Source: an optimization exercise on an open RTL-to-GDS flow (aim: small area). Production flows keep margins and buffers that such runs may drop. Only simulation tests tie the RTL to the original design; equivalence was not proved. The series may have gaps, and a smaller design here may also do less where the tests do not look. In runs 9 to 12 the design's own scripts or RTL, not TritonCTS, make the clock network. The clock input has no modelled driver; a real chip could not lean on it and would need a root buffer or a full tree. Power and IR drop assume default switching activity.

File: config.mk
export PLATFORM = sky130hd
export DESIGN_NAME = Timer_PWM_Generator
export DESIGN_NICKNAME = Timer_PWM_Generator
export VERILOG_FILES = /design/flow/design.v
export SDC_FILE = /design/flow/constraint.sdc
export NUM_CORES = 4
export LEC_CHECK = 0
export CAP_MARGIN = 20
export CORE_MARGIN = 2
export CORE_UTILIZATION = 40
export SLEW_MARGIN = 20
File: constraint.sdc
create_clock -name core_clock -period 4.0 [get_ports {clk}]
set_input_delay 0.8000 -clock core_clock [delete_from_list [all_inputs] [get_ports {clk}]]
set_output_delay 0.8000 -clock core_clock [all_outputs]
set_load 0.01 [all_outputs]
File: design.v
module Timer_NormalMode(
    input wire clk,
    input wire reset,
    output reg irq_timer,
    output reg [15:0] timer_cnt
);
    always @(posedge clk or posedge reset) begin
        if (reset) begin
            timer_cnt <= 16'b0;
            irq_timer <= 1'b0;
        end else begin
            timer_cnt <= timer_cnt + 1;
            if (timer_cnt == 16'hFFFF) begin
                irq_timer <= 1'b1;  
            end else begin
                irq_timer <= 1'b0;
            end
        end
    end
endmodule
module Fast_PWM(
    input wire clk,
    input wire reset,
    input wire [15:0] timer_top,
    input wire [15:0] pwm_cnta,
    input wire [15:0] pwm_cntb,
    output reg pwm_outa,
    output reg pwm_outb
);
    reg [15:0] pwm_counter;
    always @(posedge clk or posedge reset) begin
        if (reset) begin
            pwm_counter <= 0;
            pwm_outa <= 0;
            pwm_outb <= 0;
        end else begin
            if (pwm_counter < timer_top) begin
                pwm_counter <= pwm_counter + 1;
            end else begin
                pwm_counter <= 0;
            end
            pwm_outa <= (pwm_counter < pwm_cnta) ? 1'b1 : 1'b0;
            pwm_outb <= (pwm_counter < pwm_cntb) ? 1'b1 : 1'b0;
        end
    end
endmodule
module PhaseCorrectPWM(
    input wire clk,
    input wire reset,
    input wire [15:0] top,
    input wire [15:0] pwm_a,
    input wire [15:0] pwm_b,
    output reg pwm_outa,
    output reg pwm_outb
);
    reg [15:0] counter;
    reg direction;  
    always @(posedge clk or posedge reset) begin
        if (reset) begin
            counter <= 0;
            direction <= 0;
            pwm_outa <= 0;
            pwm_outb <= 0;
        end else begin
            if (direction == 0) begin
                if (counter < top) begin
                    counter <= counter + 1;
                end else begin
                    direction <= 1;
                end
            end else begin
                if (counter > 0) begin
                    counter <= counter - 1;
                end else begin
                    direction <= 0;
                end
            end
            pwm_outa <= (counter < pwm_a) ? 1'b1 : 1'b0;
            pwm_outb <= (counter < pwm_b) ? 1'b1 : 1'b0;
        end
    end
endmodule
module Timer_PWM_Generator(
    input wire clk,                 
    input wire reset,               
    input wire [1:0] TMR_SRC,       
    input wire [1:0] TMR_MODE,      
    input wire [15:0] TIMER_TOP,    
    input wire [15:0] PWM_CNTA,     
    input wire [15:0] PWM_CNTB,     
    output reg PWM_OUTA,            
    output reg PWM_OUTB,            
    output reg timer_interrupt      
);
    wire irq_timer_normal;
    wire pwm_outa_fast, pwm_outb_fast;
    wire pwm_outa_phase, pwm_outb_phase;
    wire [15:0] timer_cnt_normal_wire;
    reg [15:0] timer_cnt_normal;
    Timer_NormalMode normal_mode_inst (
        .clk(clk),
        .reset(reset),
        .irq_timer(irq_timer_normal),
        .timer_cnt(timer_cnt_normal_wire)
    );
    always @(posedge clk or posedge reset) begin
        if (reset) begin
            timer_cnt_normal <= 0;
        end else begin
            timer_cnt_normal <= timer_cnt_normal_wire;
        end
    end
    Fast_PWM fast_pwm_inst (
        .clk(clk),
        .reset(reset),
        .pwm_outa(pwm_outa_fast),
        .pwm_outb(pwm_outb_fast),
        .timer_top(TIMER_TOP),
        .pwm_cnta(PWM_CNTA),
        .pwm_cntb(PWM_CNTB)
    );
    PhaseCorrectPWM phase_pwm_inst (
        .clk(clk),
        .reset(reset),
        .top(TIMER_TOP),
        .pwm_a(PWM_CNTA),
        .pwm_b(PWM_CNTB),
        .pwm_outa(pwm_outa_phase),
        .pwm_outb(pwm_outb_phase)
    );
    always @(*) begin
        case (TMR_MODE)
            2'b00: begin
                PWM_OUTA = 0;
                PWM_OUTB = 0;
                timer_interrupt = irq_timer_normal;
            end
            2'b01: begin
                PWM_OUTA = pwm_outa_fast;
                PWM_OUTB = pwm_outb_fast;
                timer_interrupt = 0;
            end
            2'b10: begin
                PWM_OUTA = pwm_outa_phase;
                PWM_OUTB = pwm_outb_phase;
                timer_interrupt = 0;
            end
            default: begin
                PWM_OUTA = 0;
                PWM_OUTB = 0;
                timer_interrupt = 0;
            end
        endcase
    end
endmodule
File: run.sh
#!/bin/bash
# synth_recipe.tcl (not shown) runs the flow's synth.tcl, then flattens the netlist and writes it again
# the make line also repeats each setting of config.mk as NAME=value (left out here)
make -C /OpenROAD-flow-scripts/flow DESIGN_CONFIG=/design/flow/config.mk WORK_HOME=/design/flow/orfs CLKGATE_MAP_FILE= SYNTH_SCRIPT=/design/flow/synth_recipe.tcl finish
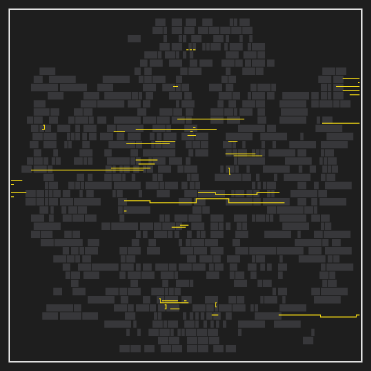
*M3 wires, run 1*
Scale: 3 px per um.
wire length on this layer: 354 um
share of all routed wire: 2.9%
met3 usage: 2.32%
vias: 4141
final wirelength: 12300 um

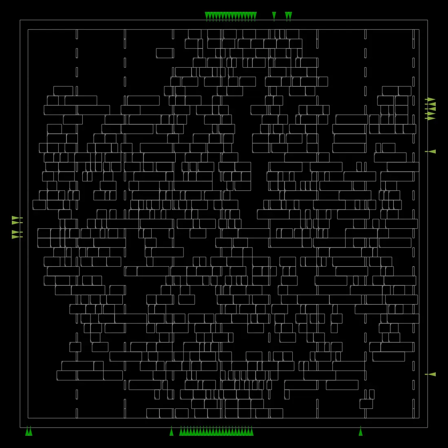
*Placed standard cells, run 1*
Seq cells: 54
Fillers: 1175
Std-Cell Rows: 41
final core utilization: 48.1%

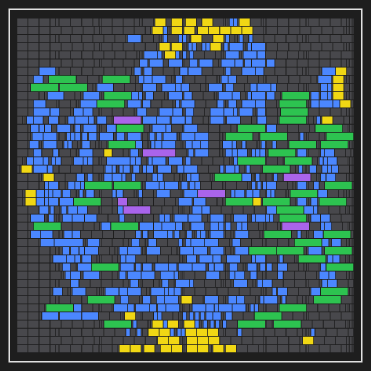
*Placed cells, one colour a class, run 1*
Scale: 3 px per um. Fill, decap, tap and diode cells in grey.
[remaining buffers and delay cells] yellow | cells: 56
[clock drivers and dummy loads] purple | cells: 7
[remaining logic cells] blue | cells: 480
[registers] green | cells: 54
design area: 6020 um^2
Core ar.: 12500 um^2
Seq area share: 22.5%

==> run 1: through the flow <==
stage	area, um^2	hold slack [ns]	worst slack (ns)	util [%]	power, mW
finish	6020	0.463	0.903	48.1	3.32
global route	6020	0.478	0.792	48.1	3.63
CTS	6010	0.470	0.890	48.0	3.34
detailed placement	5850	0.457	0.629	46.7	2.83
global placement	5850	0.452	0.702	46.7	2.75
floorplan	5100	0.434	1.41	-	2.33
==> run 1: final cells by class <==
class,count,share of cell area (%)
Inverter,52,3.24
Multi-Input combinational cell,428,58.8
Sequential cell,54,22.5
Timing Repair Buffer,56,9.23
Clock buffer,5,2.08
Clock inverter,2,0.645
Tap cell,172,3.58
==> run 1: cell families after synthesis <==
kind of cell             Yosys count  synth area share (%)
AO/OA/AOI/OAI                    136                  18.6
XOR/XNOR                          42                  7.21
adder cells (fa/ha/maj)          110                  27.1
buffers and inverters             57                  4.36
flip-flops                        54                  26.5
multiplexers                      13                  3.46
AND/OR/NAND/NOR                  127                  12.8
==> run 1: where the power goes <==
part / switching [mW] / total (mW) / internal, mW
logic: 0.896 / 1.86 / 0.961
registers: 0.290 / 0.971 / 0.681
clock network: 0.201 / 0.495 / 0.293
total: 1.39 / 3.32 / 1.94
==> run 1: routing by layer <==
metal / vias up / wire, um / GRT usage, %
met4: 0 / 199 / 4.94
met3: 15 / 354 / 2.32
met5: - / 0 / 0
met2: 64 / 6110 / 34.0
li1: 2085 / - / -
met1: 1977 / 5670 / 24.2
==> run 1: sequential cells by signal (all words and copies together), names as in the netlist <==
register,flops
normal_mode_inst.irq_timer,1
normal_mode_inst.timer_cnt,16
phase_pwm_inst.pwm_outb,1
fast_pwm_inst.pwm_outa,1
fast_pwm_inst.pwm_outb,1
phase_pwm_inst.counter,16
phase_pwm_inst.pwm_outa,1
phase_pwm_inst.direction,1
fast_pwm_inst.pwm_counter,16
==> results.cfg, run 1 <==
[sta]
skew_ns = 0.00527
finalCriticalPeriod_ns = 3.10
worst_pin_slew_ns = 0.801
slew_headroom_pct = 46.6
fin_setup_tns_ns = 0
drv_slew = 0

[finish]
drive_above_1_share_pct = 5.03
diodes = 0
final_cell_mix = ha_1, dfrtp_1, clkdlybuf4s50_1
multi_input_area_um2 = 3530
seq_area_um2 = 1350
fin_nets = 761
stdcell_count = 769

[die]
start_util_pct = 40.8
die-area_um2 = 13700
die_h_um = 117
dieWidth_um = 117
ios = 57

[critical_path]
crit_required_ns = 3.20
worstPathMaxFanout = 2
cp-endpoint = PWM_OUTB
cpMostUsedCell = clkdlybuf4s50_1
regToRegSetupSlack_ns = 1.11
r2r-start = phase_pwm_inst.direction$_DFF_PP0_
path_cells = clkdlybuf4s50_1, inv_1, ha_1, nor2b_1, clkdlybuf4s50_1
critPathLaunch = TMR_MODE[0]
worst_ep_arrival_time_ns = 2.30
cp.depth = 5
crit_family = buffers and inverters
r2r_cells = 7

[synthesis]
syn-mean-instance-area_um2 = 9.47
yosysWarnings = 4
yosys-top-cells-count = ha_1, dfrtp_1, inv_1, nor2_1, a21o_1
synth_nets = 703
ys_types = 51
synth.area.top_cells = ha_1, dfrtp_1, a21o_1, xnor2_1, inv_1
synthArstFlopShare_pct = 100
syn_area_um2 = 5100
synthCells = 539
synth_ff_type = dfrtp_1
yosysMostFrequentCell = ha_1
yosysTopAreaCellShare_pct = 26.7

[run_status]
outcome = complete, no violations

[placement]
portBuffers = 54
place_inst = 762
dp_hpwl_um = 10000
place.gp.congestion = 0.913

[clock_network]
clk_pin_slew_ns = 0.07
clock-root-buffer = clkbuf_16
insertion_delay_ns = 0.30
cts_hold_buffers = 0
clockBufferDepth = 2
post-cts-setup-buffers = 0
clock_sinks = 54
cts_resized = 0

[global_routing]
grt_overflow = 0
grt_pass1_wl_um = 20300
antenna_found_initial = 0
first_global_vias = 4228
grt_max_degree = 36
global_route.usage.total_pct = 19.0

[route]
dr.first_iter.drc_count = 193
wl_per_cell_um = 16.0
drc = 0

[pwr]
power_leakage_nw = 3.04
p_per_area_nw_per_um2 = 552

[worst_hold_path]
hold_start = normal_mode_inst.timer_cnt[14]$_DFF_PP0_
hold_depth = 1
==> run 2: changes to the inputs <==
==> design.v (replaced) <==
module Timer_NormalMode(
    input wire clk,
    input wire reset,
    output reg irq_timer,
    output reg [15:0] timer_cnt
);
    always @(posedge clk or posedge reset) begin
        if (reset) begin
            timer_cnt <= 16'b0;
            irq_timer <= 1'b0;
        end else begin
            timer_cnt <= timer_cnt + 1'b1;
            irq_timer <= &timer_cnt;
        end
    end
endmodule
module Fast_PWM(
    input wire clk,
    input wire reset,
    input wire [15:0] timer_top,
    input wire [15:0] pwm_cnta,
    input wire [15:0] pwm_cntb,
    output reg pwm_outa,
    output reg pwm_outb
);
    function ltn(input [15:0] na, input [15:0] b);
        integer i;
        reg r;
        begin
            r = 1'b0;
            for (i = 0; i < 16; i = i + 1)
                r = (na[i] & b[i]) | (na[i] & r) | (b[i] & r);
            ltn = r;
        end
    endfunction
    reg [15:0] cnt_n;
    always @(posedge clk or posedge reset) begin
        if (reset) begin
            cnt_n <= 16'hFFFF;
            pwm_outa <= 0;
            pwm_outb <= 0;
        end else begin
            cnt_n <= ltn(cnt_n, timer_top) ? cnt_n - 1'b1 : 16'hFFFF;
            pwm_outa <= ltn(cnt_n, pwm_cnta);
            pwm_outb <= ltn(cnt_n, pwm_cntb);
        end
    end
endmodule
module PhaseCorrectPWM(
    input wire clk,
    input wire reset,
    input wire [15:0] top,
    input wire [15:0] pwm_a,
    input wire [15:0] pwm_b,
    output reg pwm_outa,
    output reg pwm_outb
);
    function ltn(input [15:0] na, input [15:0] b);
        integer i;
        reg r;
        begin
            r = 1'b0;
            for (i = 0; i < 16; i = i + 1)
                r = (na[i] & b[i]) | (na[i] & r) | (b[i] & r);
            ltn = r;
        end
    endfunction
    reg [15:0] cnt_n;
    reg direction;  
    wire up_ok = ltn(cnt_n, top);
    wire dn_ok = ~&cnt_n;
    wire move = direction ? dn_ok : up_ok;
    reg [15:0] nxt;
    reg t;
    integer i;
    always @(*) begin
        t = 1'b1;
        for (i = 0; i < 16; i = i + 1) begin
            nxt[i] = cnt_n[i] ^ t;
            t = t & ~(cnt_n[i] ^ direction);
        end
    end
    always @(posedge clk or posedge reset) begin
        if (reset) begin
            cnt_n <= 16'hFFFF;
            direction <= 0;
            pwm_outa <= 0;
            pwm_outb <= 0;
        end else begin
            if (move) cnt_n <= nxt;
            else direction <= ~direction;
            pwm_outa <= ltn(cnt_n, pwm_a);
            pwm_outb <= ltn(cnt_n, pwm_b);
        end
    end
endmodule
module Timer_PWM_Generator(
    input wire clk,                 
    input wire reset,               
    input wire [1:0] TMR_SRC,       
    input wire [1:0] TMR_MODE,      
    input wire [15:0] TIMER_TOP,    
    input wire [15:0] PWM_CNTA,     
    input wire [15:0] PWM_CNTB,     
    output wire PWM_OUTA,           
    output wire PWM_OUTB,           
    output wire timer_interrupt     
);
    wire irq_timer_normal;
    wire pwm_outa_fast, pwm_outb_fast;
    wire pwm_outa_phase, pwm_outb_phase;
    wire [15:0] timer_cnt_normal;
    Timer_NormalMode normal_mode_inst (
        .clk(clk),
        .reset(reset),
        .irq_timer(irq_timer_normal),
        .timer_cnt(timer_cnt_normal)
    );
    Fast_PWM fast_pwm_inst (
        .clk(clk),
        .reset(reset),
        .pwm_outa(pwm_outa_fast),
        .pwm_outb(pwm_outb_fast),
        .timer_top(TIMER_TOP),
        .pwm_cnta(PWM_CNTA),
        .pwm_cntb(PWM_CNTB)
    );
    PhaseCorrectPWM phase_pwm_inst (
        .clk(clk),
        .reset(reset),
        .top(TIMER_TOP),
        .pwm_a(PWM_CNTA),
        .pwm_b(PWM_CNTB),
        .pwm_outa(pwm_outa_phase),
        .pwm_outb(pwm_outb_phase)
    );
    assign PWM_OUTA = TMR_MODE[0] ? (~TMR_MODE[1] & pwm_outa_fast)
                                  : ( TMR_MODE[1] & pwm_outa_phase);
    assign PWM_OUTB = TMR_MODE[0] ? (~TMR_MODE[1] & pwm_outb_fast)
                                  : ( TMR_MODE[1] & pwm_outb_phase);
    assign timer_interrupt = ~TMR_MODE[0] & ~TMR_MODE[1] & irq_timer_normal;
endmodule
==> results.cfg, run 2 <==
[synthesis]
synth.yosys.seq_area_share_pct = 33.2
synth.area.top_cells = dfstp_2, dfrtp_1, xnor2_1, nand2_1, nor2_1
yosys-top-cells-count = nand2_1, xnor2_1, nor2_1, clkbuf_1, dfstp_2
yosys_register_bits = 54
yosysTopAreaCellShare_pct = 20.1
synth_nets = 568
synthCells = 512
ys_types = 65
synth_ff_type = dfstp_2
yosysWarnings = 3
syn-mean-instance-area_um2 = 8.19
synthArstFlopShare_pct = 100
synth_edf_count = 0
yosys.area.top_type = dfstp_2
syn_area_um2 = 4190
yosysMostFrequentCell = nand2_1

[finish]
drive_above_1_share_pct = 10.7
diodes = 0
area_delta_synth_final_pct = 15.0
reg.largest.list = fast_pwm_inst.cnt_n (16), normal_mode_inst.timer_cnt (16), phase_pwm_inst.cnt_n (16)
final_cell_mix = clkdlybuf4s50_1, nand2_1, xnor2_1
layout_commonest_cell = clkdlybuf4s50_1
finalInstanceArea_um2 = 4820
fin_nets = 586

[pwr]
p_switching_mw = 0.681
p_comb_share_pct = 30.5
p_clk_share_pct = 19.3
intPower_mw = 1.08
finalPower_mw = 1.76
p_seq_mw = 0.883
powerClk_mw = 0.339
top_power_group = registers
power_leakage_nw = 1.72
ir_drop_v = 0.000179
pg_comb_mw = 0.537
power_frac_seq_pct = 50.2
switching_share_pct = 38.7
p_per_area_nw_per_um2 = 365

[sta]
worst_pin_slew_ns = 0.787
worst_slack_ns = 0.501
fmaxAchievable_mhz = 286
finalCritPeriodShare_pct = 87.5
hold_ws_ns = 0.456
fin_setup_tns_ns = 0
drv_slew = 0
finalCriticalPeriod_ns = 3.50
rsz0062_at_grt = false
skew_ns = 0.0118
setup_viol = 0
slew_headroom_pct = 47.6
hold_viol_final = 0

[placement]
placed_cell_area_um2 = 4720
place_inst = 659
post-place-ws_ns = 0.164
place.gp.congestion = 0.842
dp_hpwl_um = 7900

[critical_path]
max_stage_delay_ns = 0.56
critPathSlowestCell = clkdlybuf4s50_1
crit_family = compound AO/OA/AOI/OAI gates
cp.depth = 10
path_class = in2reg
cpMostUsedCell = and3_1
startpoint_type = input pin
worst_ep_arrival_time_ns = 3.75
r2r-start = phase_pwm_inst.cnt_n[11]$_DFFE_PP1P_
critPathLaunch = TIMER_TOP[11]
worstReg2RegEnd = phase_pwm_inst.cnt_n[14]$_DFFE_PP1P_
endpoint_kind = flop
cp-endpoint = phase_pwm_inst.cnt_n[14]$_DFFE_PP1P_
worstPathMaxFanout = 10
path_cells = clkdlybuf4s50_1, and3_1, a2111oi_0, nor4_1, o31a_1, a31oi_4, o31ai_2, and3_1, o211ai_2, xnor2_1
regToRegSetupSlack_ns = 0.78
cp.buffers_inverters = 1
r2r_cells = 9
crit_required_ns = 4.25

[job]
drv_cap = 0

[route]
wl_per_cell_um = 15.8
vias_per_cell = 5.73
dr.first_iter.drc_count = 186
first_pass_iters = 5
drc = 0
ant_nets = 0

[clock_network]
clockBufferDepth = 2
cts_buffers = 5
clock_sinks = 54
cts_resized = 0
insertion_delay_ns = 0.32
clock-root-buffer = clkbuf_8
cts_tree = yes
clk_pin_slew_ns = 0.11
cts_hold_buffers = 0
post-cts-setup-buffers = 0
h-tree-depth = 2

[die]
core_um2 = 10200
ios = 57
die-area_um2 = 11300
start_util_pct = 41.0

[global_routing]
first_global_vias = 3597
grt_pass1_wl_um = 18200
global_route.usage.total_pct = 19.6
grt_overflow = 0
antenna_found_initial = 0
grt_max_degree = 39

[worst_hold_path]
hold_depth = 1
min-delay-path-class = reg2reg

[run_status]
outcome = complete, no violations
-- run 2: cell count changes in the layout (fill, tap and decap cells not counted), sizes merged, moves of 15 or more --
| cell | before | now |
|---|---|---|
| nand2 | 22 | 52 |
| ha | 109 | 2 |
| dfrtp | 54 | 22 |
| dfstp | 0 | 32 |
| maj3 | 0 | 15 |
| inv | 52 | 15 |
| a21o | 31 | 2 |
| nor3 | 3 | 18 |
| xnor2 | 23 | 39 |
-- run 2: how the worst min path moves through the flow --
stage,startpoint,to,slack (ns)
2_1_floorplan,normal_mode_inst.timer_cnt[0]$_DFF_PP0_,normal_mode_inst.timer_cnt[0]$_DFF_PP0_,0.42
3_3_place_gp,normal_mode_inst.timer_cnt[0]$_DFF_PP0_,normal_mode_inst.timer_cnt[0]$_DFF_PP0_,0.44
6_report,normal_mode_inst.timer_cnt[0]$_DFF_PP0_,normal_mode_inst.timer_cnt[0]$_DFF_PP0_,0.46
3_5_place_dp,normal_mode_inst.timer_cnt[0]$_DFF_PP0_,normal_mode_inst.timer_cnt[0]$_DFF_PP0_,0.45
4_1_cts,normal_mode_inst.timer_cnt[0]$_DFF_PP0_,normal_mode_inst.timer_cnt[0]$_DFF_PP0_,0.47
5_1_grt,normal_mode_inst.timer_cnt[0]$_DFF_PP0_,normal_mode_inst.timer_cnt[0]$_DFF_PP0_,0.47
-- run 2: logic make-up (layout without fill, tap and decap cells) --
| family | count (synthesis) | count (layout) | share of synthesized area (%) |
|---|---|---|---|
| xor gates and xnor gates | 48 | 48 | 10.0 |
| and+or+nand+nor | 178 | 178 | 20.4 |
| adders and majority gates | 17 | 17 | 4.21 |
| DFF | 54 | 54 | 33.2 |
| AOI/OAI and AO/OA | 157 | 157 | 26.4 |
| buffers and inverters | 58 | 77 | 5.70 |
-- run 2: area by class of cell --
class,count,area [um^2]
tap,136,170
fill,983,5410
clock inverter,3,28.8
timing repair buffer,55,548
sequential,54,1390
clock buffer,5,68.8
inverter,14,52.6
multi-input combinational,400,2560
-- run 2: per-layer routing --
metal | up-vias | track usage [%] | wire length [um]
li1 | 1912 | - | -
met1 | 1785 | 28.1 | 5170
met2 | 111 | 31.2 | 4710
met3 | 13 | 2.51 | 517
met4 | 0 | 4.70 | 156
met5 | - | 0 | 0
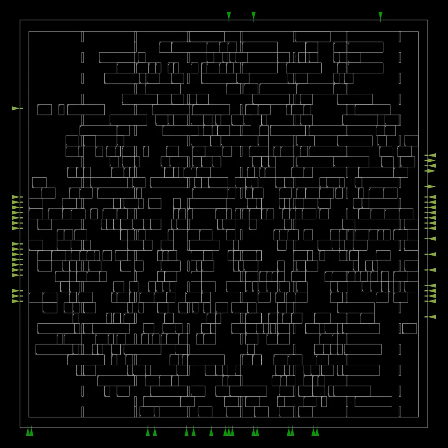
*Placed standard cells, run 2*
Std-Cell Rows: 37
Seq area share: 28.9%
final core utilization: 47.1%
Layout Cells excl Fill: 667

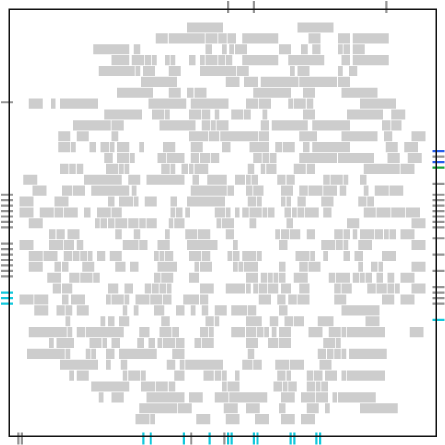
*Ports around the boundary, run 2*
Scale: 4 px per um. Pins as bars across the die edge, other pins in grey.
[PWM_OUTA] green | pins: 1 | direction: output | edge: right
[TIMER_TOP] cyan | pins: 16 | direction: input | edge: 12 bottom, 3 left, 1 right
[TMR_MODE] blue | pins: 2 | direction: input | edge: right
all pins by edge: 20 right, 18 left, 16 bottom, 3 top
die width: 106 um
Port Buffer Count: 54

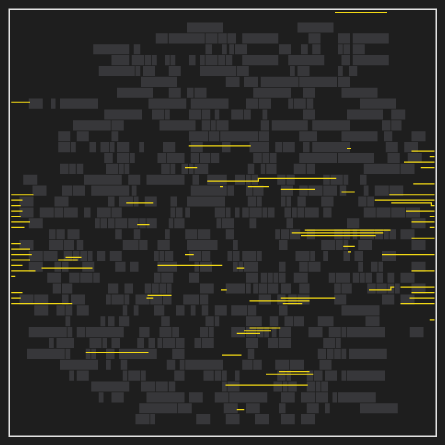
*M3 wires, run 2*
Scale: 4 px per um.
wire length on this layer: 518 um
main direction: horizontal
nets with wire on the layer: 66
longest straight run: 22.5 um
met3 usage: 2.51%
vias: 3821
final wirelength: 10600 um

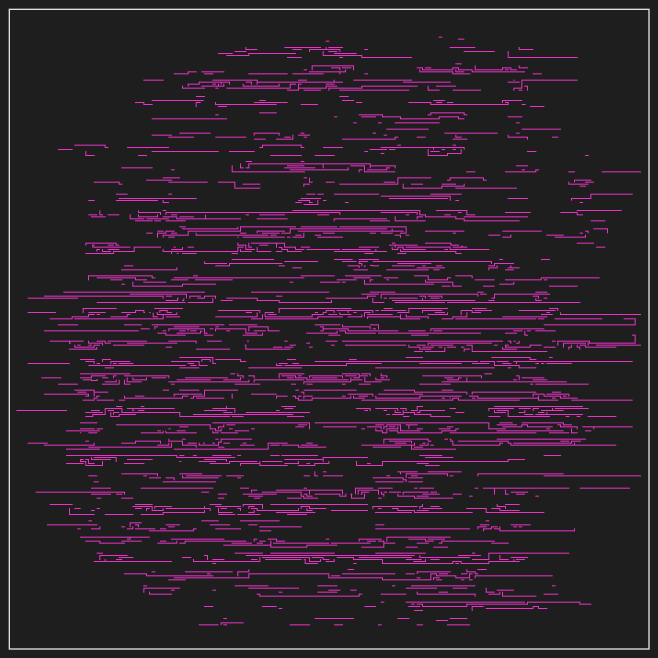
*Met1 routing, run 2*
Scale: 6 px per um.
share of all routed wire: 49%
nets with wire on the layer: 513
main direction: horizontal
longest straight run: 29.0 um
wire length on this layer: 5170 um
routing usage on met1: 28.1%

==> run 3: changes to the inputs <==
==> flow/run.sh (new file) <==
#!/bin/bash
# Own layout flow: the standard synthesis script, except that ABC maps the
# logic with an area-oriented script (flow/area.abc); then the standard ORFS
# steps, with small port buffers and a clock tree without dummy loads.
set -euo pipefail
W=$(pwd)
F=$W/flow
mkdir -p $W/myflow
# synth.tcl with the ABC script replaced
sed 's#^\(\s*\)log_cmd abc {\*}\$abc_args#\1set abc_args [lreplace $abc_args 1 1 '"$F"'/area.abc]\n\1log_cmd abc {*}$abc_args#' \
  $FLOW_HOME/scripts/synth.tcl > $W/myflow/synth.tcl
grep -q "area.abc" $W/myflow/synth.tcl
sed 's#\$::env(SCRIPTS_DIR)/synth.tcl#'"$W"'/myflow/synth.tcl#' $W/synth_recipe.tcl > $W/myflow/synth_recipe.tcl
grep -q "myflow/synth.tcl" $W/myflow/synth_recipe.tcl

KNOBS=()
[[ -f $F/knobs.txt ]] && mapfile -t KNOBS < <(grep -v '^#' $F/knobs.txt | grep .)

make -C $FLOW_HOME DESIGN_CONFIG=$W/config.mk WORK_HOME=$W/orfs CLKGATE_MAP_FILE= \
  SYNTH_SCRIPT=$W/myflow/synth_recipe.tcl "${KNOBS[@]}" finish > $W/make_finish.log 2>&1
R=$W/orfs/results/$FLOW_PLATFORM/Timer_PWM_Generator/base
: # left out here: write the final layout as DEF
==> flow/area.abc (new file) <==
strash; &get -n; &fraig -x; &put; scorr; dc2; dretime; strash; &get -n; &dch -f; &nf -R 1000; &put; topo; stime -p
==> flow/knobs.txt (new file) <==
# extra make variables for the ORFS run, one per line
BUFFER_PORTS_ARGS=-buffer_cell sky130_fd_sc_hd__buf_1
CTS_ARGS=-sink_clustering_enable -repair_clock_nets -dont_use_dummy_load
==> standard.sh (new file) <==
#!/bin/bash
# synth_recipe.tcl (not shown) runs the flow's synth.tcl, then flattens the netlist and writes it again
# the make line also repeats each setting of config.mk as NAME=value (left out here)
make -C /OpenROAD-flow-scripts/flow DESIGN_CONFIG=/design/flow/config.mk WORK_HOME=/design/flow/orfs CLKGATE_MAP_FILE= SYNTH_SCRIPT=/design/flow/synth_recipe.tcl "${@:-finish}"
removed: run.sh
==> results.cfg, run 3 <==
[run_status]
outcome = complete, no violations

[synthesis]
synth_ff_type = dfstp_2
synth_xor_area_share_pct = 9.98
synth-simple-area-share_pct = 17.2
syn-mean-instance-area_um2 = 9.30
yosysMostFrequentCell = nor2_1
synth_top_family_by_area = compound AO/OA/AOI/OAI gates
yosysTopAreaCellShare_pct = 25.9
synth_edf_count = 0
ys_types = 29
synth.yosys.seq_area_share_pct = 42.9
synthCells = 349
yosys.area.top_type = dfstp_2
yosys.area_share.adder_pct = 0.771
synth.area.top_cells = dfstp_2, dfrtp_1, a22oi_1, o22ai_1, xor2_1
syn_area_um2 = 3250
synth_nets = 405
yosysWarnings = 3
synthArstFlopShare_pct = 100
yosys-top-cells-count = nor2_1, dfstp_2, a22oi_1, o22ai_1, o21ai_0

[clock_network]
cts_buffers = 5
h-tree-depth = 2
cts_hold_buffers = 0
cts_tree = yes
clockBufferDepth = 2
clock-root-buffer = clkbuf_8
insertion_delay_ns = 0.31

[sta]
drv_slew = 0
rsz0062_at_grt = false
skew_ns = 0.0229
fin_setup_tns_ns = 0
fmaxAchievable_mhz = 293
setup_viol = 0
finalCriticalPeriod_ns = 3.42
hold_ws_ns = 0.479
hold_viol_final = 0
finalCritPeriodShare_pct = 85.4
slew_headroom_pct = 30.6
worst_slack_ns = 0.584

[critical_path]
max_stage_delay_ns = 0.66
path_class = reg2reg
crit_family = compound AO/OA/AOI/OAI gates
critPathSlowestCell = dfstp_2
worstPathMaxFanout = 11
startpoint_type = flop
worst_ep_arrival_time_ns = 3.66
path_cells = o22ai_1, o21ai_0, o221ai_1, a21oi_1, a221oi_1, nor2_1, a221oi_1, o21ai_0, o221ai_1, a21oi_1, a221oi_1, nor3_1, a21o_1, nand2_1, a21oi_1, o21ai_0, nor2_1, xor2_1
crit_required_ns = 4.25
endpoint_kind = flop

[die]
num_rows = 32
die-area_um2 = 8850
core_um2 = 7810
ios = 57
start_util_pct = 41.6

[pwr]
intPower_mw = 0.821
p_per_area_nw_per_um2 = 317
pg_comb_mw = 0.207
p_switching_mw = 0.342
top_power_group = registers
powerClk_mw = 0.276
switching_share_pct = 29.4
power_frac_seq_pct = 58.5
p_clk_share_pct = 23.7
finalPower_mw = 1.16

[finish]
fillers = 810
reg.largest.list = fast_pwm_inst.cnt_n (16), normal_mode_inst.timer_cnt (16), phase_pwm_inst.cnt_n (16)
drive_above_1_share_pct = 9.98
layout_commonest_cell = buf_1
diodes = 0
area_delta_synth_final_pct = 13.0
final_cell_mix = buf_1, nor2_1, dfstp_2

[worst_hold_path]
min-delay-path-class = reg2reg

[job]
drv_cap = 0

[global_routing]
grt_pass1_wl_um = 13200
grt_max_degree = 37
global_route.usage.total_pct = 18.3
antenna_found_initial = 0
grt_overflow = 0

[placement]
portBuffers = 54
place.gp.congestion = 0.779
post-place-ws_ns = 0.261
dp_hpwl_um = 5740

[route]
wl_per_cell_um = 15.0
dr.first_iter.drc_count = 82
ant_nets = 0
first_pass_iters = 4
[run 3: cell count changes after synthesis, moves of 14 or more]
cell      change
a221oi_1     +14
a22oi_1      +26
a31oi_1      -15
clkbuf_1     -34
inv_1        -14
maj3_1       -14
nand2_1      -35
nor3_1       -15
o22ai_1      +20
xnor2_1      -21
[run 3: final timing paths]
kind | endpoint | cells past startpoint | slack (ns) | from
worst max-delay path | phase_pwm_inst.cnt_n[15]$_DFFE_PP1P_ | 18 | 0.58 | phase_pwm_inst.cnt_n[2]$_DFFE_PP1P_
worst min-delay path | normal_mode_inst.timer_cnt[15]$_DFF_PP0_ | 1 | 0.48 | normal_mode_inst.timer_cnt[15]$_DFF_PP0_
worst max register to register | phase_pwm_inst.cnt_n[15]$_DFFE_PP1P_ | 18 | 0.58 | phase_pwm_inst.cnt_n[2]$_DFFE_PP1P_
worst min register to register | normal_mode_inst.timer_cnt[15]$_DFF_PP0_ | 1 | 0.48 | normal_mode_inst.timer_cnt[15]$_DFF_PP0_
max in group asynchronous | phase_pwm_inst.cnt_n[0]$_DFFE_PP1P_ | 3 | 2.55 | reset
min in group asynchronous | normal_mode_inst.timer_cnt[11]$_DFF_PP0_ | 2 | 0.62 | reset
[run 3: kinds of logic (layout without fill, tap and decap cells)]
logic type               Yosys count  in the layout
AO/OA/AOI/OAI                    137            137
AND/OR/NAND/NOR                  113            113
flip-flops                        54             54
XOR/XNOR                          37             37
buffers and inverters              6             68
adder cells (fa/ha/maj)            2              2
[run 3: layer usage]
metal / global-route usage [%] / vias to the layer above / share of wire, %
li1: - / 1505 / -
met1: 24.7 / 1375 / 48
met2: 30.1 / 58 / 45
met3: 4.57 / 4 / 6.0
met4: 3.26 / 0 / 0.69
met5: 0 / - / 0
[run 3: layout make-up]
cell class                      instances  area, um^2  area share [%]
Multi-Input combinational cell        289        1830            49.9
Sequential cell                        54        1390            37.9
Timing Repair Buffer                   57         225            6.14
Tap cell                              102         128            3.48
Clock buffer                            5        68.8            1.88
Inverter                                6        22.5           0.614
[run 3: stage by stage]
step	area (um^2)	cells	util, %
after global placement	3600	508	46.1
after global routing	3670	513	47.0
after floorplan	3250	349	-
after CTS	3670	513	47.0
final	3670	513	47.0
after detailed placement	3600	508	46.1
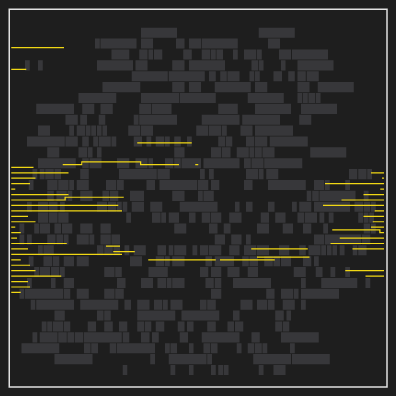
*M3 wires, run 3*
Scale: 4 px per um.
main direction: horizontal
wire length on this layer: 464 um
share of all routed wire: 6.0%
nets with wire on the layer: 50
final wirelength: 7690 um
vias: 2942
met3 usage: 4.57%

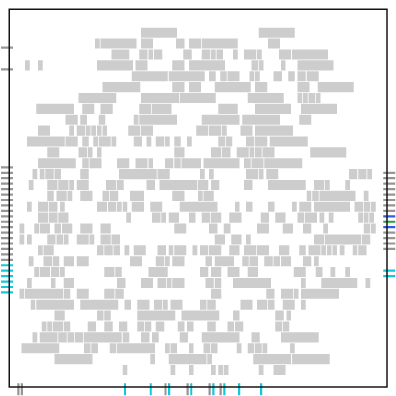
*Ports around the boundary, run 3*
Scale: 4 px per um. Pins as bars across the die edge, other pins in grey.
[PWM_OUTA] green | pins: 1 | direction: output | edge: right
[TMR_MODE] blue | pins: 2 | direction: input | edge: right
[TIMER_TOP] cyan | pins: 16 | direction: input | edge: 8 bottom, 6 left, 2 right
DIE HEIGHT: 94.1 um
die width: 94.1 um

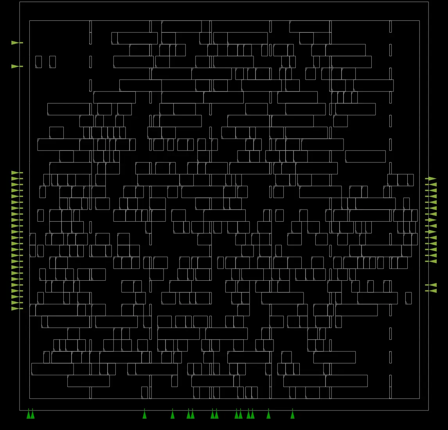
*Placed standard cells, run 3*
Layout Cells excl Fill: 513
Seq area share: 37.9%

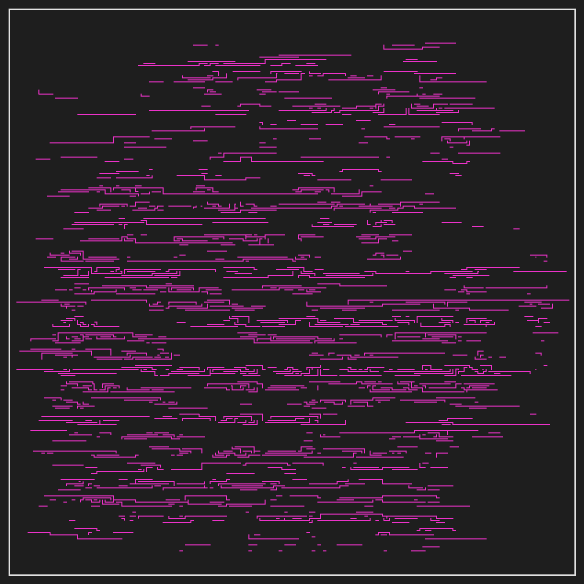
*Met1 routing, run 3*
Scale: 6 px per um.
share of all routed wire: 48%
wire length on this layer: 3690 um
routing usage on met1: 24.7%

==> run 4: changes to the inputs <==
--- a/design.v
+++ b/design.v
@@ -4,13 +4,20 @@
     output reg irq_timer,
     output reg [15:0] timer_cnt
 );
+    reg [16:0] c;
+    integer i;
+    always @(*) begin
+        c[0] = 1'b1;
+        for (i = 0; i < 16; i = i + 1)
+            c[i+1] = c[i] & timer_cnt[i];
+    end
     always @(posedge clk or posedge reset) begin
         if (reset) begin
             timer_cnt <= 16'b0;
             irq_timer <= 1'b0;
         end else begin
-            timer_cnt <= timer_cnt + 1'b1;
-            irq_timer <= &timer_cnt;
+            timer_cnt <= timer_cnt ^ c[15:0];
+            irq_timer <= c[16];
         end
     end
 endmodule
@@ -67,19 +74,15 @@
     endfunction
     reg [15:0] cnt_n;
     reg direction;  
-    wire up_ok = ltn(cnt_n, top);
-    wire dn_ok = ~&cnt_n;
-    wire move = direction ? dn_ok : up_ok;
-    reg [15:0] nxt;
-    reg t;
+    reg [16:0] t;
     integer i;
     always @(*) begin
-        t = 1'b1;
-        for (i = 0; i < 16; i = i + 1) begin
-            nxt[i] = cnt_n[i] ^ t;
-            t = t & ~(cnt_n[i] ^ direction);
-        end
+        t[0] = 1'b1;
+        for (i = 0; i < 16; i = i + 1)
+            t[i+1] = t[i] & ~(cnt_n[i] ^ direction);
     end
+    wire up_ok = ltn(cnt_n, top);
+    wire move = direction ? ~t[16] : up_ok;
     always @(posedge clk or posedge reset) begin
         if (reset) begin
             cnt_n <= 16'hFFFF;
@@ -87,7 +90,7 @@
             pwm_outa <= 0;
             pwm_outb <= 0;
         end else begin
-            if (move) cnt_n <= nxt;
+            if (move) cnt_n <= cnt_n ^ t[15:0];
             else direction <= ~direction;
             pwm_outa <= ltn(cnt_n, pwm_a);
             pwm_outb <= ltn(cnt_n, pwm_b);
==> flow/area.abc (replaced) <==
strash; &get -n; &fraig -x; &put; scorr; dc2; dretime; strash; &get -n; &dch -f; &nf -R 1000; &put
==> flow/knobs.txt (replaced) <==
# extra make variables for the ORFS run, one per line (@FLOW@ is this folder)
BUFFER_PORTS_ARGS=-buffer_cell sky130_fd_sc_hd__buf_1
ADDER_MAP_FILE=
CTS_ARGS=-sink_clustering_enable -repair_clock_nets -dont_use_dummy_load -buf_list sky130_fd_sc_hd__clkbuf_8 -root_buf sky130_fd_sc_hd__clkbuf_8
GPL_TIMING_DRIVEN=0
==> results.cfg, run 4 <==
[run_status]
outcome = complete, no violations

[pwr]
top_power_group = registers
intPower_mw = 0.819
p_seq_mw = 0.676
p_clk_share_pct = 24.1
powerClk_mw = 0.279
finalPower_mw = 1.16
switching_share_pct = 29.4
power_leakage_nw = 1.29
p_switching_mw = 0.340
pg_comb_mw = 0.204
p_per_area_nw_per_um2 = 324
power_frac_seq_pct = 58.3
ir_drop_v = 0.000224

[finish]
seq_area_um2 = 1390
diodes = 0
fin_nets = 448
layout_commonest_cell = buf_1
area_delta_synth_final_pct = 13.5
stdcell_count = 494
drive_above_1_share_pct = 10.5
fillers = 785
multi_input_area_um2 = 1740
fin_util_pct = 46.5
reg.largest.list = fast_pwm_inst.cnt_n (16), normal_mode_inst.timer_cnt (16), phase_pwm_inst.cnt_n (16)
final_cell_mix = buf_1, nor2_1, dfstp_2

[route]
wl_met2_um = 3490
wl_met3_um = 428
ant_nets = 0
dr.first_iter.drc_count = 132
wl_per_cell_um = 15.1
vias_per_cell = 5.67
wl_met1_um = 3500
top_layer = met4
drc = 0
first_pass_iters = 5

[global_routing]
grt_pass1_wl_um = 12800
grt_overflow = 0
global_route.usage.total_pct = 18.4
grt_max_degree = 34
antenna_found_initial = 0
first_global_vias = 2613

[critical_path]
worst_ep_arrival_time_ns = 3.91
startpoint_type = flop
worstPathMaxFanout = 8
path_class = reg2reg
endpoint_kind = flop
crit_required_ns = 4.23

[sta]
fin_setup_tns_ns = 0
slew_headroom_pct = 52.7
fmaxAchievable_mhz = 272
setup_viol = 0
rsz0062_at_grt = false
finalCriticalPeriod_ns = 3.68
drv_slew = 0
hold_viol_final = 0
worst_slack_ns = 0.325
finalCritPeriodShare_pct = 91.9
skew_ns = 0.0242
worst_pin_slew_ns = 0.709
hold_ws_ns = 0.420

[placement]
place_inst = 489
portBuffers = 54
dp_hpwl_um = 5580
placed_cell_area_um2 = 3500
place.gp.congestion = 0.841
post-place-ws_ns = -0.0156

[clock_network]
clock-root-buffer = clkbuf_8
cts_tree = yes
clock_sinks = 54
cts_hold_buffers = 0
h-tree-depth = 2
clk_pin_slew_ns = 0.11
insertion_delay_ns = 0.31
clockBufferDepth = 2
cts_buffers = 5

[synthesis]
yosys.area.top_type = dfstp_2
synth_top_family_by_area = compound AO/OA/AOI/OAI gates
synth_edf_count = 0
yosysTopAreaCellShare_pct = 26.7
syn_area_um2 = 3150
synth.area.top_cells = dfstp_2, dfrtp_1, a22oi_1, o22ai_1, xnor2_1
yosys_register_bits = 54
synth.yosys.seq_area_share_pct = 44.2
synth_nets = 386
synth_ff_type = dfstp_2
yosysMostFrequentCell = nor2_1
ys_types = 28
synth_xor_area_share_pct = 10.3
yosysWarnings = 3
synth-simple-area-share_pct = 15.0
yosys.area_share.adder_pct = 0
synthArstFlopShare_pct = 100
synthCells = 332
syn-mean-instance-area_um2 = 9.48
yosys-top-cells-count = nor2_1, dfstp_2, a22oi_1, o22ai_1, a21oi_1

[die]
start_util_pct = 41.0
die-area_um2 = 8600
ios = 57

[job]
drv_cap = 0

[worst_hold_path]
min-delay-path-class = in2async
==> run 4: kinds of logic (layout without fill, tap and decap cells) <==
group / Yosys count / count (layout)
muxes: 3 / 3
xor gates and xnor gates: 37 / 37
DFF: 54 / 54
buffers and inverters: 6 / 66
and+or+nand+nor: 98 / 98
AOI/OAI and AO/OA: 134 / 134
==> run 4: final cells by class <==
cell class              instances  area share, %
clock buffers                   5           1.93
well taps                     102           3.57
flip-flops and latches         54           38.9
multi-input cells             272           48.7
repair buffers                 55           6.23
inverters                       6          0.665
==> run 4: worst max-delay path, stage by stage (launching register included) <==
cell and delay (ns):
dfstp_2 0.65, a22oi_1 0.11, o21ai_0 0.18, o221ai_1 0.15, a21oi_1 0.16, a221oi_1 0.06
o21ai_0 0.20, o221ai_1 0.15, a21oi_1 0.15, a221oi_1 0.06, nor2_1 0.11, a221oi_1 0.05
nor3_1 0.31, a21oi_1 0.22, nor2_2 0.25, nand2_1 0.14, nor2_1 0.23, nand2_1 0.13
nor2_1 0.14, xor2_1 0.15
==> run 4: final timing paths <==
| check | start | to | slack [ns] | cells after the start |
|---|---|---|---|---|
| max reg2reg | phase_pwm_inst.cnt_n[1]$_DFFE_PP1P_ | phase_pwm_inst.cnt_n[9]$_DFFE_PP1P_ | 0.32 | 19 |
| min reg2reg | normal_mode_inst.timer_cnt[12]$_DFF_PP0_ | normal_mode_inst.timer_cnt[12]$_DFF_PP0_ | 0.48 | 1 |
| min in group core_clock | normal_mode_inst.timer_cnt[12]$_DFF_PP0_ | normal_mode_inst.timer_cnt[12]$_DFF_PP0_ | 0.48 | 1 |
| max in group asynchronous | reset | fast_pwm_inst.cnt_n[9]$_DFF_PP1_ | 2.99 | 3 |
| min | reset | normal_mode_inst.timer_cnt[8]$_DFF_PP0_ | 0.42 | 2 |
| max | phase_pwm_inst.cnt_n[1]$_DFFE_PP1P_ | phase_pwm_inst.cnt_n[9]$_DFFE_PP1P_ | 0.32 | 19 |
==> run 4: repair_timing <==
item / 4_1_cts / 5_1_grt
setup endpoints to repair: 0 / 2
gates resized for setup: 0 / 1
hold endpoints to repair: 0 / 0
==> run 4: metal layers <==
metal	track usage, %	up-vias
met5	0	-
li1	-	1422
met4	4.41	0
met1	25.5	1294
met2	29.4	81
met3	3.99	6
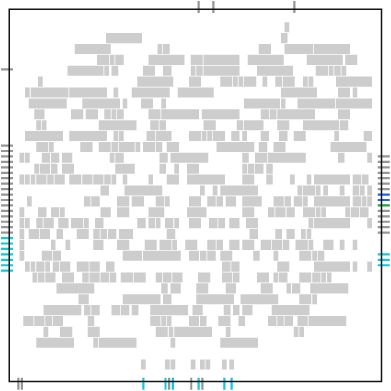
*Ports around the boundary, run 4*
Scale: 4 px per um. Pins as bars across the die edge, other pins in grey.
[TIMER_TOP] cyan | pins: 16 | direction: input | edge: 7 left, 6 bottom, 3 right
[PWM_OUTA] green | pins: 1 | direction: output | edge: right
[TMR_MODE] blue | pins: 2 | direction: input | edge: right
all pins by edge: 25 left, 18 right, 11 bottom, 3 top
DIE HEIGHT: 92.7 um
die width: 92.7 um

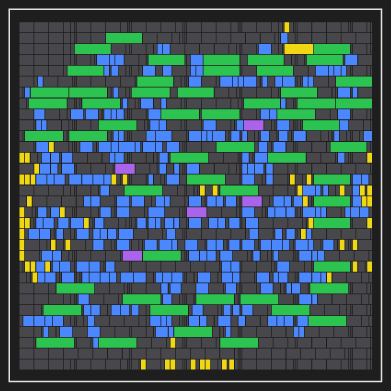
*Placed cells, one colour a class, run 4*
Scale: 4 px per um. Fill, decap, tap and diode cells in grey.
[remaining buffers and delay cells] yellow | cells: 55
[registers] green | cells: 54
[remaining logic cells] blue | cells: 278
[clock-net drivers] purple | cells: 5
Core ar.: 7690 um^2
design area: 3570 um^2
Seq area share: 38.9%
Std-Cell Rows: 32

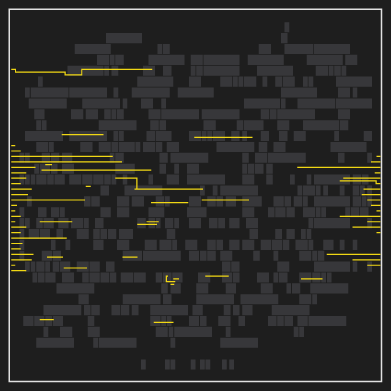
*M3 wires, run 4*
Scale: 4 px per um.
wire length on this layer: 428 um
main direction: horizontal
met3 usage: 3.99%
vias: 2803

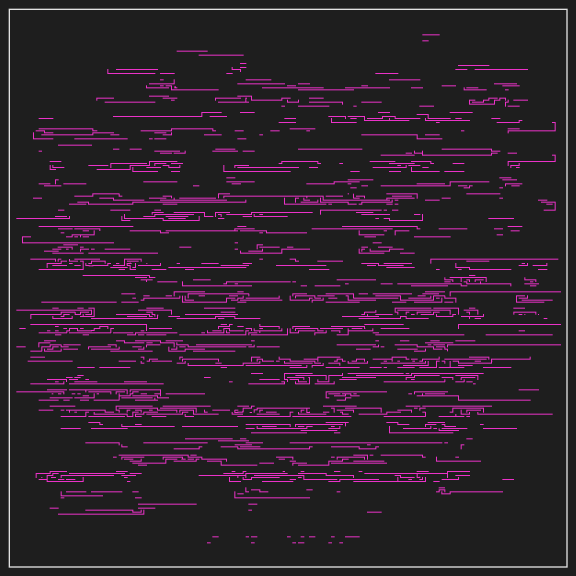
*Met1 routing, run 4*
Scale: 6 px per um.
share of all routed wire: 47%
nets with wire on the layer: 393
routing usage on met1: 25.5%
final wirelength: 7470 um

==> run 5: changes to the inputs <==
==> flow/knobs.txt (replaced) <==
# extra make variables for the ORFS run, one per line
BUFFER_PORTS_ARGS=-buffer_cell sky130_fd_sc_hd__buf_1
ADDER_MAP_FILE=
CTS_ARGS=-sink_clustering_enable -repair_clock_nets -dont_use_dummy_load -buf_list sky130_fd_sc_hd__clkbuf_8 -root_buf sky130_fd_sc_hd__clkbuf_8 -sink_clustering_size 30 -sink_clustering_max_diameter 200
CORE_UTILIZATION=60
==> results.cfg, run 5 <==
[finish]
layout_commonest_cell = buf_1
drive_above_1_share_pct = 10.2
fin_nets = 449
area_delta_synth_final_pct = 12.0
reg.largest.list = fast_pwm_inst.cnt_n (16), normal_mode_inst.timer_cnt (16), phase_pwm_inst.cnt_n (16)
stdcell_count = 463
finalInstanceArea_um2 = 3530
final_cell_mix = buf_1, nor2_1, dfstp_2
diodes = 0
fin_util_pct = 69.5

[clock_network]
clock-root-buffer = clkbuf_8
cts_resized = 0
cts_buffers = 5
clk_pin_slew_ns = 0.09
clock_sinks = 54
insertion_delay_ns = 0.31
clockBufferDepth = 2
cts_hold_buffers = 0
h-tree-depth = 2
cts_tree = yes

[synthesis]
yosysMostFrequentCell = nor2_1
yosys_register_bits = 54
synthArstFlopShare_pct = 100
syn_area_um2 = 3150
ys_types = 28
synthCells = 332
synth_edf_count = 0
syn-mean-instance-area_um2 = 9.48
yosys-top-cells-count = nor2_1, dfstp_2, a22oi_1, o22ai_1, a21oi_1
synth.yosys.seq_area_share_pct = 44.2
synth.area.top_cells = dfstp_2, dfrtp_1, a22oi_1, o22ai_1, xnor2_1
yosysWarnings = 3
synth_nets = 386
yosys.area.top_type = dfstp_2
synth_ff_type = dfstp_2
yosysTopAreaCellShare_pct = 26.7

[placement]
placed_cell_area_um2 = 3460
dp_hpwl_um = 5530
portBuffers = 54
place.gp.congestion = 0.884
post-place-ws_ns = 0.164

[die]
die-area_um2 = 5840
core_um2 = 5070
ios = 57
start_util_pct = 62.0

[route]
drc = 0
wl_met3_um = 497
first_pass_iters = 5
dr.first_iter.drc_count = 222
wl_met1_um = 3180
wl_per_cell_um = 15.9
wl_met2_um = 3600
ant_nets = 0

[worst_hold_path]
holdPathEnd = normal_mode_inst.timer_cnt[12]$_DFF_PP0_
hold_depth = 1
hold_start = normal_mode_inst.timer_cnt[12]$_DFF_PP0_
min-delay-path-class = reg2reg

[sta]
slew_headroom_pct = 40.5
finalCriticalPeriod_ns = 3.60
worst_pin_slew_ns = 0.892
hold_viol_final = 0
drv_slew = 0
fmaxAchievable_mhz = 278
worst_slack_ns = 0.402
hold_ws_ns = 0.476
skew_ns = 0.0153
setup_viol = 0
rsz0062_at_grt = false
fin_setup_tns_ns = 0
finalCritPeriodShare_pct = 90.0

[critical_path]
startpoint_type = input pin
path_class = in2reg
endpoint_kind = flop
worst_ep_arrival_time_ns = 3.82
worstPathMaxFanout = 4
regToRegSetupSlack_ns = 0.41
worstReg2RegEnd = phase_pwm_inst.cnt_n[9]$_DFFE_PP1P_
r2r-start = phase_pwm_inst.cnt_n[1]$_DFFE_PP1P_
r2r_cells = 19

[pwr]
p_per_area_nw_per_um2 = 328
ir_drop_v = 0.000286
p_switching_mw = 0.341
intPower_mw = 0.817
switching_share_pct = 29.5
power_leakage_nw = 1.29
p_clk_share_pct = 23.9
power_frac_seq_pct = 58.5
finalPower_mw = 1.16

[global_routing]
grt_max_degree = 55
global_route.usage.total_pct = 26.7
top_usage_layer = met2
grt_overflow = 0
first_global_vias = 2800
met2_usage_pct = 46.2
grt_pass1_wl_um = 12900

[job]
drv_cap = 0

[run_status]
outcome = complete, no violations
## run 5: changes by cell type in the layout (fill, tap and decap cells not counted), sizes merged
cell,change
buf,+1
## run 5: worst max-delay path, cell delays in order
cell,delay (ns)
buf_1,0.15
a22oi_1,0.10
o21ai_0,0.17
o221ai_1,0.14
a21oi_1,0.14
a221oi_1,0.06
o21ai_0,0.18
o221ai_1,0.15
a21oi_1,0.16
a221oi_1,0.07
nor2_1,0.14
a221oi_1,0.06
nor3_1,0.32
a21oi_1,0.11
nor2_1,0.26
nand2_1,0.15
nor2_1,0.23
nand2_1,0.13
nor2_1,0.15
xor2_1,0.16
## run 5: cells by family (layout without fill, tap and decap cells)
family	count (synthesis)	count (layout)	synth area share (%)
AOI/OAI and AO/OA	134	134	28.7
xor gates and xnor gates	37	37	10.3
buffers and inverters	6	67	0.715
DFF	54	54	44.2
muxes	3	3	1.07
and+or+nand+nor	98	98	15.0
## run 5: area by class of cell
cell class	instances	area [um^2]
multi-input combinational	272	1730
fill	441	1550
tap	70	87.6
inverter	6	23.8
clock buffer	5	68.8
timing repair buffer	56	221
sequential	54	1390
## run 5: worst max-delay path by stage
stage                                        start  cells past startpoint                                   to
3_5_place_dp                          TIMER_TOP[1]                     20  phase_pwm_inst.cnt_n[9]$_DFFE_PP1P_
3_3_place_gp                          TIMER_TOP[1]                     20  phase_pwm_inst.cnt_n[9]$_DFFE_PP1P_
5_1_grt        phase_pwm_inst.cnt_n[2]$_DFFE_PP1P_                     19  phase_pwm_inst.cnt_n[9]$_DFFE_PP1P_
6_report                              TIMER_TOP[1]                     20  phase_pwm_inst.cnt_n[9]$_DFFE_PP1P_
4_1_cts        phase_pwm_inst.cnt_n[1]$_DFFE_PP1P_                     19  phase_pwm_inst.cnt_n[9]$_DFFE_PP1P_
2_1_floorplan                         TIMER_TOP[1]                     19  phase_pwm_inst.cnt_n[9]$_DFFE_PP1P_
## run 5: power groups by stage
| stage | registers (mW) | clock network [mW] | logic, mW |
|---|---|---|---|
| 3_3_place_gp | 0.684 | 0 | 0.194 |
| 6_report | 0.678 | 0.276 | 0.204 |
| 5_1_grt | 0.688 | 0.299 | 0.234 |
| 4_1_cts | 0.677 | 0.284 | 0.203 |
| 3_5_place_dp | 0.686 | 0 | 0.201 |
| 2_1_floorplan | 0.662 | 0 | 0.142 |
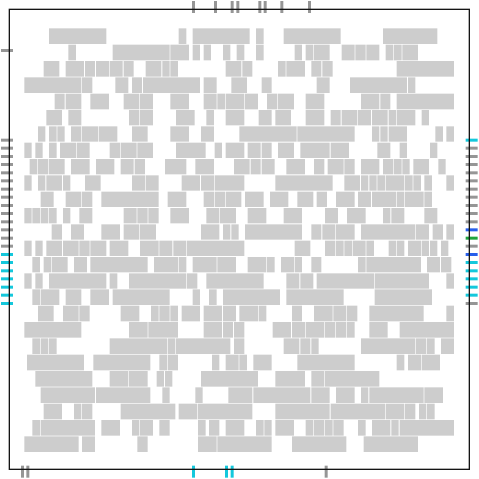
*Ports around the boundary, run 5*
Scale: 6 px per um. Pins as bars across the die edge, other pins in grey.
[TIMER_TOP] cyan | pins: 16 | direction: input | edge: 7 left, 6 right, 3 bottom
[TMR_MODE] blue | pins: 2 | direction: input | edge: right
[PWM_OUTA] green | pins: 1 | direction: output | edge: right
all pins by edge: 22 left, 21 right, 8 top, 6 bottom
DIE HEIGHT: 76.4 um
die width: 76.4 um

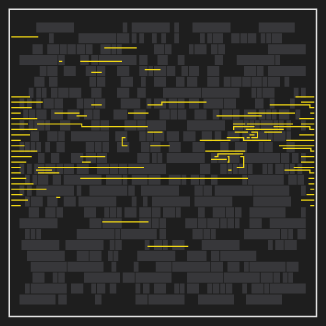
*M3 wires, run 5*
Scale: 4 px per um.
main direction: horizontal
share of all routed wire: 6.7%
vias: 2907
met3 usage: 4.98%
final wirelength: 7380 um

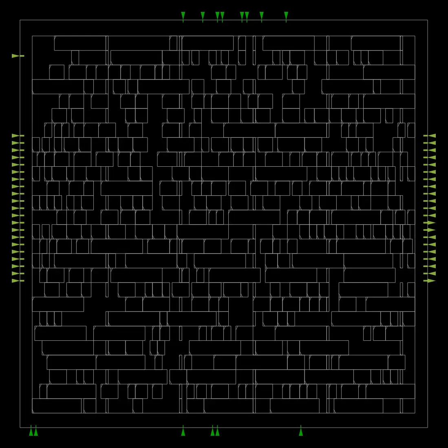
*Placed standard cells, run 5*
Std-Cell Rows: 26
Fillers: 441

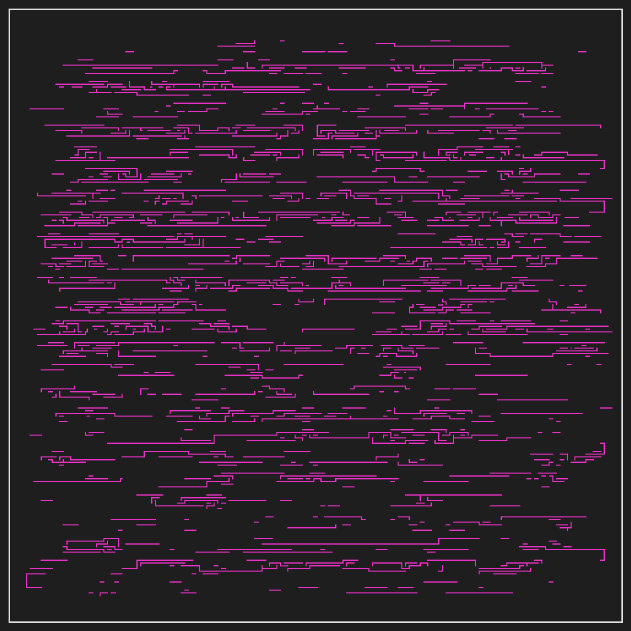
*Met1 routing, run 5*
Scale: 8 px per um.
wire length on this layer: 3180 um
longest straight run: 22.1 um
routing usage on met1: 34.6%

==> run 6: changes to the inputs <==
==> flow/knobs.txt (replaced) <==
# extra make variables for the ORFS run, one per line
BUFFER_PORTS_ARGS=-buffer_cell sky130_fd_sc_hd__buf_1
ADDER_MAP_FILE=
CTS_ARGS=-sink_clustering_enable -repair_clock_nets -dont_use_dummy_load -buf_list sky130_fd_sc_hd__clkbuf_8 -root_buf sky130_fd_sc_hd__clkbuf_8 -sink_clustering_size 30 -sink_clustering_max_diameter 200
==> results.cfg, run 6 <==
[placement]
dp_hpwl_um = 5600
place.gp.congestion = 0.872
place_inst = 490
portBuffers = 54
placed_cell_area_um2 = 3500

[pwr]
ir_drop_v = 0.000219
power_leakage_nw = 1.29
p_per_area_nw_per_um2 = 326

[route]
dr.first_iter.drc_count = 144
first_pass_iters = 5
vias_per_cell = 5.87
drc = 0
wl_per_cell_um = 15.2
ant_nets = 0

[synthesis]
yosys-top-cells-count = nor2_1, dfstp_2, a22oi_1, o22ai_1, a21oi_1
syn_area_um2 = 3150
synthCells = 332
ys_types = 28
yosysTopAreaCellShare_pct = 26.7
synthArstFlopShare_pct = 100
yosys.area.top_type = dfstp_2
yosys_register_bits = 54
synth_ff_type = dfstp_2
yosysWarnings = 3
yosysMostFrequentCell = nor2_1
synth_edf_count = 0
syn-mean-instance-area_um2 = 9.48
synth_nets = 386
synth.yosys.seq_area_share_pct = 44.2
synth.area.top_cells = dfstp_2, dfrtp_1, a22oi_1, o22ai_1, xnor2_1

[clock_network]
clk_pin_slew_ns = 0.10
cts_buffers = 5
clock-root-buffer = clkbuf_8
cts_hold_buffers = 0
clock_sinks = 54
clockBufferDepth = 2
h-tree-depth = 2
cts_tree = yes
cts_resized = 0
post-cts-setup-buffers = 0
insertion_delay_ns = 0.31

[die]
core_um2 = 7690
ios = 57
die-area_um2 = 8600
start_util_pct = 41.0

[critical_path]
crit_required_ns = 4.25
regToRegSetupSlack_ns = 0.51
worstReg2RegEnd = phase_pwm_inst.cnt_n[9]$_DFFE_PP1P_
r2r-start = phase_pwm_inst.cnt_n[0]$_DFFE_PP1P_
critPathSlowestCell = nor3_1
path_cells = buf_1, a22oi_1, o21ai_0, o221ai_1, a21oi_1, a221oi_1, o21ai_0, o221ai_1, a21oi_1, a221oi_1, nor2_1, a221oi_1, nor3_1, a21oi_1, nor2_1, nand2_1, nor2_1, nand2_1, nor2_1, xor2_1
worst_ep_arrival_time_ns = 3.77
worstPathMaxFanout = 4
cpMostUsedCell = nor2_1
path_class = in2reg
crit_family = compound AO/OA/AOI/OAI gates
cp.buffers_inverters = 1
startpoint_type = input pin
max_stage_delay_ns = 0.32
r2r_cells = 19
endpoint_kind = flop

[worst_hold_path]
holdPathEnd = normal_mode_inst.timer_cnt[6]$_DFF_PP0_
hold_depth = 1
hold_start = normal_mode_inst.timer_cnt[6]$_DFF_PP0_
min-delay-path-class = reg2reg

[global_routing]
grt_pass1_wl_um = 12600
grt_max_degree = 55
first_global_vias = 2557
global_route.usage.total_pct = 18.1
grt_overflow = 0
antenna_found_initial = 0

[finish]
drive_above_1_share_pct = 10.4
layout_commonest_cell = buf_1
area_delta_synth_final_pct = 13.3
final_cell_mix = buf_1, nor2_1, dfstp_2
diodes = 0
reg.largest.list = fast_pwm_inst.cnt_n (16), normal_mode_inst.timer_cnt (16), phase_pwm_inst.cnt_n (16)
fin_nets = 449

[sta]
finalCritPeriodShare_pct = 88.1
fin_setup_tns_ns = 0
hold_ws_ns = 0.479
slew_headroom_pct = 55.2
rsz0062_at_grt = false
finalCriticalPeriod_ns = 3.52
hold_viol_final = 0
skew_ns = 0.0193
worst_pin_slew_ns = 0.671
setup_viol = 0
fmaxAchievable_mhz = 284
drv_slew = 0

[run_status]
outcome = complete, no violations

[job]
drv_cap = 0
[run 6: cell counts after synthesis]
Identical to the previous run, type by type.
[run 6: logic make-up after synthesis]
group                  count (synthesis)  share of synthesized area [%]
AO/OA/AOI/OAI                        134                           28.7
AND/OR/NAND/NOR                       98                           15.0
flip-flops                            54                           44.2
XOR/XNOR                              37                           10.3
buffers and inverters                  6                          0.715
multiplexers                           3                           1.07
[run 6: layer usage]
metal	global-route usage, %	vias up	part of all wire, %
met1	25.4	1372	47
met3	3.82	9	6.4
met4	4.04	0	1.4
met2	28.9	101	45
li1	-	1424	-
met5	0	-	0
[run 6: how the worst max path moves through the flow]
stage / endpoint / cells after the start / slack [ns] / start
finish: phase_pwm_inst.cnt_n[9]$_DFFE_PP1P_ / 20 / 0.48 / TIMER_TOP[1]
global route: phase_pwm_inst.cnt_n[9]$_DFFE_PP1P_ / 19 / 0.07 / phase_pwm_inst.cnt_n[2]$_DFFE_PP1P_
CTS: phase_pwm_inst.cnt_n[9]$_DFFE_PP1P_ / 20 / 0.53 / TIMER_TOP[1]
detailed placement: phase_pwm_inst.cnt_n[9]$_DFFE_PP1P_ / 20 / 0.19 / TIMER_TOP[1]
global placement: phase_pwm_inst.cnt_n[9]$_DFFE_PP1P_ / 20 / 0.27 / TIMER_TOP[1]
floorplan: phase_pwm_inst.cnt_n[9]$_DFFE_PP1P_ / 19 / 0.78 / TIMER_TOP[1]
[run 6: area by class of cell]
| type | instances | area, um^2 | area share, % |
|---|---|---|---|
| clock buffers | 5 | 68.8 | 1.93 |
| inverters | 6 | 25.0 | 0.702 |
| flip-flops and latches | 54 | 1390 | 39.0 |
| well taps | 102 | 128 | 3.58 |
| multi-input cells | 272 | 1740 | 48.7 |
| repair buffers | 56 | 218 | 6.10 |
[run 6: power by group]
group	internal, mW	switching [mW]	leakage, nW	total [mW]
Sequential	0.602	0.0767	0.612	0.679
Clock	0.114	0.166	0.0359	0.279
Combinational	0.101	0.103	0.645	0.204
[run 6: through the flow]
step	setup slack, ns	power (mW)
after global placement	0.266	0.882
final	0.476	1.16
after CTS	0.526	1.18
after floorplan	0.780	0.804
after detailed placement	0.190	0.891
after global routing	0.0684	1.23
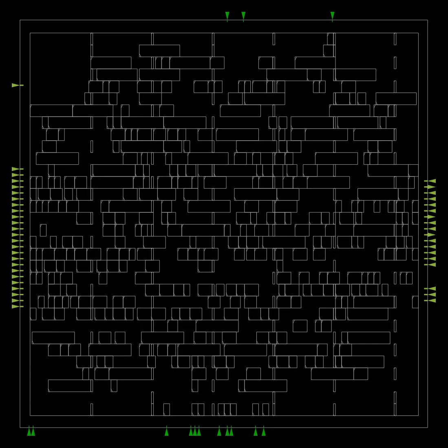
*Placed standard cells, run 6*
Seq area share: 39.0%
Fillers: 760
Layout Cells excl Fill: 495

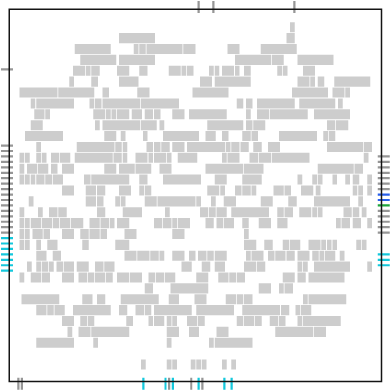
*Ports around the boundary, run 6*
Scale: 4 px per um. Pins as bars across the die edge, other pins in grey.
[PWM_OUTA] green | pins: 1 | direction: output | edge: right
[TMR_MODE] blue | pins: 2 | direction: input | edge: right
[TIMER_TOP] cyan | pins: 16 | direction: input | edge: 7 left, 6 bottom, 3 right
all pins by edge: 25 left, 18 right, 11 bottom, 3 top
DIE HEIGHT: 92.7 um
die width: 92.7 um

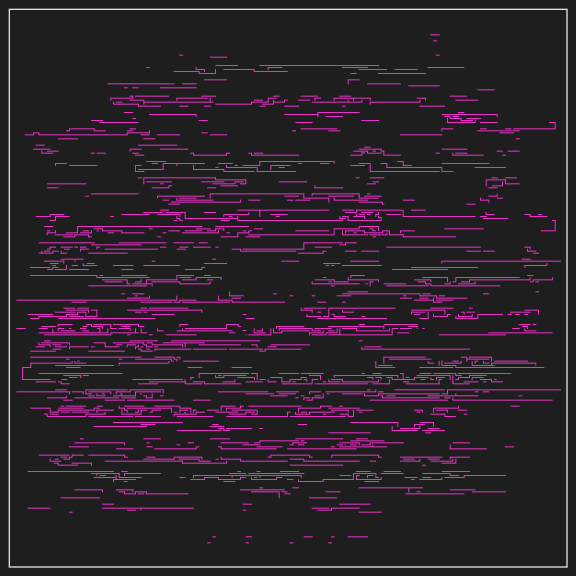
*Met1 routing, run 6*
Scale: 6 px per um.
main direction: horizontal
longest straight run: 26.7 um
wire length on this layer: 3510 um
nets with wire on the layer: 389
vias: 2906
final wirelength: 7520 um
routing usage on met1: 25.4%

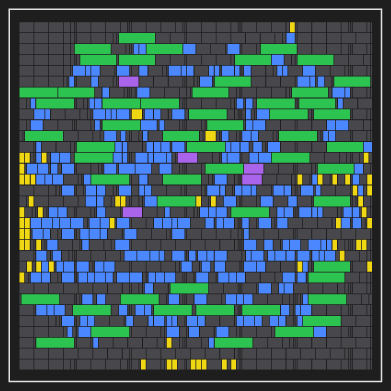
*Placed cells, one colour a class, run 6*
Scale: 4 px per um. Fill, decap, tap and diode cells in grey.
[remaining buffers and delay cells] yellow | cells: 56
[remaining logic cells] blue | cells: 278
[registers] green | cells: 54
[clock-net drivers] purple | cells: 5
design area: 3570 um^2
Std-Cell Rows: 32
final core utilization: 46.4%

==> run 7: changes to the inputs <==
==> flow/knobs.txt (replaced) <==
# extra make variables for the ORFS run, one per line
BUFFER_PORTS_ARGS=-buffer_cell sky130_fd_sc_hd__buf_1
ADDER_MAP_FILE=
CTS_ARGS=-sink_clustering_enable -repair_clock_nets -dont_use_dummy_load -buf_list sky130_fd_sc_hd__clkbuf_8 -root_buf sky130_fd_sc_hd__clkbuf_8 -sink_clustering_size 30 -sink_clustering_max_diameter 200
CORE_UTILIZATION=70
PLACE_DENSITY=0.85
==> results.cfg, run 7 <==
[run_status]
outcome = complete, no violations

[placement]
dp_hpwl_um = 5460
place.gp.congestion = 0.888
portBuffers = 54
placed_cell_area_um2 = 3420

[sta]
drv_slew = 0
finalCritPeriodShare_pct = 88.3
setup_viol = 0
rsz0062_at_grt = false
fin_setup_tns_ns = 0
finalCriticalPeriod_ns = 3.53
slew_headroom_pct = 40.1
worst_pin_slew_ns = 0.897
hold_viol_final = 0
skew_ns = 0.0227
fmaxAchievable_mhz = 283

[global_routing]
grt_overflow = 0
grt_pass1_wl_um = 12700
antenna_found_initial = 0
grt_max_degree = 55
first_global_vias = 2882
global_route.usage.total_pct = 30.7

[synthesis]
yosysTopAreaCellShare_pct = 26.7
synth_edf_count = 0
yosys_register_bits = 54
synthCells = 332
syn-mean-instance-area_um2 = 9.48
synth_nets = 386
yosys.area.top_type = dfstp_2
synth_ff_type = dfstp_2
syn_area_um2 = 3150
ys_types = 28
synth.area.top_cells = dfstp_2, dfrtp_1, a22oi_1, o22ai_1, xnor2_1
synthArstFlopShare_pct = 100
synth.yosys.seq_area_share_pct = 44.2
yosysWarnings = 3
yosysMostFrequentCell = nor2_1
yosys-top-cells-count = nor2_1, dfstp_2, a22oi_1, o22ai_1, a21oi_1

[worst_hold_path]
holdPathEnd = normal_mode_inst.timer_cnt[9]$_DFF_PP0_
hold_start = normal_mode_inst.timer_cnt[9]$_DFF_PP0_
min-delay-path-class = reg2reg
hold_depth = 1

[finish]
area_delta_synth_final_pct = 11.0
drive_above_1_share_pct = 10.2
multi_input_area_um2 = 1740
fin_nets = 448
diodes = 0
finalInstanceArea_um2 = 3500
layout_commonest_cell = buf_1
final_cell_mix = buf_1, nor2_1, dfstp_2
seq_area_um2 = 1390
reg.largest.list = fast_pwm_inst.cnt_n (16), normal_mode_inst.timer_cnt (16), phase_pwm_inst.cnt_n (16)

[pwr]
ir_drop_v = 0.000298
power_leakage_nw = 1.29
p_per_area_nw_per_um2 = 331

[clock_network]
clk_pin_slew_ns = 0.10
cts_buffers = 5
clock-root-buffer = clkbuf_8
clock_sinks = 54
post-cts-setup-buffers = 0
cts_resized = 0
h-tree-depth = 2
clockBufferDepth = 2
insertion_delay_ns = 0.31
cts_hold_buffers = 0
cts_tree = yes

[route]
wl_met3_um = 506
ant_nets = 0
top_layer = met4
vias_per_cell = 6.69
wl_met2_um = 3790
first_pass_iters = 5
wl_met1_um = 3010
dr.first_iter.drc_count = 231
wl_per_cell_um = 16.6
drc = 0

[critical_path]
worst_ep_arrival_time_ns = 3.75
startpoint_type = input pin
worstReg2RegEnd = phase_pwm_inst.cnt_n[9]$_DFFE_PP1P_
worstPathMaxFanout = 4
regToRegSetupSlack_ns = 0.48
cp-endpoint = phase_pwm_inst.cnt_n[9]$_DFFE_PP1P_
r2r_cells = 19
r2r-start = phase_pwm_inst.cnt_n[1]$_DFFE_PP1P_
endpoint_kind = flop
crit_required_ns = 4.22
critPathLaunch = TIMER_TOP[1]
path_class = in2reg

[job]
drv_cap = 0

[die]
ios = 57
start_util_pct = 72.3
die-area_um2 = 5050
run 7: cell types whose count changed in the layout (fill, tap and decap cells not counted):
cell,delta
buf_4,-1
clkinv_2,+1
inv_4,-1
run 7: cell type report:
class,count,area share [%]
flip-flops and latches,54,39.8
inverters,6,0.680
repair buffers,55,6.01
clock buffers,5,1.97
well taps,52,1.86
multi-input cells,272,49.7
run 7: critical path, stage by stage:
cell and delay [ns]:
buf_1 0.14, a22oi_1 0.11, o21ai_0 0.16, o221ai_1 0.14, a21oi_1 0.15, a221oi_1 0.06, o21ai_0 0.17, o221ai_1 0.14
a21oi_1 0.16, a221oi_1 0.06, nor2_1 0.11, a221oi_1 0.05, nor3_1 0.29, a21oi_1 0.12, nor2_1 0.26, nand2_1 0.15
nor2_1 0.24, nand2_1 0.13, nor2_1 0.14, xor2_1 0.15
run 7: cells by family after synthesis:
| family | count (synthesis) | synth area share (%) |
|---|---|---|
| mux | 3 | 1.07 |
| xor+xnor | 37 | 10.3 |
| buf+inv | 6 | 0.715 |
| simple gates | 98 | 15.0 |
| flops | 54 | 44.2 |
| compound gates | 134 | 28.7 |
run 7: where the power goes:
part / leakage [nW] / internal (mW) / total [mW] / switching (mW)
Sequential: 0.612 / 0.602 / 0.679 / 0.0770
Combinational: 0.639 / 0.101 / 0.204 / 0.102
Clock: 0.0359 / 0.113 / 0.274 / 0.160
Total: 1.29 / 0.817 / 1.16 / 0.340
run 7: per-stage QoR:
stage / hold slack [ns] / cells / utilization, % / worst slack, ns / power [mW]
6_report: 0.481 / 444 / 80.3 / 0.470 / 1.16
5_1_grt: 0.505 / 444 / 80.3 / 0.175 / 1.21
4_1_cts: 0.483 / 444 / 80.2 / 0.523 / 1.16
3_5_place_dp: 0.464 / 439 / 78.6 / 0.267 / 0.886
3_3_place_gp: 0.460 / 439 / 78.6 / 0.348 / 0.878
2_1_floorplan: 0.446 / 332 / - / 0.780 / 0.804
run 7: metal layers:
metal,GRT usage [%],up-vias
met1,38.2,1399
li1,-,1424
met2,55.1,141
met5,0,-
met4,10.1,0
met3,4.27,6
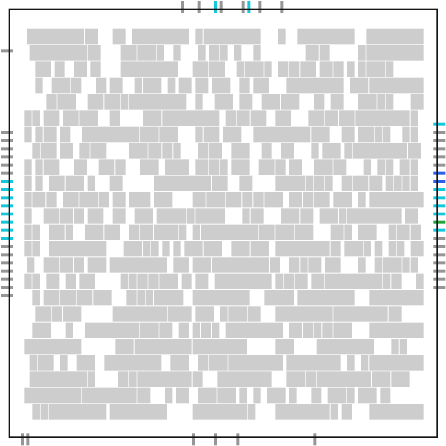
*Ports around the boundary, run 7*
Scale: 6 px per um. Pins as bars across the die edge, other pins in grey.
[PWM_OUTA] green | pins: 1 | direction: output | edge: right
[TIMER_TOP] cyan | pins: 16 | direction: input | edge: 8 left, 6 right, 2 top
[TMR_MODE] blue | pins: 2 | direction: input | edge: right
all pins by edge: 22 left, 21 right, 8 top, 6 bottom
die width: 71.1 um
DIE HEIGHT: 71.1 um

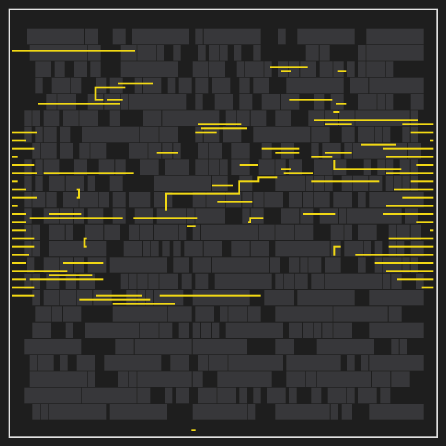
*M3 wires, run 7*
Scale: 6 px per um.
longest straight run: 20.2 um
nets with wire on the layer: 84
wire length on this layer: 507 um
share of all routed wire: 6.9%
final wirelength: 7380 um
vias: 2970
met3 usage: 4.27%

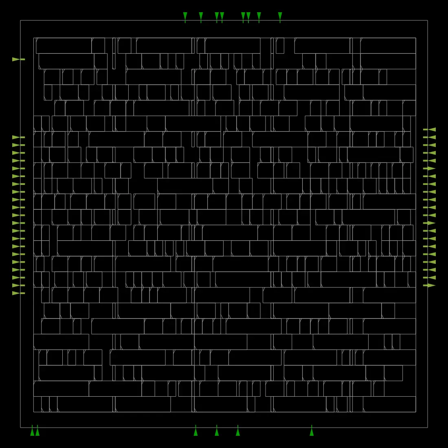
*Placed standard cells, run 7*
Fillers: 301
Layout Cells excl Fill: 444

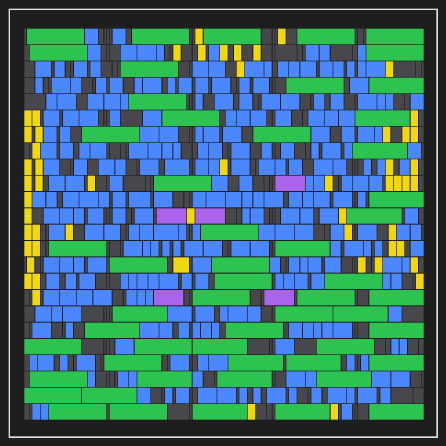
*Placed cells, one colour a class, run 7*
Scale: 6 px per um. Fill, decap, tap and diode cells in grey.
[remaining buffers and delay cells] yellow | cells: 55
[clock-net drivers] purple | cells: 5
[registers] green | cells: 54
[remaining logic cells] blue | cells: 278
final core utilization: 80.3%
Std-Cell Rows: 24
Core ar.: 4350 um^2
Seq area share: 39.8%

==> run 8: changes to the inputs <==
--- a/design.v
+++ b/design.v
@@ -1,23 +1,18 @@
 module Timer_NormalMode(
     input wire clk,
     input wire reset,
-    output reg irq_timer,
-    output reg [15:0] timer_cnt
+    output reg irq_timer
 );
-    reg [16:0] c;
-    integer i;
-    always @(*) begin
-        c[0] = 1'b1;
-        for (i = 0; i < 16; i = i + 1)
-            c[i+1] = c[i] & timer_cnt[i];
-    end
+    reg [15:0] lfsr;
+    wire low_zero = ~|lfsr[14:0];
+    wire feedback = lfsr[15] ^ lfsr[13] ^ lfsr[12] ^ lfsr[10] ^ low_zero;
     always @(posedge clk or posedge reset) begin
         if (reset) begin
-            timer_cnt <= 16'b0;
+            lfsr <= 16'b0;
             irq_timer <= 1'b0;
         end else begin
-            timer_cnt <= timer_cnt ^ c[15:0];
-            irq_timer <= c[16];
+            lfsr <= {lfsr[14:0], feedback};
+            irq_timer <= lfsr[15] & low_zero;   
         end
     end
 endmodule
@@ -112,12 +107,10 @@
     wire irq_timer_normal;
     wire pwm_outa_fast, pwm_outb_fast;
     wire pwm_outa_phase, pwm_outb_phase;
-    wire [15:0] timer_cnt_normal;
     Timer_NormalMode normal_mode_inst (
         .clk(clk),
         .reset(reset),
-        .irq_timer(irq_timer_normal),
-        .timer_cnt(timer_cnt_normal)
+        .irq_timer(irq_timer_normal)
     );
     Fast_PWM fast_pwm_inst (
         .clk(clk),
==> flow/knobs.txt (replaced) <==
# extra make variables for the ORFS run, one per line
BUFFER_PORTS_ARGS=-buffer_cell sky130_fd_sc_hd__buf_1
ADDER_MAP_FILE=
CTS_ARGS=-sink_clustering_enable -repair_clock_nets -dont_use_dummy_load -buf_list sky130_fd_sc_hd__clkbuf_8 -root_buf sky130_fd_sc_hd__clkbuf_8 -sink_clustering_size 30 -sink_clustering_max_diameter 200
==> results.cfg, run 8 <==
[sta]
hold_viol_final = 0
finalCriticalPeriod_ns = 3.36
hold_ws_ns = 0.358
worst_pin_slew_ns = 0.834
rsz0062_at_grt = false
fmaxAchievable_mhz = 297
slew_headroom_pct = 44.3
drv_slew = 0
fin_setup_tns_ns = 0
setup_viol = 0
skew_ns = 0.0231
finalCritPeriodShare_pct = 84.0
worst_slack_ns = 0.638

[pwr]
ir_drop_v = 0.000233
power_leakage_nw = 1.17
finalPower_mw = 1.16
p_per_area_nw_per_um2 = 335

[critical_path]
worstPathMaxFanout = 9
worst_ep_arrival_time_ns = 3.59
path_class = reg2reg
cp.buffers_inverters = 1
worstReg2RegEnd = phase_pwm_inst.cnt_n[13]$_DFFE_PP1P_
critPathSlowestCell = dfstp_2
r2r-start = phase_pwm_inst.cnt_n[1]$_DFFE_PP1P_
r2r_cells = 19
path_cells = a22oi_1, o21ai_0, o221ai_1, a21oi_1, a221oi_1, nor2_1, a221oi_1, o21ai_0, o221ai_1, a21oi_1, a221oi_1, nor3_1, a21oi_1, buf_4, nor2_1, nand2_1, nor2_1, nand2_1, xnor2_1
regToRegSetupSlack_ns = 0.64
endpoint_kind = flop
max_stage_delay_ns = 0.64
cp.depth = 19
crit_required_ns = 4.23
crit_family = compound AO/OA/AOI/OAI gates
startpoint_type = flop

[worst_hold_path]
min-delay-path-class = reg2reg
hold_start = normal_mode_inst.lfsr[5]$_DFF_PP0_
holdPathEnd = normal_mode_inst.lfsr[6]$_DFF_PP0_
hold_depth = 0

[synthesis]
synth_nets = 363
ys_types = 31
yosys-top-cells-count = dfstp_2, a22oi_1, o22ai_1, nor2_1, dfrtp_1
synthArstFlopShare_pct = 100
synth.area.top_cells = dfstp_2, dfrtp_1, a22oi_1, o22ai_1, xnor2_1
synth_edf_count = 0
syn_area_um2 = 3030
synthCells = 309
synth_ff_type = dfstp_2
yosysTopAreaCellShare_pct = 27.8
synth.yosys.seq_area_share_pct = 45.9
yosysWarnings = 3
yosysMostFrequentCell = dfstp_2
yosys_register_bits = 54
syn-mean-instance-area_um2 = 9.80
yosys.area.top_type = dfstp_2

[placement]
dp_hpwl_um = 5550
post-place-ws_ns = 0.309
portBuffers = 54
place_inst = 466
place.gp.congestion = 0.831
placed_cell_area_um2 = 3390

[global_routing]
global_route.usage.total_pct = 18.5
grt_overflow = 0
first_global_vias = 2533
grt_pass1_wl_um = 12600
antenna_found_initial = 0
grt_max_degree = 40

[clock_network]
cts_resized = 0
cts_buffers = 5
h-tree-depth = 2
cts_tree = yes
clockBufferDepth = 2
insertion_delay_ns = 0.30
post-cts-setup-buffers = 0
cts_hold_buffers = 0
clk_pin_slew_ns = 0.11
clock-root-buffer = clkbuf_8
clock_sinks = 54

[route]
drc = 0
first_pass_iters = 5
wl_per_cell_um = 15.6
dr.first_iter.drc_count = 178
vias_per_cell = 5.75
ant_nets = 0

[die]
die-area_um2 = 8280
start_util_pct = 41.5
ios = 57

[run_status]
outcome = complete, no violations

[finish]
reg.largest.list = fast_pwm_inst.cnt_n (16), normal_mode_inst.lfsr (16), phase_pwm_inst.cnt_n (16)
fin_nets = 428
final_cell_mix = buf_1, dfstp_2, a22oi_1
drive_above_1_share_pct = 11.3
layout_commonest_cell = buf_1
area_delta_synth_final_pct = 14.0
diodes = 0

[job]
drv_cap = 0
[run 8: cell types whose count changed in the layout (fill, tap and decap cells not counted), moves of 3 or more]
cell	delta
nand3_1	-3
nor2_1	-8
clkinv_1	-3
buf_4	+3
a21oi_1	-4
xor2_1	-8
[run 8: worst max-delay path by stage]
stage                                        start                                    to
5_1_grt        phase_pwm_inst.cnt_n[1]$_DFFE_PP1P_  phase_pwm_inst.cnt_n[13]$_DFFE_PP1P_
6_report       phase_pwm_inst.cnt_n[1]$_DFFE_PP1P_  phase_pwm_inst.cnt_n[13]$_DFFE_PP1P_
3_3_place_gp                          TIMER_TOP[1]  phase_pwm_inst.cnt_n[13]$_DFFE_PP1P_
2_1_floorplan                         TIMER_TOP[1]   phase_pwm_inst.cnt_n[7]$_DFFE_PP1P_
3_5_place_dp                          TIMER_TOP[1]  phase_pwm_inst.cnt_n[13]$_DFFE_PP1P_
4_1_cts        phase_pwm_inst.cnt_n[1]$_DFFE_PP1P_   phase_pwm_inst.cnt_n[7]$_DFFE_PP1P_
[run 8: per-layer routing]
metal,global-route usage (%),wire [um],vias to the layer above
li1,-,-,1354
met1,25.9,3520,1281
met2,29.0,3380,70
met3,4.73,441,2
met4,3.66,31,0
met5,0,0,-
[run 8: report_power, final]
group / switching, mW / leakage [nW] / internal (mW)
clock: 0.165 / 0.0359 / 0.114
sequential: 0.0754 / 0.575 / 0.602
combinational: 0.0994 / 0.562 / 0.102
total: 0.340 / 1.17 / 0.818
[run 8: area by class of cell]
class | count | area [um^2] | area share [%]
clock buffers | 5 | 68.8 | 1.99
flip-flops and latches | 54 | 1390 | 40.3
repair buffers | 58 | 233 | 6.74
multi-input cells | 252 | 1630 | 47.1
inverters | 3 | 11.3 | 0.326
well taps | 99 | 124 | 3.59
[run 8: logic make-up (layout without fill, tap and decap cells)]
group	Yosys count	after routing	share of synthesized area, %
buf+inv	3	66	0.372
flops	54	54	45.9
mux	3	3	1.12
xor+xnor	29	29	8.38
simple gates	89	89	14.7
compound gates	131	131	29.5
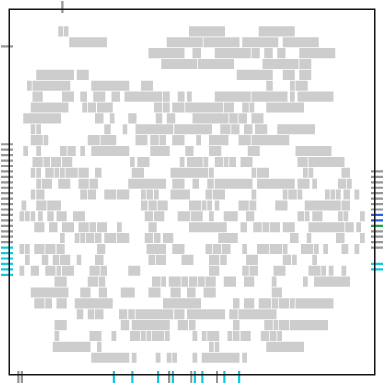
*Ports around the boundary, run 8*
Scale: 4 px per um. Pins as bars across the die edge, other pins in grey.
[TIMER_TOP] cyan | pins: 16 | direction: input | edge: 8 bottom, 6 left, 2 right
[TMR_MODE] blue | pins: 2 | direction: input | edge: right
[PWM_OUTA] green | pins: 1 | direction: output | edge: right
die width: 91.0 um
DIE HEIGHT: 91.0 um

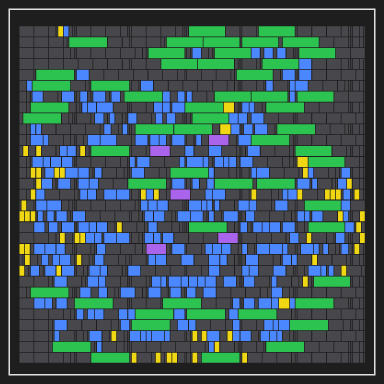
*Placed cells, one colour a class, run 8*
Scale: 4 px per um. Fill, decap, tap and diode cells in grey.
[remaining buffers and delay cells] yellow | cells: 58
[registers] green | cells: 54
[remaining logic cells] blue | cells: 255
[clock-net drivers] purple | cells: 5
Seq area share: 40.3%
Core ar.: 7290 um^2
Std-Cell Rows: 31
final core utilization: 47.4%
design area: 3450 um^2

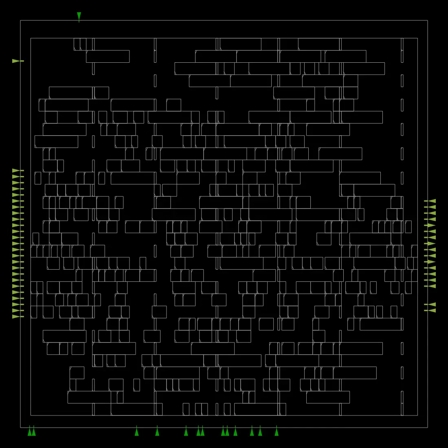
*Placed standard cells, run 8*
# Taps: 99
Layout Cells excl Fill: 471
Fillers: 756

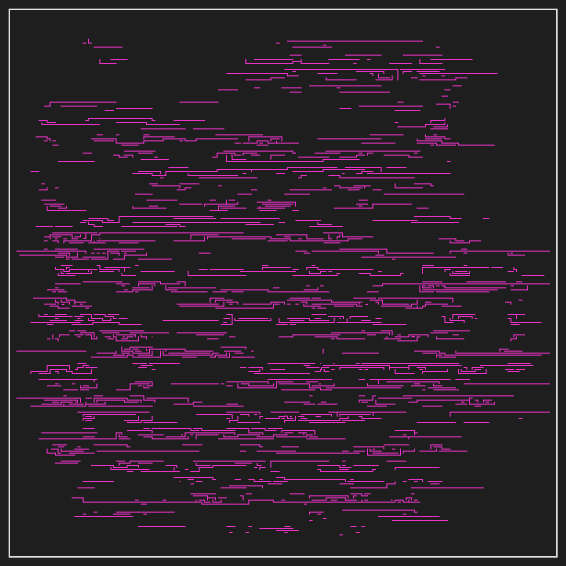
*Met1 routing, run 8*
Scale: 6 px per um.
nets with wire on the layer: 370
wire length on this layer: 3520 um
share of all routed wire: 48%
main direction: horizontal
longest straight run: 27.8 um
vias: 2707
final wirelength: 7370 um
routing usage on met1: 25.9%

==> run 9: changes to the inputs <==
--- a/design.v
+++ b/design.v
@@ -1,18 +1,23 @@
 module Timer_NormalMode(
     input wire clk,
     input wire reset,
-    output reg irq_timer
+    output reg irq_timer,
+    output reg [15:0] timer_cnt
 );
-    reg [15:0] lfsr;
-    wire low_zero = ~|lfsr[14:0];
-    wire feedback = lfsr[15] ^ lfsr[13] ^ lfsr[12] ^ lfsr[10] ^ low_zero;
+    reg [16:0] c;
+    integer i;
+    always @(*) begin
+        c[0] = 1'b1;
+        for (i = 0; i < 16; i = i + 1)
+            c[i+1] = c[i] & timer_cnt[i];
+    end
     always @(posedge clk or posedge reset) begin
         if (reset) begin
-            lfsr <= 16'b0;
+            timer_cnt <= 16'b0;
             irq_timer <= 1'b0;
         end else begin
-            lfsr <= {lfsr[14:0], feedback};
-            irq_timer <= lfsr[15] & low_zero;   
+            timer_cnt <= timer_cnt ^ c[15:0];
+            irq_timer <= c[16];
         end
     end
 endmodule
@@ -107,10 +112,12 @@
     wire irq_timer_normal;
     wire pwm_outa_fast, pwm_outb_fast;
     wire pwm_outa_phase, pwm_outb_phase;
+    wire [15:0] timer_cnt_normal;
     Timer_NormalMode normal_mode_inst (
         .clk(clk),
         .reset(reset),
-        .irq_timer(irq_timer_normal)
+        .irq_timer(irq_timer_normal),
+        .timer_cnt(timer_cnt_normal)
     );
     Fast_PWM fast_pwm_inst (
         .clk(clk),
--- a/flow/run.sh
+++ b/flow/run.sh
@@ -14,7 +14,7 @@
 grep -q "myflow/synth.tcl" $W/myflow/synth_recipe.tcl
 
 KNOBS=()
-[[ -f $F/knobs.txt ]] && mapfile -t KNOBS < <(grep -v '^#' $F/knobs.txt | grep .)
+[[ -f $F/knobs.txt ]] && mapfile -t KNOBS < <(grep -v '^#' $F/knobs.txt | grep . | sed "s|@FLOW@|$F|g")
 
 make -C $FLOW_HOME DESIGN_CONFIG=$W/config.mk WORK_HOME=$W/orfs CLKGATE_MAP_FILE= \
   SYNTH_SCRIPT=$W/myflow/synth_recipe.tcl "${KNOBS[@]}" finish > $W/make_finish.log 2>&1
==> flow/clock.tcl (new file) <==
# Used as PRE_CTS_TCL: replaces the clock tree synthesis command for this small
# design with one level of clock buffers fed by the clock port. The registers
# are split by position into MYCLK_N groups, each driven by one MYCLK_CELL.
proc clock_tree_synthesis {args} {
  set block [ord::get_db_block]
  set db [ord::get_db]
  set n $::env(MYCLK_N)
  set master [$db findMaster $::env(MYCLK_CELL)]
  set clk [[$block findBTerm clk] getNet]
  set sinks {}
  foreach it [$clk getITerms] {
    if { [$it isInputSignal] } {
      set inst [$it getInst]
      set box [$inst getBBox]
      lappend sinks [list [expr {([$box xMin] + [$box xMax]) / 2}] [expr {([$box yMin] + [$box yMax]) / 2}] $it]
    }
  }
  set sinks [lsort -integer -index 0 $sinks]
  set total [llength $sinks]
  for {set g 0} {$g < $n} {incr g} {
    set lo [expr {$g * $total / $n}]
    set hi [expr {($g + 1) * $total / $n - 1}]
    set group [lrange $sinks $lo $hi]
    set sx 0; set sy 0
    foreach s $group { incr sx [lindex $s 0]; incr sy [lindex $s 1] }
    set cx [expr {$sx / [llength $group]}]
    set cy [expr {$sy / [llength $group]}]
    set buf [odb::dbInst_create $block $master "clkbuf_leaf_${g}_clk"]
    set net [odb::dbNet_create $block "clknet_leaf_${g}_clk"]
    $net setSigType CLOCK
    foreach s $group {
      set it [lindex $s 2]
      $it disconnect
      $it connect $net
    }
    [$buf findITerm A] connect $clk
    [$buf findITerm X] connect $net
    $buf setLocation $cx $cy
    $buf setPlacementStatus PLACED
    puts "clock buffer $g: [llength $group] sinks at $cx $cy"
  }
  $clk setSigType CLOCK
  global_connect
  set_propagated_clock [all_clocks]
}
==> flow/knobs.txt (replaced) <==
# extra make variables for the ORFS run, one per line (@FLOW@ is this folder)
BUFFER_PORTS_ARGS=-buffer_cell sky130_fd_sc_hd__buf_1
ADDER_MAP_FILE=
PRE_CTS_TCL=@FLOW@/clock.tcl
MYCLK_N=2
MYCLK_CELL=sky130_fd_sc_hd__clkbuf_16
GPL_TIMING_DRIVEN=0
==> results.cfg, run 9 <==
[run_status]
outcome = complete, no violations

[sta]
setup_viol = 0
skew_ns = 0.00561
drv_slew = 0
hold_viol_final = 0
fmaxAchievable_mhz = 273
finalCriticalPeriod_ns = 3.66
rsz0062_at_grt = false
slew_headroom_pct = 52.5
hold_ws_ns = 0.480
worst_pin_slew_ns = 0.712
finalCritPeriodShare_pct = 91.4
worst_slack_ns = 0.343

[finish]
final_cell_mix = buf_1, dfstp_2, nor2_1, a22oi_1, o22ai_1
drive_above_1_share_pct = 10.3
finalInstanceArea_um2 = 3560
reg.largest.list = fast_pwm_inst.cnt_n (16), normal_mode_inst.timer_cnt (16), phase_pwm_inst.cnt_n (16)
area_delta_synth_final_pct = 13.2
fin_nets = 446
diodes = 0
layout_commonest_cell = buf_1

[synthesis]
synth_ff_type = dfstp_2
yosys.area_share.adder_pct = 0
synthArstFlopShare_pct = 100
synth_edf_count = 0
synth.yosys.seq_area_share_pct = 44.2
synth-simple-area-share_pct = 15.0
ys_types = 28
yosys_register_bits = 54
synth_compound_area_share_pct = 28.7
synthMuxAreaShare_pct = 1.07
synthCells = 332
synth_nets = 386
yosys-top-cells-count = nor2_1, dfstp_2, a22oi_1, o22ai_1, a21oi_1
yosysTopAreaCellShare_pct = 26.7
yosysWarnings = 3
syn-mean-instance-area_um2 = 9.48
synth_xor_area_share_pct = 10.3
yosys.area.top_type = dfstp_2
yosysMostFrequentCell = nor2_1
synth.area.top_cells = dfstp_2, dfrtp_1, a22oi_1, o22ai_1, xnor2_1
syn_area_um2 = 3150
synth_top_family_by_area = compound AO/OA/AOI/OAI gates

[die]
dieWidth_um = 92.7
ios = 57
die-area_um2 = 8600
start_util_pct = 41.0
die_h_um = 92.7

[pwr]
ir_drop_v = 0.000224
power_frac_seq_pct = 60.8
intPower_mw = 0.798
finalPower_mw = 1.11
switching_share_pct = 28.3
p_clk_share_pct = 20.9
p_switching_mw = 0.315
p_per_area_nw_per_um2 = 312
p_comb_share_pct = 18.3
power_leakage_nw = 1.28

[critical_path]
max_stage_delay_ns = 0.31
worstPathMaxFanout = 7
crit_required_ns = 4.10
cp.buffers_inverters = 1
worst_ep_arrival_time_ns = 3.76
path_cells = buf_1, a22oi_1, o21ai_0, o221ai_1, a21oi_1, a221oi_1, o21ai_0, o221ai_1, a21oi_1, a221oi_1, nor2_1, a221oi_1, nor3_1, a21oi_1, nor2_2, nand2_1, nor2_2, nand2_1, nor2_1, xor2_1
crit_family = compound AO/OA/AOI/OAI gates
startpoint_type = input pin
critPathSlowestCell = nor3_1
path_class = in2reg
endpoint_kind = flop

[route]
vias_per_cell = 5.67
first_pass_iters = 5
wl_per_cell_um = 15.0
drc = 0
ant_nets = 0
dr.first_iter.drc_count = 133

[global_routing]
grt_max_degree = 34
global_route.usage.total_pct = 17.4
grt_overflow = 0
antenna_found_initial = 0
grt_pass1_wl_um = 12700
first_global_vias = 2588

[placement]
placed_cell_area_um2 = 3500
post-place-ws_ns = -0.0156
place.gp.congestion = 0.841
portBuffers = 54
dp_hpwl_um = 5580

[worst_hold_path]
min-delay-path-class = reg2reg

[clock_network]
insertion_delay_ns = 0.17
clk_pin_slew_ns = 0.11

[job]
drv_cap = 0
-- run 9: cell types whose count changed in the layout (fill, tap and decap cells not counted), sizes merged, moves of 3 or more --
| cell | before | now |
|---|---|---|
| clkinv | 2 | 6 |
| clkbuf | 5 | 2 |
| a21oi | 20 | 24 |
| nand3 | 5 | 8 |
| nor2 | 25 | 34 |
| xor2 | 10 | 18 |
-- run 9: cell type report --
| type | count | area (um^2) |
|---|---|---|
| repair buffers | 56 | 230 |
| fillers | 778 | 4120 |
| well taps | 102 | 128 |
| plain buffers | 2 | 50.0 |
| multi-input cells | 272 | 1740 |
| flip-flops and latches | 54 | 1390 |
| inverters | 6 | 23.8 |
-- run 9: per-stage QoR --
stage               std cells  TNS [ns]  utilization (%)
floorplan                 332         0                -
global placement          488         0             45.2
detailed placement        489   -0.0156             45.5
CTS                       491         0             46.2
global route              492         0             46.4
finish                    492         0             46.4
-- run 9: repair_timing --
action                                  CTS  global route
hold buffers                              0             0
buffers inserted                          0             1
gates resized for setup                   0             2
endpoints found under the setup margin    0             3
-- run 9: power groups by stage --
stage                     clock network (mW)  logic (mW)  registers, mW
after global placement                     0       0.195          0.687
after global routing                   0.260       0.232          0.689
after detailed placement                   0       0.203          0.686
after CTS                              0.244       0.204          0.678
final                                  0.233       0.204          0.677
after floorplan                            0       0.142          0.662
-- run 9: per-layer routing --
layer  vias to the layer above  GRT usage, %  wire [um]
met4                         0         0.858         24
met3                         2          2.12        422
met1                      1302          25.3       3510
li1                       1416             -          -
met2                        71          29.4       3410
met5                         -             0          0
-- run 9: worst paths after layout --
kind / from / end / slack, ns / depth (start not counted)
worst max register to register: phase_pwm_inst.cnt_n[1]$_DFFE_PP1P_ / phase_pwm_inst.cnt_n[9]$_DFFE_PP1P_ / 0.48 / 19
min in group asynchronous: reset / normal_mode_inst.timer_cnt[2]$_DFF_PP0_ / 0.57 / 2
worst max-delay path: TIMER_TOP[1] / phase_pwm_inst.cnt_n[9]$_DFFE_PP1P_ / 0.34 / 20
worst min register to register: normal_mode_inst.timer_cnt[12]$_DFF_PP0_ / normal_mode_inst.timer_cnt[12]$_DFF_PP0_ / 0.48 / 1
max in group asynchronous: reset / fast_pwm_inst.cnt_n[12]$_DFF_PP1_ / 2.87 / 3
worst min-delay path: normal_mode_inst.timer_cnt[12]$_DFF_PP0_ / normal_mode_inst.timer_cnt[12]$_DFF_PP0_ / 0.48 / 1
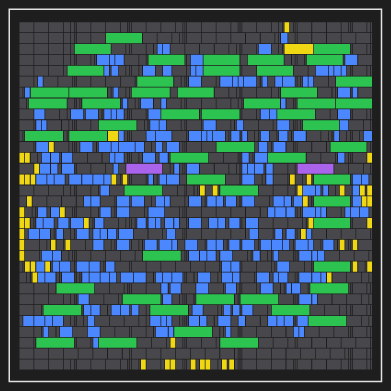
*Placed cells, one colour a class, run 9*
Scale: 4 px per um. Fill, decap, tap and diode cells in grey.
[remaining logic cells] blue | cells: 278
[remaining buffers and delay cells] yellow | cells: 56
[clock-net drivers] purple | cells: 2
[registers] green | cells: 54
Core ar.: 7690 um^2
final core utilization: 46.4%
Std-Cell Rows: 32
Seq area share: 39.0%

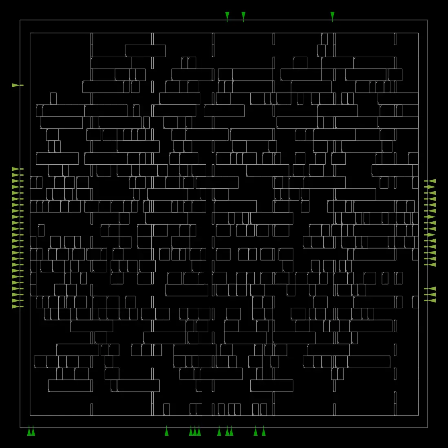
*Placed standard cells, run 9*
Fillers: 778
Layout Cells excl Fill: 492
# Taps: 102

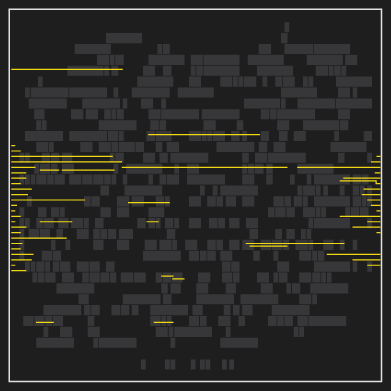
*M3 wires, run 9*
Scale: 4 px per um.
main direction: horizontal
longest straight run: 41.2 um
nets with wire on the layer: 55
share of all routed wire: 5.7%
wire length on this layer: 423 um
vias: 2791
met3 usage: 2.12%

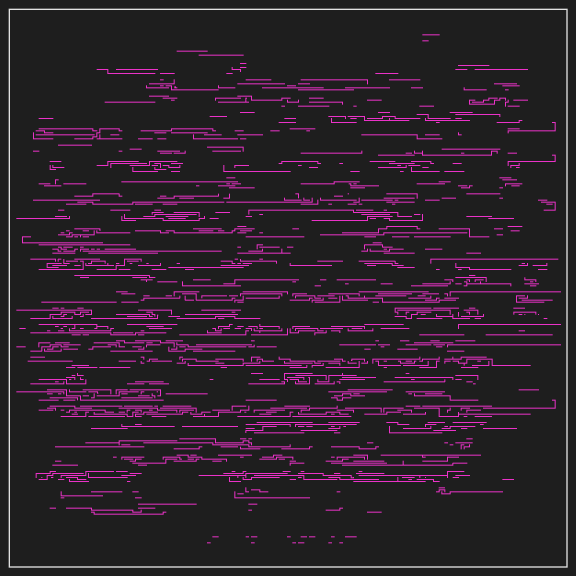
*Met1 routing, run 9*
Scale: 6 px per um.
longest straight run: 23.0 um
wire length on this layer: 3510 um
nets with wire on the layer: 389
routing usage on met1: 25.3%
final wirelength: 7370 um

==> run 10: changes to the inputs <==
--- a/design.v
+++ b/design.v
@@ -1,23 +1,18 @@
 module Timer_NormalMode(
     input wire clk,
     input wire reset,
-    output reg irq_timer,
-    output reg [15:0] timer_cnt
+    output reg irq_timer
 );
-    reg [16:0] c;
-    integer i;
-    always @(*) begin
-        c[0] = 1'b1;
-        for (i = 0; i < 16; i = i + 1)
-            c[i+1] = c[i] & timer_cnt[i];
-    end
+    reg [15:0] lfsr;
+    wire low_zero = ~|lfsr[14:0];
+    wire feedback = lfsr[15] ^ lfsr[13] ^ lfsr[12] ^ lfsr[10] ^ low_zero;
     always @(posedge clk or posedge reset) begin
         if (reset) begin
-            timer_cnt <= 16'b0;
+            lfsr <= 16'b0;
             irq_timer <= 1'b0;
         end else begin
-            timer_cnt <= timer_cnt ^ c[15:0];
-            irq_timer <= c[16];
+            lfsr <= {lfsr[14:0], feedback};
+            irq_timer <= lfsr[15] & low_zero;   
         end
     end
 endmodule
@@ -112,12 +107,10 @@
     wire irq_timer_normal;
     wire pwm_outa_fast, pwm_outb_fast;
     wire pwm_outa_phase, pwm_outb_phase;
-    wire [15:0] timer_cnt_normal;
     Timer_NormalMode normal_mode_inst (
         .clk(clk),
         .reset(reset),
-        .irq_timer(irq_timer_normal),
-        .timer_cnt(timer_cnt_normal)
+        .irq_timer(irq_timer_normal)
     );
     Fast_PWM fast_pwm_inst (
         .clk(clk),
==> flow/clock.tcl (replaced) <==
proc clock_tree_synthesis {args} {
  set block [ord::get_db_block]
  set db [ord::get_db]
  set n $::env(MYCLK_N)
  set master [$db findMaster $::env(MYCLK_CELL)]
  set clk [[$block findBTerm clk] getNet]
  set sinks {}
  foreach it [$clk getITerms] {
    if { [$it isInputSignal] } {
      set box [[$it getInst] getBBox]
      lappend sinks [list [expr {([$box xMin] + [$box xMax]) / 2}] \
        [expr {([$box yMin] + [$box yMax]) / 2}] $it]
    }
  }
  set total [llength $sinks]
  set cap [expr {($total + $n - 1) / $n}]
  # start from strips along x, then balanced k-means: each sink goes to the
  # nearest centre that still has room, sinks taken in order of distance
  set sinks [lsort -integer -index 0 $sinks]
  set centres {}
  for {set g 0} {$g < $n} {incr g} {
    set grp [lrange $sinks [expr {$g * $total / $n}] [expr {($g + 1) * $total / $n - 1}]]
    set sx 0; set sy 0
    foreach s $grp { incr sx [lindex $s 0]; incr sy [lindex $s 1] }
    lappend centres [list [expr {$sx / [llength $grp]}] [expr {$sy / [llength $grp]}]]
  }
  for {set iter 0} {$iter < 20} {incr iter} {
    set pairs {}
    set k 0
    foreach s $sinks {
      for {set g 0} {$g < $n} {incr g} {
        set c [lindex $centres $g]
        set d [expr {abs([lindex $s 0] - [lindex $c 0]) + abs([lindex $s 1] - [lindex $c 1])}]
        lappend pairs [list $d $k $g]
      }
      incr k
    }
    set pairs [lsort -integer -index 0 $pairs]
    array unset asg
    array unset cnt
    for {set g 0} {$g < $n} {incr g} { set cnt($g) 0 }
    foreach p $pairs {
      lassign $p d k g
      if { [info exists asg($k)] || $cnt($g) >= $cap } { continue }
      set asg($k) $g
      incr cnt($g)
    }
    set new {}
    for {set g 0} {$g < $n} {incr g} {
      set sx 0; set sy 0; set m 0
      for {set k 0} {$k < $total} {incr k} {
        if { $asg($k) == $g } {
          incr sx [lindex [lindex $sinks $k] 0]; incr sy [lindex [lindex $sinks $k] 1]; incr m
        }
      }
      if { $m > 0 } { lappend new [list [expr {$sx / $m}] [expr {$sy / $m}]] } else { lappend new [lindex $centres $g] }
    }
    set centres $new
  }
  for {set g 0} {$g < $n} {incr g} {
    set buf [odb::dbInst_create $block $master "clkbuf_leaf_${g}_clk"]
    set net [odb::dbNet_create $block "clknet_leaf_${g}_clk"]
    $net setSigType CLOCK
    set m 0
    for {set k 0} {$k < $total} {incr k} {
      if { $asg($k) == $g } {
        set it [lindex [lindex $sinks $k] 2]
        $it disconnect
        $it connect $net
        incr m
      }
    }
    [$buf findITerm A] connect $clk
    [$buf findITerm X] connect $net
    lassign [lindex $centres $g] cx cy
    $buf setLocation $cx $cy
    $buf setPlacementStatus PLACED
    puts "clock buffer $g: $m sinks at $cx $cy"
  }
  $clk setSigType CLOCK
  global_connect
  set_propagated_clock [all_clocks]
}
==> flow/knobs.txt (replaced) <==
# extra make variables for the ORFS run, one per line (@FLOW@ is this folder)
BUFFER_PORTS_ARGS=-buffer_cell sky130_fd_sc_hd__buf_1
ADDER_MAP_FILE=
PRE_CTS_TCL=@FLOW@/clock.tcl
MYCLK_N=3
MYCLK_CELL=sky130_fd_sc_hd__clkbuf_8
==> results.cfg, run 10 <==
[run_status]
outcome = complete, no violations

[pwr]
p_clk_share_pct = 19.6
p_comb_share_pct = 18.4
p_per_area_nw_per_um2 = 319
ir_drop_v = 0.000233
p_switching_mw = 0.318
power_leakage_nw = 1.16
switching_share_pct = 29.1
finalPower_mw = 1.09
intPower_mw = 0.774
power_frac_seq_pct = 62.0

[sta]
hold_viol_final = 0
setup_viol = 0
skew_ns = 0.0147
worst_pin_slew_ns = 0.837
rsz0062_at_grt = false
worst_slack_ns = 0.532
slew_headroom_pct = 44.2
finalCriticalPeriod_ns = 3.47
finalCritPeriodShare_pct = 86.7
fin_setup_tns_ns = 0
fmaxAchievable_mhz = 288
hold_ws_ns = 0.381
drv_slew = 0

[critical_path]
endpoint_kind = flop
path_class = in2reg
crit_required_ns = 4.11
r2r_cells = 19
worstPathMaxFanout = 5
worst_ep_arrival_time_ns = 3.58
startpoint_type = input pin

[global_routing]
global_route.usage.total_pct = 17.7
grt_pass1_wl_um = 12500
antenna_found_initial = 0
grt_overflow = 0
grt_max_degree = 40
first_global_vias = 2498

[synthesis]
yosys.area.top_type = dfstp_2
syn_area_um2 = 3030
ys_types = 31
yosysMostFrequentCell = dfstp_2
synth_edf_count = 0
synth.area.top_cells = dfstp_2, dfrtp_1, a22oi_1, o22ai_1, xnor2_1
syn-mean-instance-area_um2 = 9.80
yosysTopAreaCellShare_pct = 27.8
synth_ff_type = dfstp_2
synthArstFlopShare_pct = 100
yosysWarnings = 3
yosys_register_bits = 54
synth_nets = 363
synth.yosys.seq_area_share_pct = 45.9
yosys-top-cells-count = dfstp_2, a22oi_1, o22ai_1, nor2_1, dfrtp_1
synthCells = 309

[finish]
seq_area_um2 = 1390
layout_commonest_cell = buf_1
inverters = 3
drive_above_1_share_pct = 10.8
fin_nets = 426
largestClassByArea = multi-input combinational cells
nMultiInputCombCells = 252
multi_input_area_share_pct = 47.5
diodes = 0
reg.largest.list = fast_pwm_inst.cnt_n (16), normal_mode_inst.lfsr (16), phase_pwm_inst.cnt_n (16)
area_delta_synth_final_pct = 13.1
final_cell_mix = buf_1, dfstp_2, a22oi_1
multi_input_area_um2 = 1630
design.seq.count = 54

[die]
die_h_um = 91.0
dieWidth_um = 91.0
ios = 57
nWellTaps = 99
start_util_pct = 41.5
die-area_um2 = 8280

[placement]
placed_cell_area_um2 = 3390
place.gp.congestion = 0.831
post-place-ws_ns = 0.309
place_inst = 466
portBuffers = 54
dp_hpwl_um = 5550

[clock_network]
cts_hold_buffers = 0
insertion_delay_ns = 0.17
cts_resized = 0
post-cts-setup-buffers = 0
clk_pin_slew_ns = 0.11

[worst_hold_path]
min-delay-path-class = reg2reg
hold_depth = 0

[job]
drv_cap = 0

[route]
first_pass_iters = 4
wl_per_cell_um = 15.7
dr.first_iter.drc_count = 126
vias_per_cell = 5.75
ant_nets = 0
drc = 0
[run 10: logic make-up (layout without fill, tap and decap cells)]
| group | after synthesis | count (layout) | share of synthesized area (%) |
|---|---|---|---|
| XOR/XNOR | 29 | 29 | 8.38 |
| AO/OA/AOI/OAI | 131 | 131 | 29.5 |
| AND/OR/NAND/NOR | 89 | 89 | 14.7 |
| multiplexers | 3 | 3 | 1.12 |
| buffers and inverters | 3 | 64 | 0.372 |
| flip-flops | 54 | 54 | 45.9 |
[run 10: layer usage]
| layer | track usage [%] | vias up | part of all wire (%) |
|---|---|---|---|
| met1 | 26.0 | 1277 | 48 |
| met2 | 28.8 | 66 | 45 |
| li1 | - | 1352 | - |
| met3 | 2.82 | 3 | 6.4 |
| met4 | 1.26 | 0 | 0.60 |
| met5 | 0 | - | 0 |
[run 10: worst paths after layout]
path                                                      from                                    to  slack (ns)
min reg2reg                 normal_mode_inst.lfsr[9]$_DFF_PP0_   normal_mode_inst.lfsr[10]$_DFF_PP0_        0.38
min                         normal_mode_inst.lfsr[9]$_DFF_PP0_   normal_mode_inst.lfsr[10]$_DFF_PP0_        0.38
max                                               TIMER_TOP[1]  phase_pwm_inst.cnt_n[13]$_DFFE_PP1P_        0.53
max reg2reg                phase_pwm_inst.cnt_n[1]$_DFFE_PP1P_  phase_pwm_inst.cnt_n[13]$_DFFE_PP1P_        0.65
max in group asynchronous                                reset   phase_pwm_inst.cnt_n[8]$_DFFE_PP1P_        2.42
min in group asynchronous                                reset   normal_mode_inst.lfsr[10]$_DFF_PP0_        0.77
[run 10: power by group through the flow]
| stage | Clock [mW] | Sequential, mW | Combinational [mW] |
|---|---|---|---|
| after global placement | 0 | 0.686 | 0.195 |
| after detailed placement | 0 | 0.687 | 0.199 |
| after CTS | 0.225 | 0.677 | 0.201 |
| after global routing | 0.242 | 0.688 | 0.230 |
| after floorplan | 0 | 0.662 | 0.141 |
| final | 0.214 | 0.677 | 0.201 |
[run 10: critical path: stages]
cell	delay, ns
buf_1	0.14
a22oi_1	0.10
o21ai_0	0.16
o221ai_1	0.14
a21oi_1	0.15
a221oi_1	0.07
nor2_1	0.11
a221oi_1	0.05
o21ai_0	0.17
o221ai_1	0.13
a21oi_1	0.14
a221oi_1	0.06
nor3_1	0.31
a21oi_1	0.12
buf_4	0.17
nor2_1	0.19
nand2_1	0.14
nor2_1	0.18
nand2_1	0.09
xnor2_1	0.13
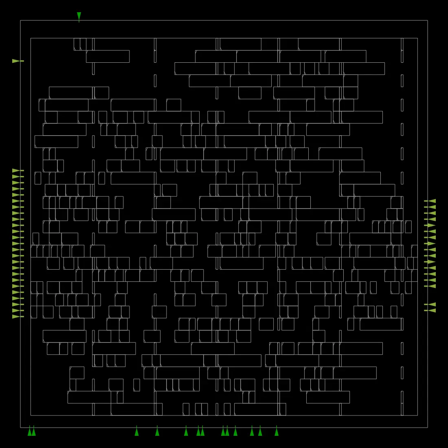
*Placed standard cells, run 10*
Seq area share: 40.6%
Layout Cells excl Fill: 469
final core utilization: 47.0%
Fillers: 755
Std-Cell Rows: 31

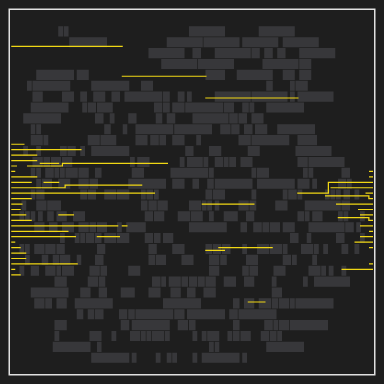
*M3 wires, run 10*
Scale: 4 px per um.
longest straight run: 35.6 um
wire length on this layer: 470 um
nets with wire on the layer: 52
share of all routed wire: 6.4%
met3 usage: 2.82%
vias: 2698

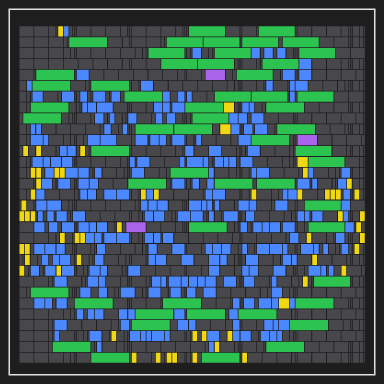
*Placed cells, one colour a class, run 10*
Scale: 4 px per um. Fill, decap, tap and diode cells in grey.
[registers] green | cells: 54
[remaining logic cells] blue | cells: 255
[clock-net drivers] purple | cells: 3
[remaining buffers and delay cells] yellow | cells: 58
Core ar.: 7290 um^2
design area: 3430 um^2

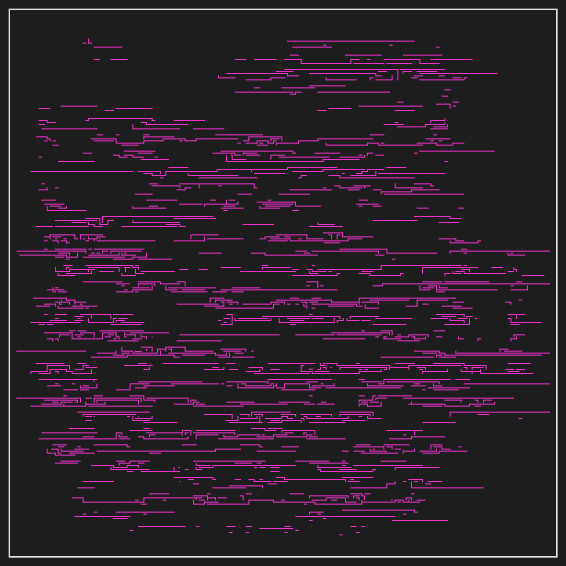
*Met1 routing, run 10*
Scale: 6 px per um.
wire length on this layer: 3500 um
nets with wire on the layer: 366
share of all routed wire: 48%
longest straight run: 27.8 um
final wirelength: 7360 um
routing usage on met1: 26.0%

==> run 11: changes to the inputs <==
--- a/flow/knobs.txt
+++ b/flow/knobs.txt
@@ -4,3 +4,5 @@
 PRE_CTS_TCL=@FLOW@/clock.tcl
 MYCLK_N=3
 MYCLK_CELL=sky130_fd_sc_hd__clkbuf_8
+CORE_UTILIZATION=70
+PLACE_DENSITY=0.85
==> results.cfg, run 11 <==
[finish]
drive_above_1_share_pct = 10.6
final_cell_mix = buf_1, dfstp_2, a22oi_1
finalInstanceArea_um2 = 3360
area_delta_synth_final_pct = 10.9
fin_nets = 425
diodes = 0
layout_commonest_cell = buf_1
reg.largest.list = fast_pwm_inst.cnt_n (16), normal_mode_inst.lfsr (16), phase_pwm_inst.cnt_n (16)

[die]
start_util_pct = 74.1
ios = 57
num_rows = 23
die-area_um2 = 4870
core_um2 = 4090

[placement]
dp_hpwl_um = 5100
post-place-ws_ns = 0.325
place.gp.congestion = 0.871
placed_cell_area_um2 = 3320
portBuffers = 54

[sta]
hold_ws_ns = 0.382
rsz0062_at_grt = false
worst_pin_slew_ns = 0.896
finalCritPeriodShare_pct = 88.3
worst_slack_ns = 0.467
fmaxAchievable_mhz = 283
finalCriticalPeriod_ns = 3.53
fin_setup_tns_ns = 0
slew_headroom_pct = 40.2
drv_slew = 0
hold_viol_final = 0
skew_ns = 0.00882
setup_viol = 0

[synthesis]
synthCells = 309
synth.yosys.seq_area_share_pct = 45.9
yosys.area.top_type = dfstp_2
synthArstFlopShare_pct = 100
syn-mean-instance-area_um2 = 9.80
synth.area.top_cells = dfstp_2, dfrtp_1, a22oi_1, o22ai_1, xnor2_1
syn_area_um2 = 3030
synth_nets = 363
yosys-top-cells-count = dfstp_2, a22oi_1, o22ai_1, nor2_1, dfrtp_1
ys_types = 31
yosysMostFrequentCell = dfstp_2
yosysTopAreaCellShare_pct = 27.8
synth_ff_type = dfstp_2
yosysWarnings = 3
yosys_register_bits = 54
synth_edf_count = 0

[critical_path]
path_class = in2reg
max_stage_delay_ns = 0.29
critPathLaunch = TIMER_TOP[1]
crit_required_ns = 4.09
regToRegSetupSlack_ns = 0.61
worst_ep_arrival_time_ns = 3.63
endpoint_kind = flop
path_cells = buf_1, a22oi_1, o21ai_0, o221ai_1, a21oi_1, a221oi_1, nor2_1, a221oi_1, o21ai_0, o221ai_1, a21oi_1, a221oi_1, nor3_1, a21oi_1, buf_4, nor2_1, nand2_1, nor2_1, nand2_1, xnor2_1
critPathSlowestCell = nor3_1
worstPathMaxFanout = 5
r2r-start = phase_pwm_inst.cnt_n[1]$_DFFE_PP1P_
startpoint_type = input pin

[global_routing]
global_route.usage.total_pct = 29.6
grt_overflow = 0
first_global_vias = 2613
antenna_found_initial = 0
grt_max_degree = 55
grt_pass1_wl_um = 12100

[clock_network]
cts_resized = 0
insertion_delay_ns = 0.17
clk_pin_slew_ns = 0.11
cts_hold_buffers = 0
post-cts-setup-buffers = 0

[pwr]
power_leakage_nw = 1.15
p_per_area_nw_per_um2 = 323
ir_drop_v = 0.000408

[route]
vias_per_cell = 6.68
wl_per_cell_um = 16.7
ant_nets = 0
dr.first_iter.drc_count = 261
drc = 0
first_pass_iters = 7

[worst_hold_path]
hold_start = normal_mode_inst.lfsr[9]$_DFF_PP0_
min-delay-path-class = reg2reg

[job]
drv_cap = 0

[run_status]
outcome = complete, no violations
[run 11: critical path, delay by kind of cell]
family	cells	cell delay, ns
XOR/XNOR	1	0.16
AO/OA/AOI/OAI	11	1.32
buffers and inverters	2	0.34
AND/OR/NAND/NOR	6	1.02
[run 11: metal layers]
layer / vias up / global-route usage (%) / wire [um]
met3: 12 / 2.33 / 459
met5: - / 0 / 0
li1: 1352 / - / -
met2: 134 / 49.4 / 3350
met4: 0 / 6.62 / 116
met1: 1300 / 42.7 / 3060
[run 11: final cells by class]
cell class	instances	area [um^2]	share of cell area [%]
buffer	3	41.3	1.23
timing repair buffer	57	225	6.70
tap	50	62.6	1.86
sequential	54	1390	41.4
multi-input combinational	252	1630	48.4
inverter	3	12.5	0.372
[run 11: worst paths after layout]
path	endpoint	depth (start not counted)
worst max-delay path	phase_pwm_inst.cnt_n[13]$_DFFE_PP1P_	20
worst min-delay path	normal_mode_inst.lfsr[10]$_DFF_PP0_	0
worst max register to register	phase_pwm_inst.cnt_n[13]$_DFFE_PP1P_	19
worst min register to register	normal_mode_inst.lfsr[10]$_DFF_PP0_	0
max in group asynchronous	fast_pwm_inst.pwm_outa$_DFF_PP0_	2
min in group asynchronous	phase_pwm_inst.direction$_DFFE_PP0N_	2
[run 11: stage by stage]
stage	util [%]	cells	power [mW]
3_3_place_gp	81.2	416	0.872
3_5_place_dp	81.2	416	0.882
2_1_floorplan	-	309	0.803
5_1_grt	82.2	419	1.15
6_report	82.2	419	1.09
4_1_cts	82.2	419	1.09
[run 11: power by group]
group / switching [mW] / internal, mW / total [mW]
logic: 0.101 / 0.101 / 0.203
registers: 0.0723 / 0.602 / 0.674
clock network: 0.139 / 0.0701 / 0.209
[run 11: kinds of logic after synthesis]
family,share of synthesized area (%)
muxes,1.12
xor gates and xnor gates,8.38
and+or+nand+nor,14.7
DFF,45.9
AOI/OAI and AO/OA,29.5
buffers and inverters,0.372
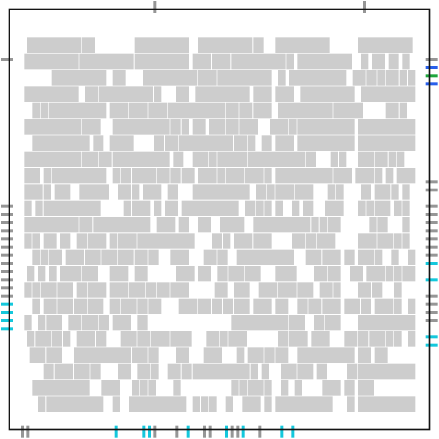
*Ports around the boundary, run 11*
Scale: 6 px per um. Pins as bars across the die edge, other pins in grey.
[TMR_MODE] blue | pins: 2 | direction: input | edge: right
[PWM_OUTA] green | pins: 1 | direction: output | edge: right
[TIMER_TOP] cyan | pins: 16 | direction: input | edge: 8 bottom, 4 left, 4 right
die width: 69.8 um
DIE HEIGHT: 69.8 um

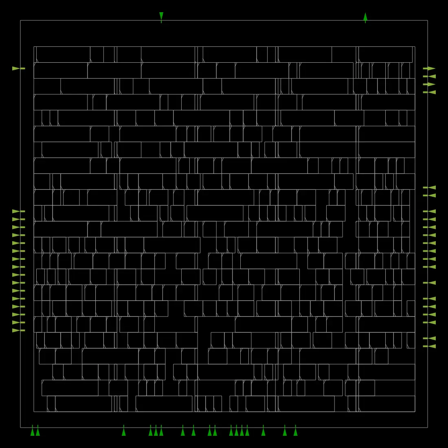
*Placed standard cells, run 11*
# Taps: 50
Fillers: 266
Layout Cells excl Fill: 419

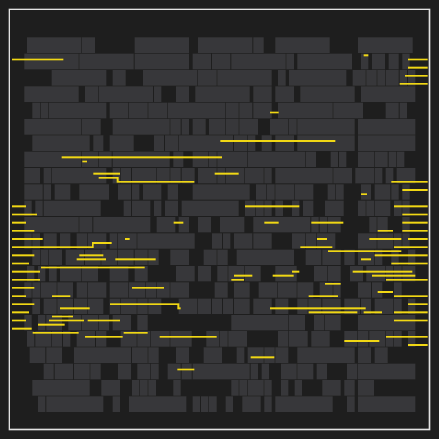
*M3 wires, run 11*
Scale: 6 px per um.
longest straight run: 26.4 um
main direction: horizontal
share of all routed wire: 6.6%
nets with wire on the layer: 79
met3 usage: 2.33%
vias: 2798
final wirelength: 6980 um

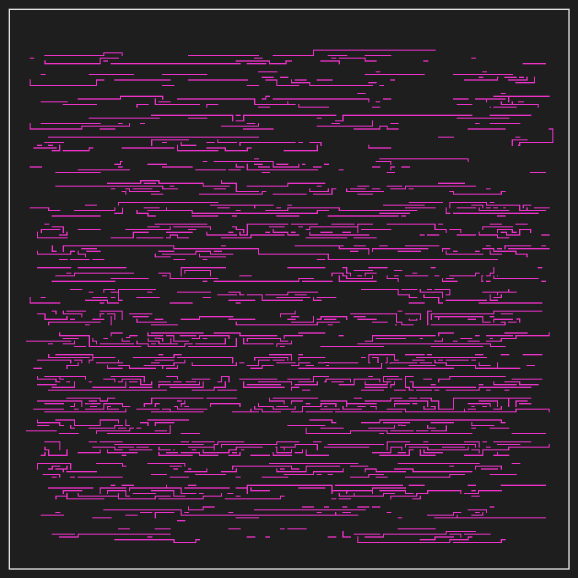
*Met1 routing, run 11*
Scale: 8 px per um.
nets with wire on the layer: 356
share of all routed wire: 44%
routing usage on met1: 42.7%

==> run 12: changes to the inputs <==
--- a/flow/knobs.txt
+++ b/flow/knobs.txt
@@ -6,3 +6,5 @@
 MYCLK_CELL=sky130_fd_sc_hd__clkbuf_8
 CORE_UTILIZATION=70
 PLACE_DENSITY=0.85
+SLEW_MARGIN=0
+CAP_MARGIN=0
==> results.cfg, run 12 <==
[sta]
drv_slew = 0
finalCriticalPeriod_ns = 3.54
fmaxAchievable_mhz = 283
slew_headroom_pct = 27.5
fin_setup_tns_ns = 0
hold_viol_final = 0
setup_viol = 0
skew_ns = 0.00903
rsz0062_at_grt = false
worst_slack_ns = 0.464
finalCritPeriodShare_pct = 88.4
worst_pin_slew_ns = 1.09
hold_ws_ns = 0.382

[worst_hold_path]
hold_depth = 0
min-delay-path-class = reg2reg

[synthesis]
yosys-top-cells-count = dfstp_2, a22oi_1, o22ai_1, nor2_1, dfrtp_1
yosysMostFrequentCell = dfstp_2
yosys.area.top_type = dfstp_2
synth_edf_count = 0
synthArstFlopShare_pct = 100
synth_ff_type = dfstp_2
yosys_register_bits = 54
synthCells = 309
yosysTopAreaCellShare_pct = 27.8
ys_types = 31
syn-mean-instance-area_um2 = 9.80
yosysWarnings = 3
synth_nets = 363
synth.area.top_cells = dfstp_2, dfrtp_1, a22oi_1, o22ai_1, xnor2_1
synth.yosys.seq_area_share_pct = 45.9
syn_area_um2 = 3030

[global_routing]
antenna_found_initial = 0
global_route.usage.total_pct = 29.6
first_global_vias = 2613
grt_pass1_wl_um = 12100
grt_max_degree = 55
grt_overflow = 0

[route]
ant_nets = 0
vias_per_cell = 6.68
wl_per_cell_um = 16.7
drc = 0
dr.first_iter.drc_count = 261
num_vias = 2798
first_pass_iters = 6

[pwr]
power_leakage_nw = 1.15
p_switching_mw = 0.312
finalPower_mw = 1.09
intPower_mw = 0.773
p_comb_share_pct = 18.7
ir_drop_v = 0.000408
power_frac_seq_pct = 62.1
p_clk_share_pct = 19.2
p_per_area_nw_per_um2 = 323

[critical_path]
endpoint_kind = flop
crit_family = compound AO/OA/AOI/OAI gates
r2r_cells = 19
cp.buffers_inverters = 2
path_cells = buf_1, a22oi_1, o21ai_0, o221ai_1, a21oi_1, a221oi_1, nor2_1, a221oi_1, o21ai_0, o221ai_1, a21oi_1, a221oi_1, nor3_1, a21oi_1, buf_4, nor2_1, nand2_1, nor2_1, nand2_1, xnor2_1
worstPathMaxFanout = 5
startpoint_type = input pin
worst_ep_arrival_time_ns = 3.63
critPathSlowestCell = nor3_1
max_stage_delay_ns = 0.29
cp.depth = 20
crit_required_ns = 4.09
path_class = in2reg

[finish]
fin_nets = 425
diodes = 0
area_delta_synth_final_pct = 10.9
final_cell_mix = buf_1, dfstp_2, a22oi_1
layout_commonest_cell = buf_1
stdcell_count = 419
drive_above_1_share_pct = 10.6
reg.largest.list = fast_pwm_inst.cnt_n (16), normal_mode_inst.lfsr (16), phase_pwm_inst.cnt_n (16)
fillers = 267

[placement]
place_inst = 416
portBuffers = 54
place.gp.congestion = 0.871
post-place-ws_ns = 0.325
dp_hpwl_um = 5100

[job]
drv_cap = 0

[die]
die-area_um2 = 4870
ios = 57
dieWidth_um = 69.8
start_util_pct = 74.1

[clock_network]
clk_pin_slew_ns = 0.11
insertion_delay_ns = 0.17
cts_resized = 0
post-cts-setup-buffers = 0
cts_hold_buffers = 0

[run_status]
outcome = complete, no violations
run 12: cell counts after synthesis:
Identical to the previous run, type by type.
run 12: per-stage QoR:
| stage | utilization, % | cell area (um^2) |
|---|---|---|
| final | 82.2 | 3360 |
| after global routing | 82.2 | 3360 |
| after CTS | 82.2 | 3360 |
| after detailed placement | 81.2 | 3320 |
| after global placement | 81.2 | 3320 |
| after floorplan | - | 3030 |
run 12: kinds of logic after synthesis:
kind of cell	share of synthesized area (%)
AO/OA/AOI/OAI	29.5
AND/OR/NAND/NOR	14.7
flip-flops	45.9
XOR/XNOR	8.38
multiplexers	1.12
buffers and inverters	0.372
run 12: cell type report:
| type | count | area (um^2) | area share [%] |
|---|---|---|---|
| Tap cell | 50 | 62.6 | 1.86 |
| Buffer | 3 | 41.3 | 1.23 |
| Multi-Input combinational cell | 252 | 1630 | 48.4 |
| Inverter | 3 | 11.3 | 0.335 |
| Timing Repair Buffer | 57 | 225 | 6.71 |
| Sequential cell | 54 | 1390 | 41.4 |
run 12: path summary, 6_finish.rpt:
| check | from | end | slack [ns] |
|---|---|---|---|
| hold / removal | normal_mode_inst.lfsr[9]$_DFF_PP0_ | normal_mode_inst.lfsr[10]$_DFF_PP0_ | 0.38 |
| setup / recovery | TIMER_TOP[1] | phase_pwm_inst.cnt_n[13]$_DFFE_PP1P_ | 0.46 |
| hold reg to reg | normal_mode_inst.lfsr[9]$_DFF_PP0_ | normal_mode_inst.lfsr[10]$_DFF_PP0_ | 0.38 |
| setup reg to reg | phase_pwm_inst.cnt_n[1]$_DFFE_PP1P_ | phase_pwm_inst.cnt_n[13]$_DFFE_PP1P_ | 0.61 |
| min in group asynchronous | reset | phase_pwm_inst.direction$_DFFE_PP0N_ | 0.88 |
| max in group asynchronous | reset | fast_pwm_inst.pwm_outa$_DFF_PP0_ | 2.46 |
run 12: power by group through the flow:
stage,Combinational (mW),Sequential [mW],Clock [mW]
floorplan,0.141,0.662,0
global placement,0.191,0.680,0
detailed placement,0.200,0.682,0
CTS,0.201,0.673,0.214
global route,0.234,0.687,0.228
finish,0.203,0.674,0.209
run 12: routing by layer:
layer	vias to the layer above	GRT usage [%]	part of all wire, %
met5	-	0	0
met4	0	6.62	1.7
met3	12	2.33	6.4
met2	125	49.4	48
met1	1309	42.7	44
li1	1352	-	-
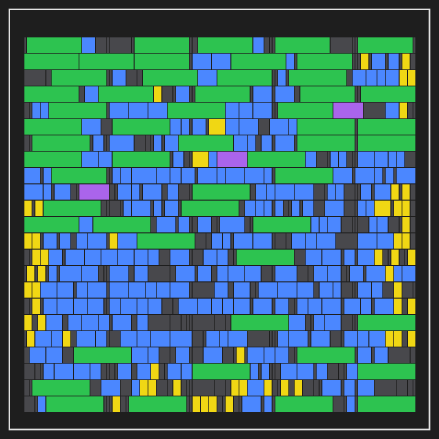
*Placed cells, one colour a class, run 12*
Scale: 6 px per um. Fill, decap, tap and diode cells in grey.
[registers] green | cells: 54
[remaining logic cells] blue | cells: 255
[remaining buffers and delay cells] yellow | cells: 57
[clock-net drivers] purple | cells: 3
design area: 3360 um^2
Seq area share: 41.4%
final core utilization: 82.2%
Std-Cell Rows: 23
Core ar.: 4090 um^2

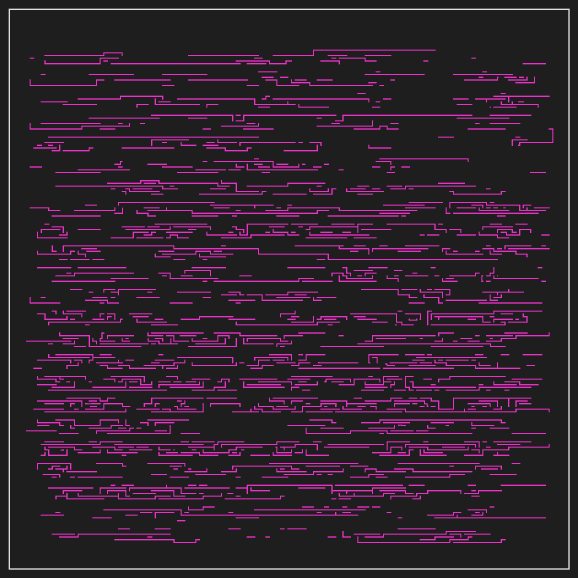
*Met1 routing, run 12*
Scale: 8 px per um.
nets with wire on the layer: 357
longest straight run: 26.2 um
final wirelength: 6990 um

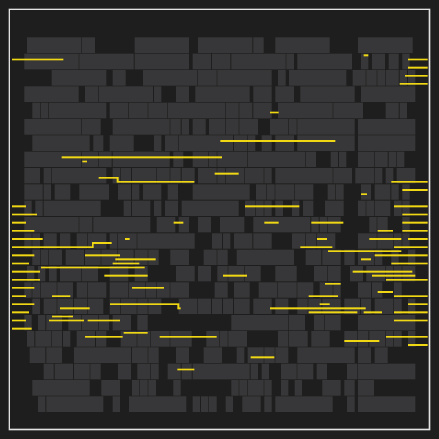
*M3 wires, run 12*
Scale: 6 px per um.
wire length on this layer: 449 um
share of all routed wire: 6.4%
nets with wire on the layer: 76

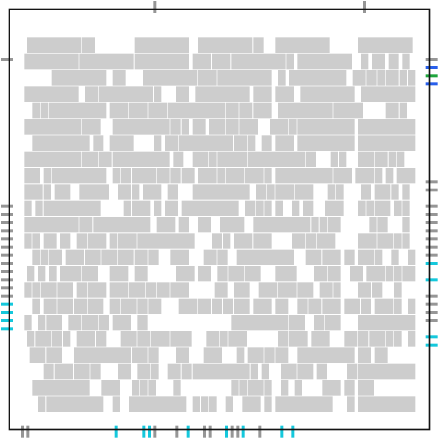
*Ports around the boundary, run 12*
Scale: 6 px per um. Pins as bars across the die edge, other pins in grey.
[TMR_MODE] blue | pins: 2 | direction: input | edge: right
[PWM_OUTA] green | pins: 1 | direction: output | edge: right
[TIMER_TOP] cyan | pins: 16 | direction: input | edge: 8 bottom, 4 left, 4 right
all pins by edge: 21 right, 17 left, 17 bottom, 2 top

[what the ideal ports hide]
In the flow no input, the clock included, has a driving cell. The finished layouts below were timed again as built, in two steps.
Step 1 assumes that a clkbuf_16 drives the clock port and a buf_2 every other input.
Step 2 times the ports against the registers' clock, not the clock port: input delays grow and output delays shrink by t, the midpoint of the rising clock arrivals with the driver on.
a / b / c = no drivers / after step 1 / after step 2; a / b = the first two.
run | shift t [ns] | setup WS [ns] | clock arrival spread, ns | worst slew at a driven data input, ns
run 1 | 0.330 | 0.903 / 0.872 / 0.621 | 0.008 / 0.008 | 0.04
run 2 | 0.344 | 0.501 / 0.509 / 0.165 | 0.013 / 0.013 | 0.04
run 3 | 0.326 | 0.584 / 0.584 / 0.271 | 0.023 / 0.024 | 0.06
run 4 | 0.332 | 0.325 / 0.325 / 0.008 | 0.024 / 0.024 | 0.05
run 5 | 0.327 | 0.402 / 0.406 / 0.081 | 0.015 / 0.016 | 0.05
run 6 | 0.329 | 0.476 / 0.478 / 0.149 | 0.019 / 0.019 | 0.05
run 7 | 0.325 | 0.470 / 0.478 / 0.154 | 0.023 / 0.023 | 0.06
run 8 | 0.322 | 0.638 / 0.638 / 0.325 | 0.025 / 0.025 | 0.05
run 9 | 0.211 | 0.343 / 0.369 / 0.158 | 0.005 / 0.006 | 0.05
run 10 | 0.216 | 0.532 / 0.561 / 0.345 | 0.017 / 0.016 | 0.05
run 11 | 0.207 | 0.467 / 0.488 / 0.281 | 0.009 / 0.009 | 0.04
run 12 | 0.207 | 0.464 / 0.484 / 0.278 | 0.009 / 0.009 | 0.04
After both steps setup and hold are still met in every run listed. The setup slack of run 2, which loses most, moves by +0.008 ns with the drivers and by -0.336 ns with both steps.
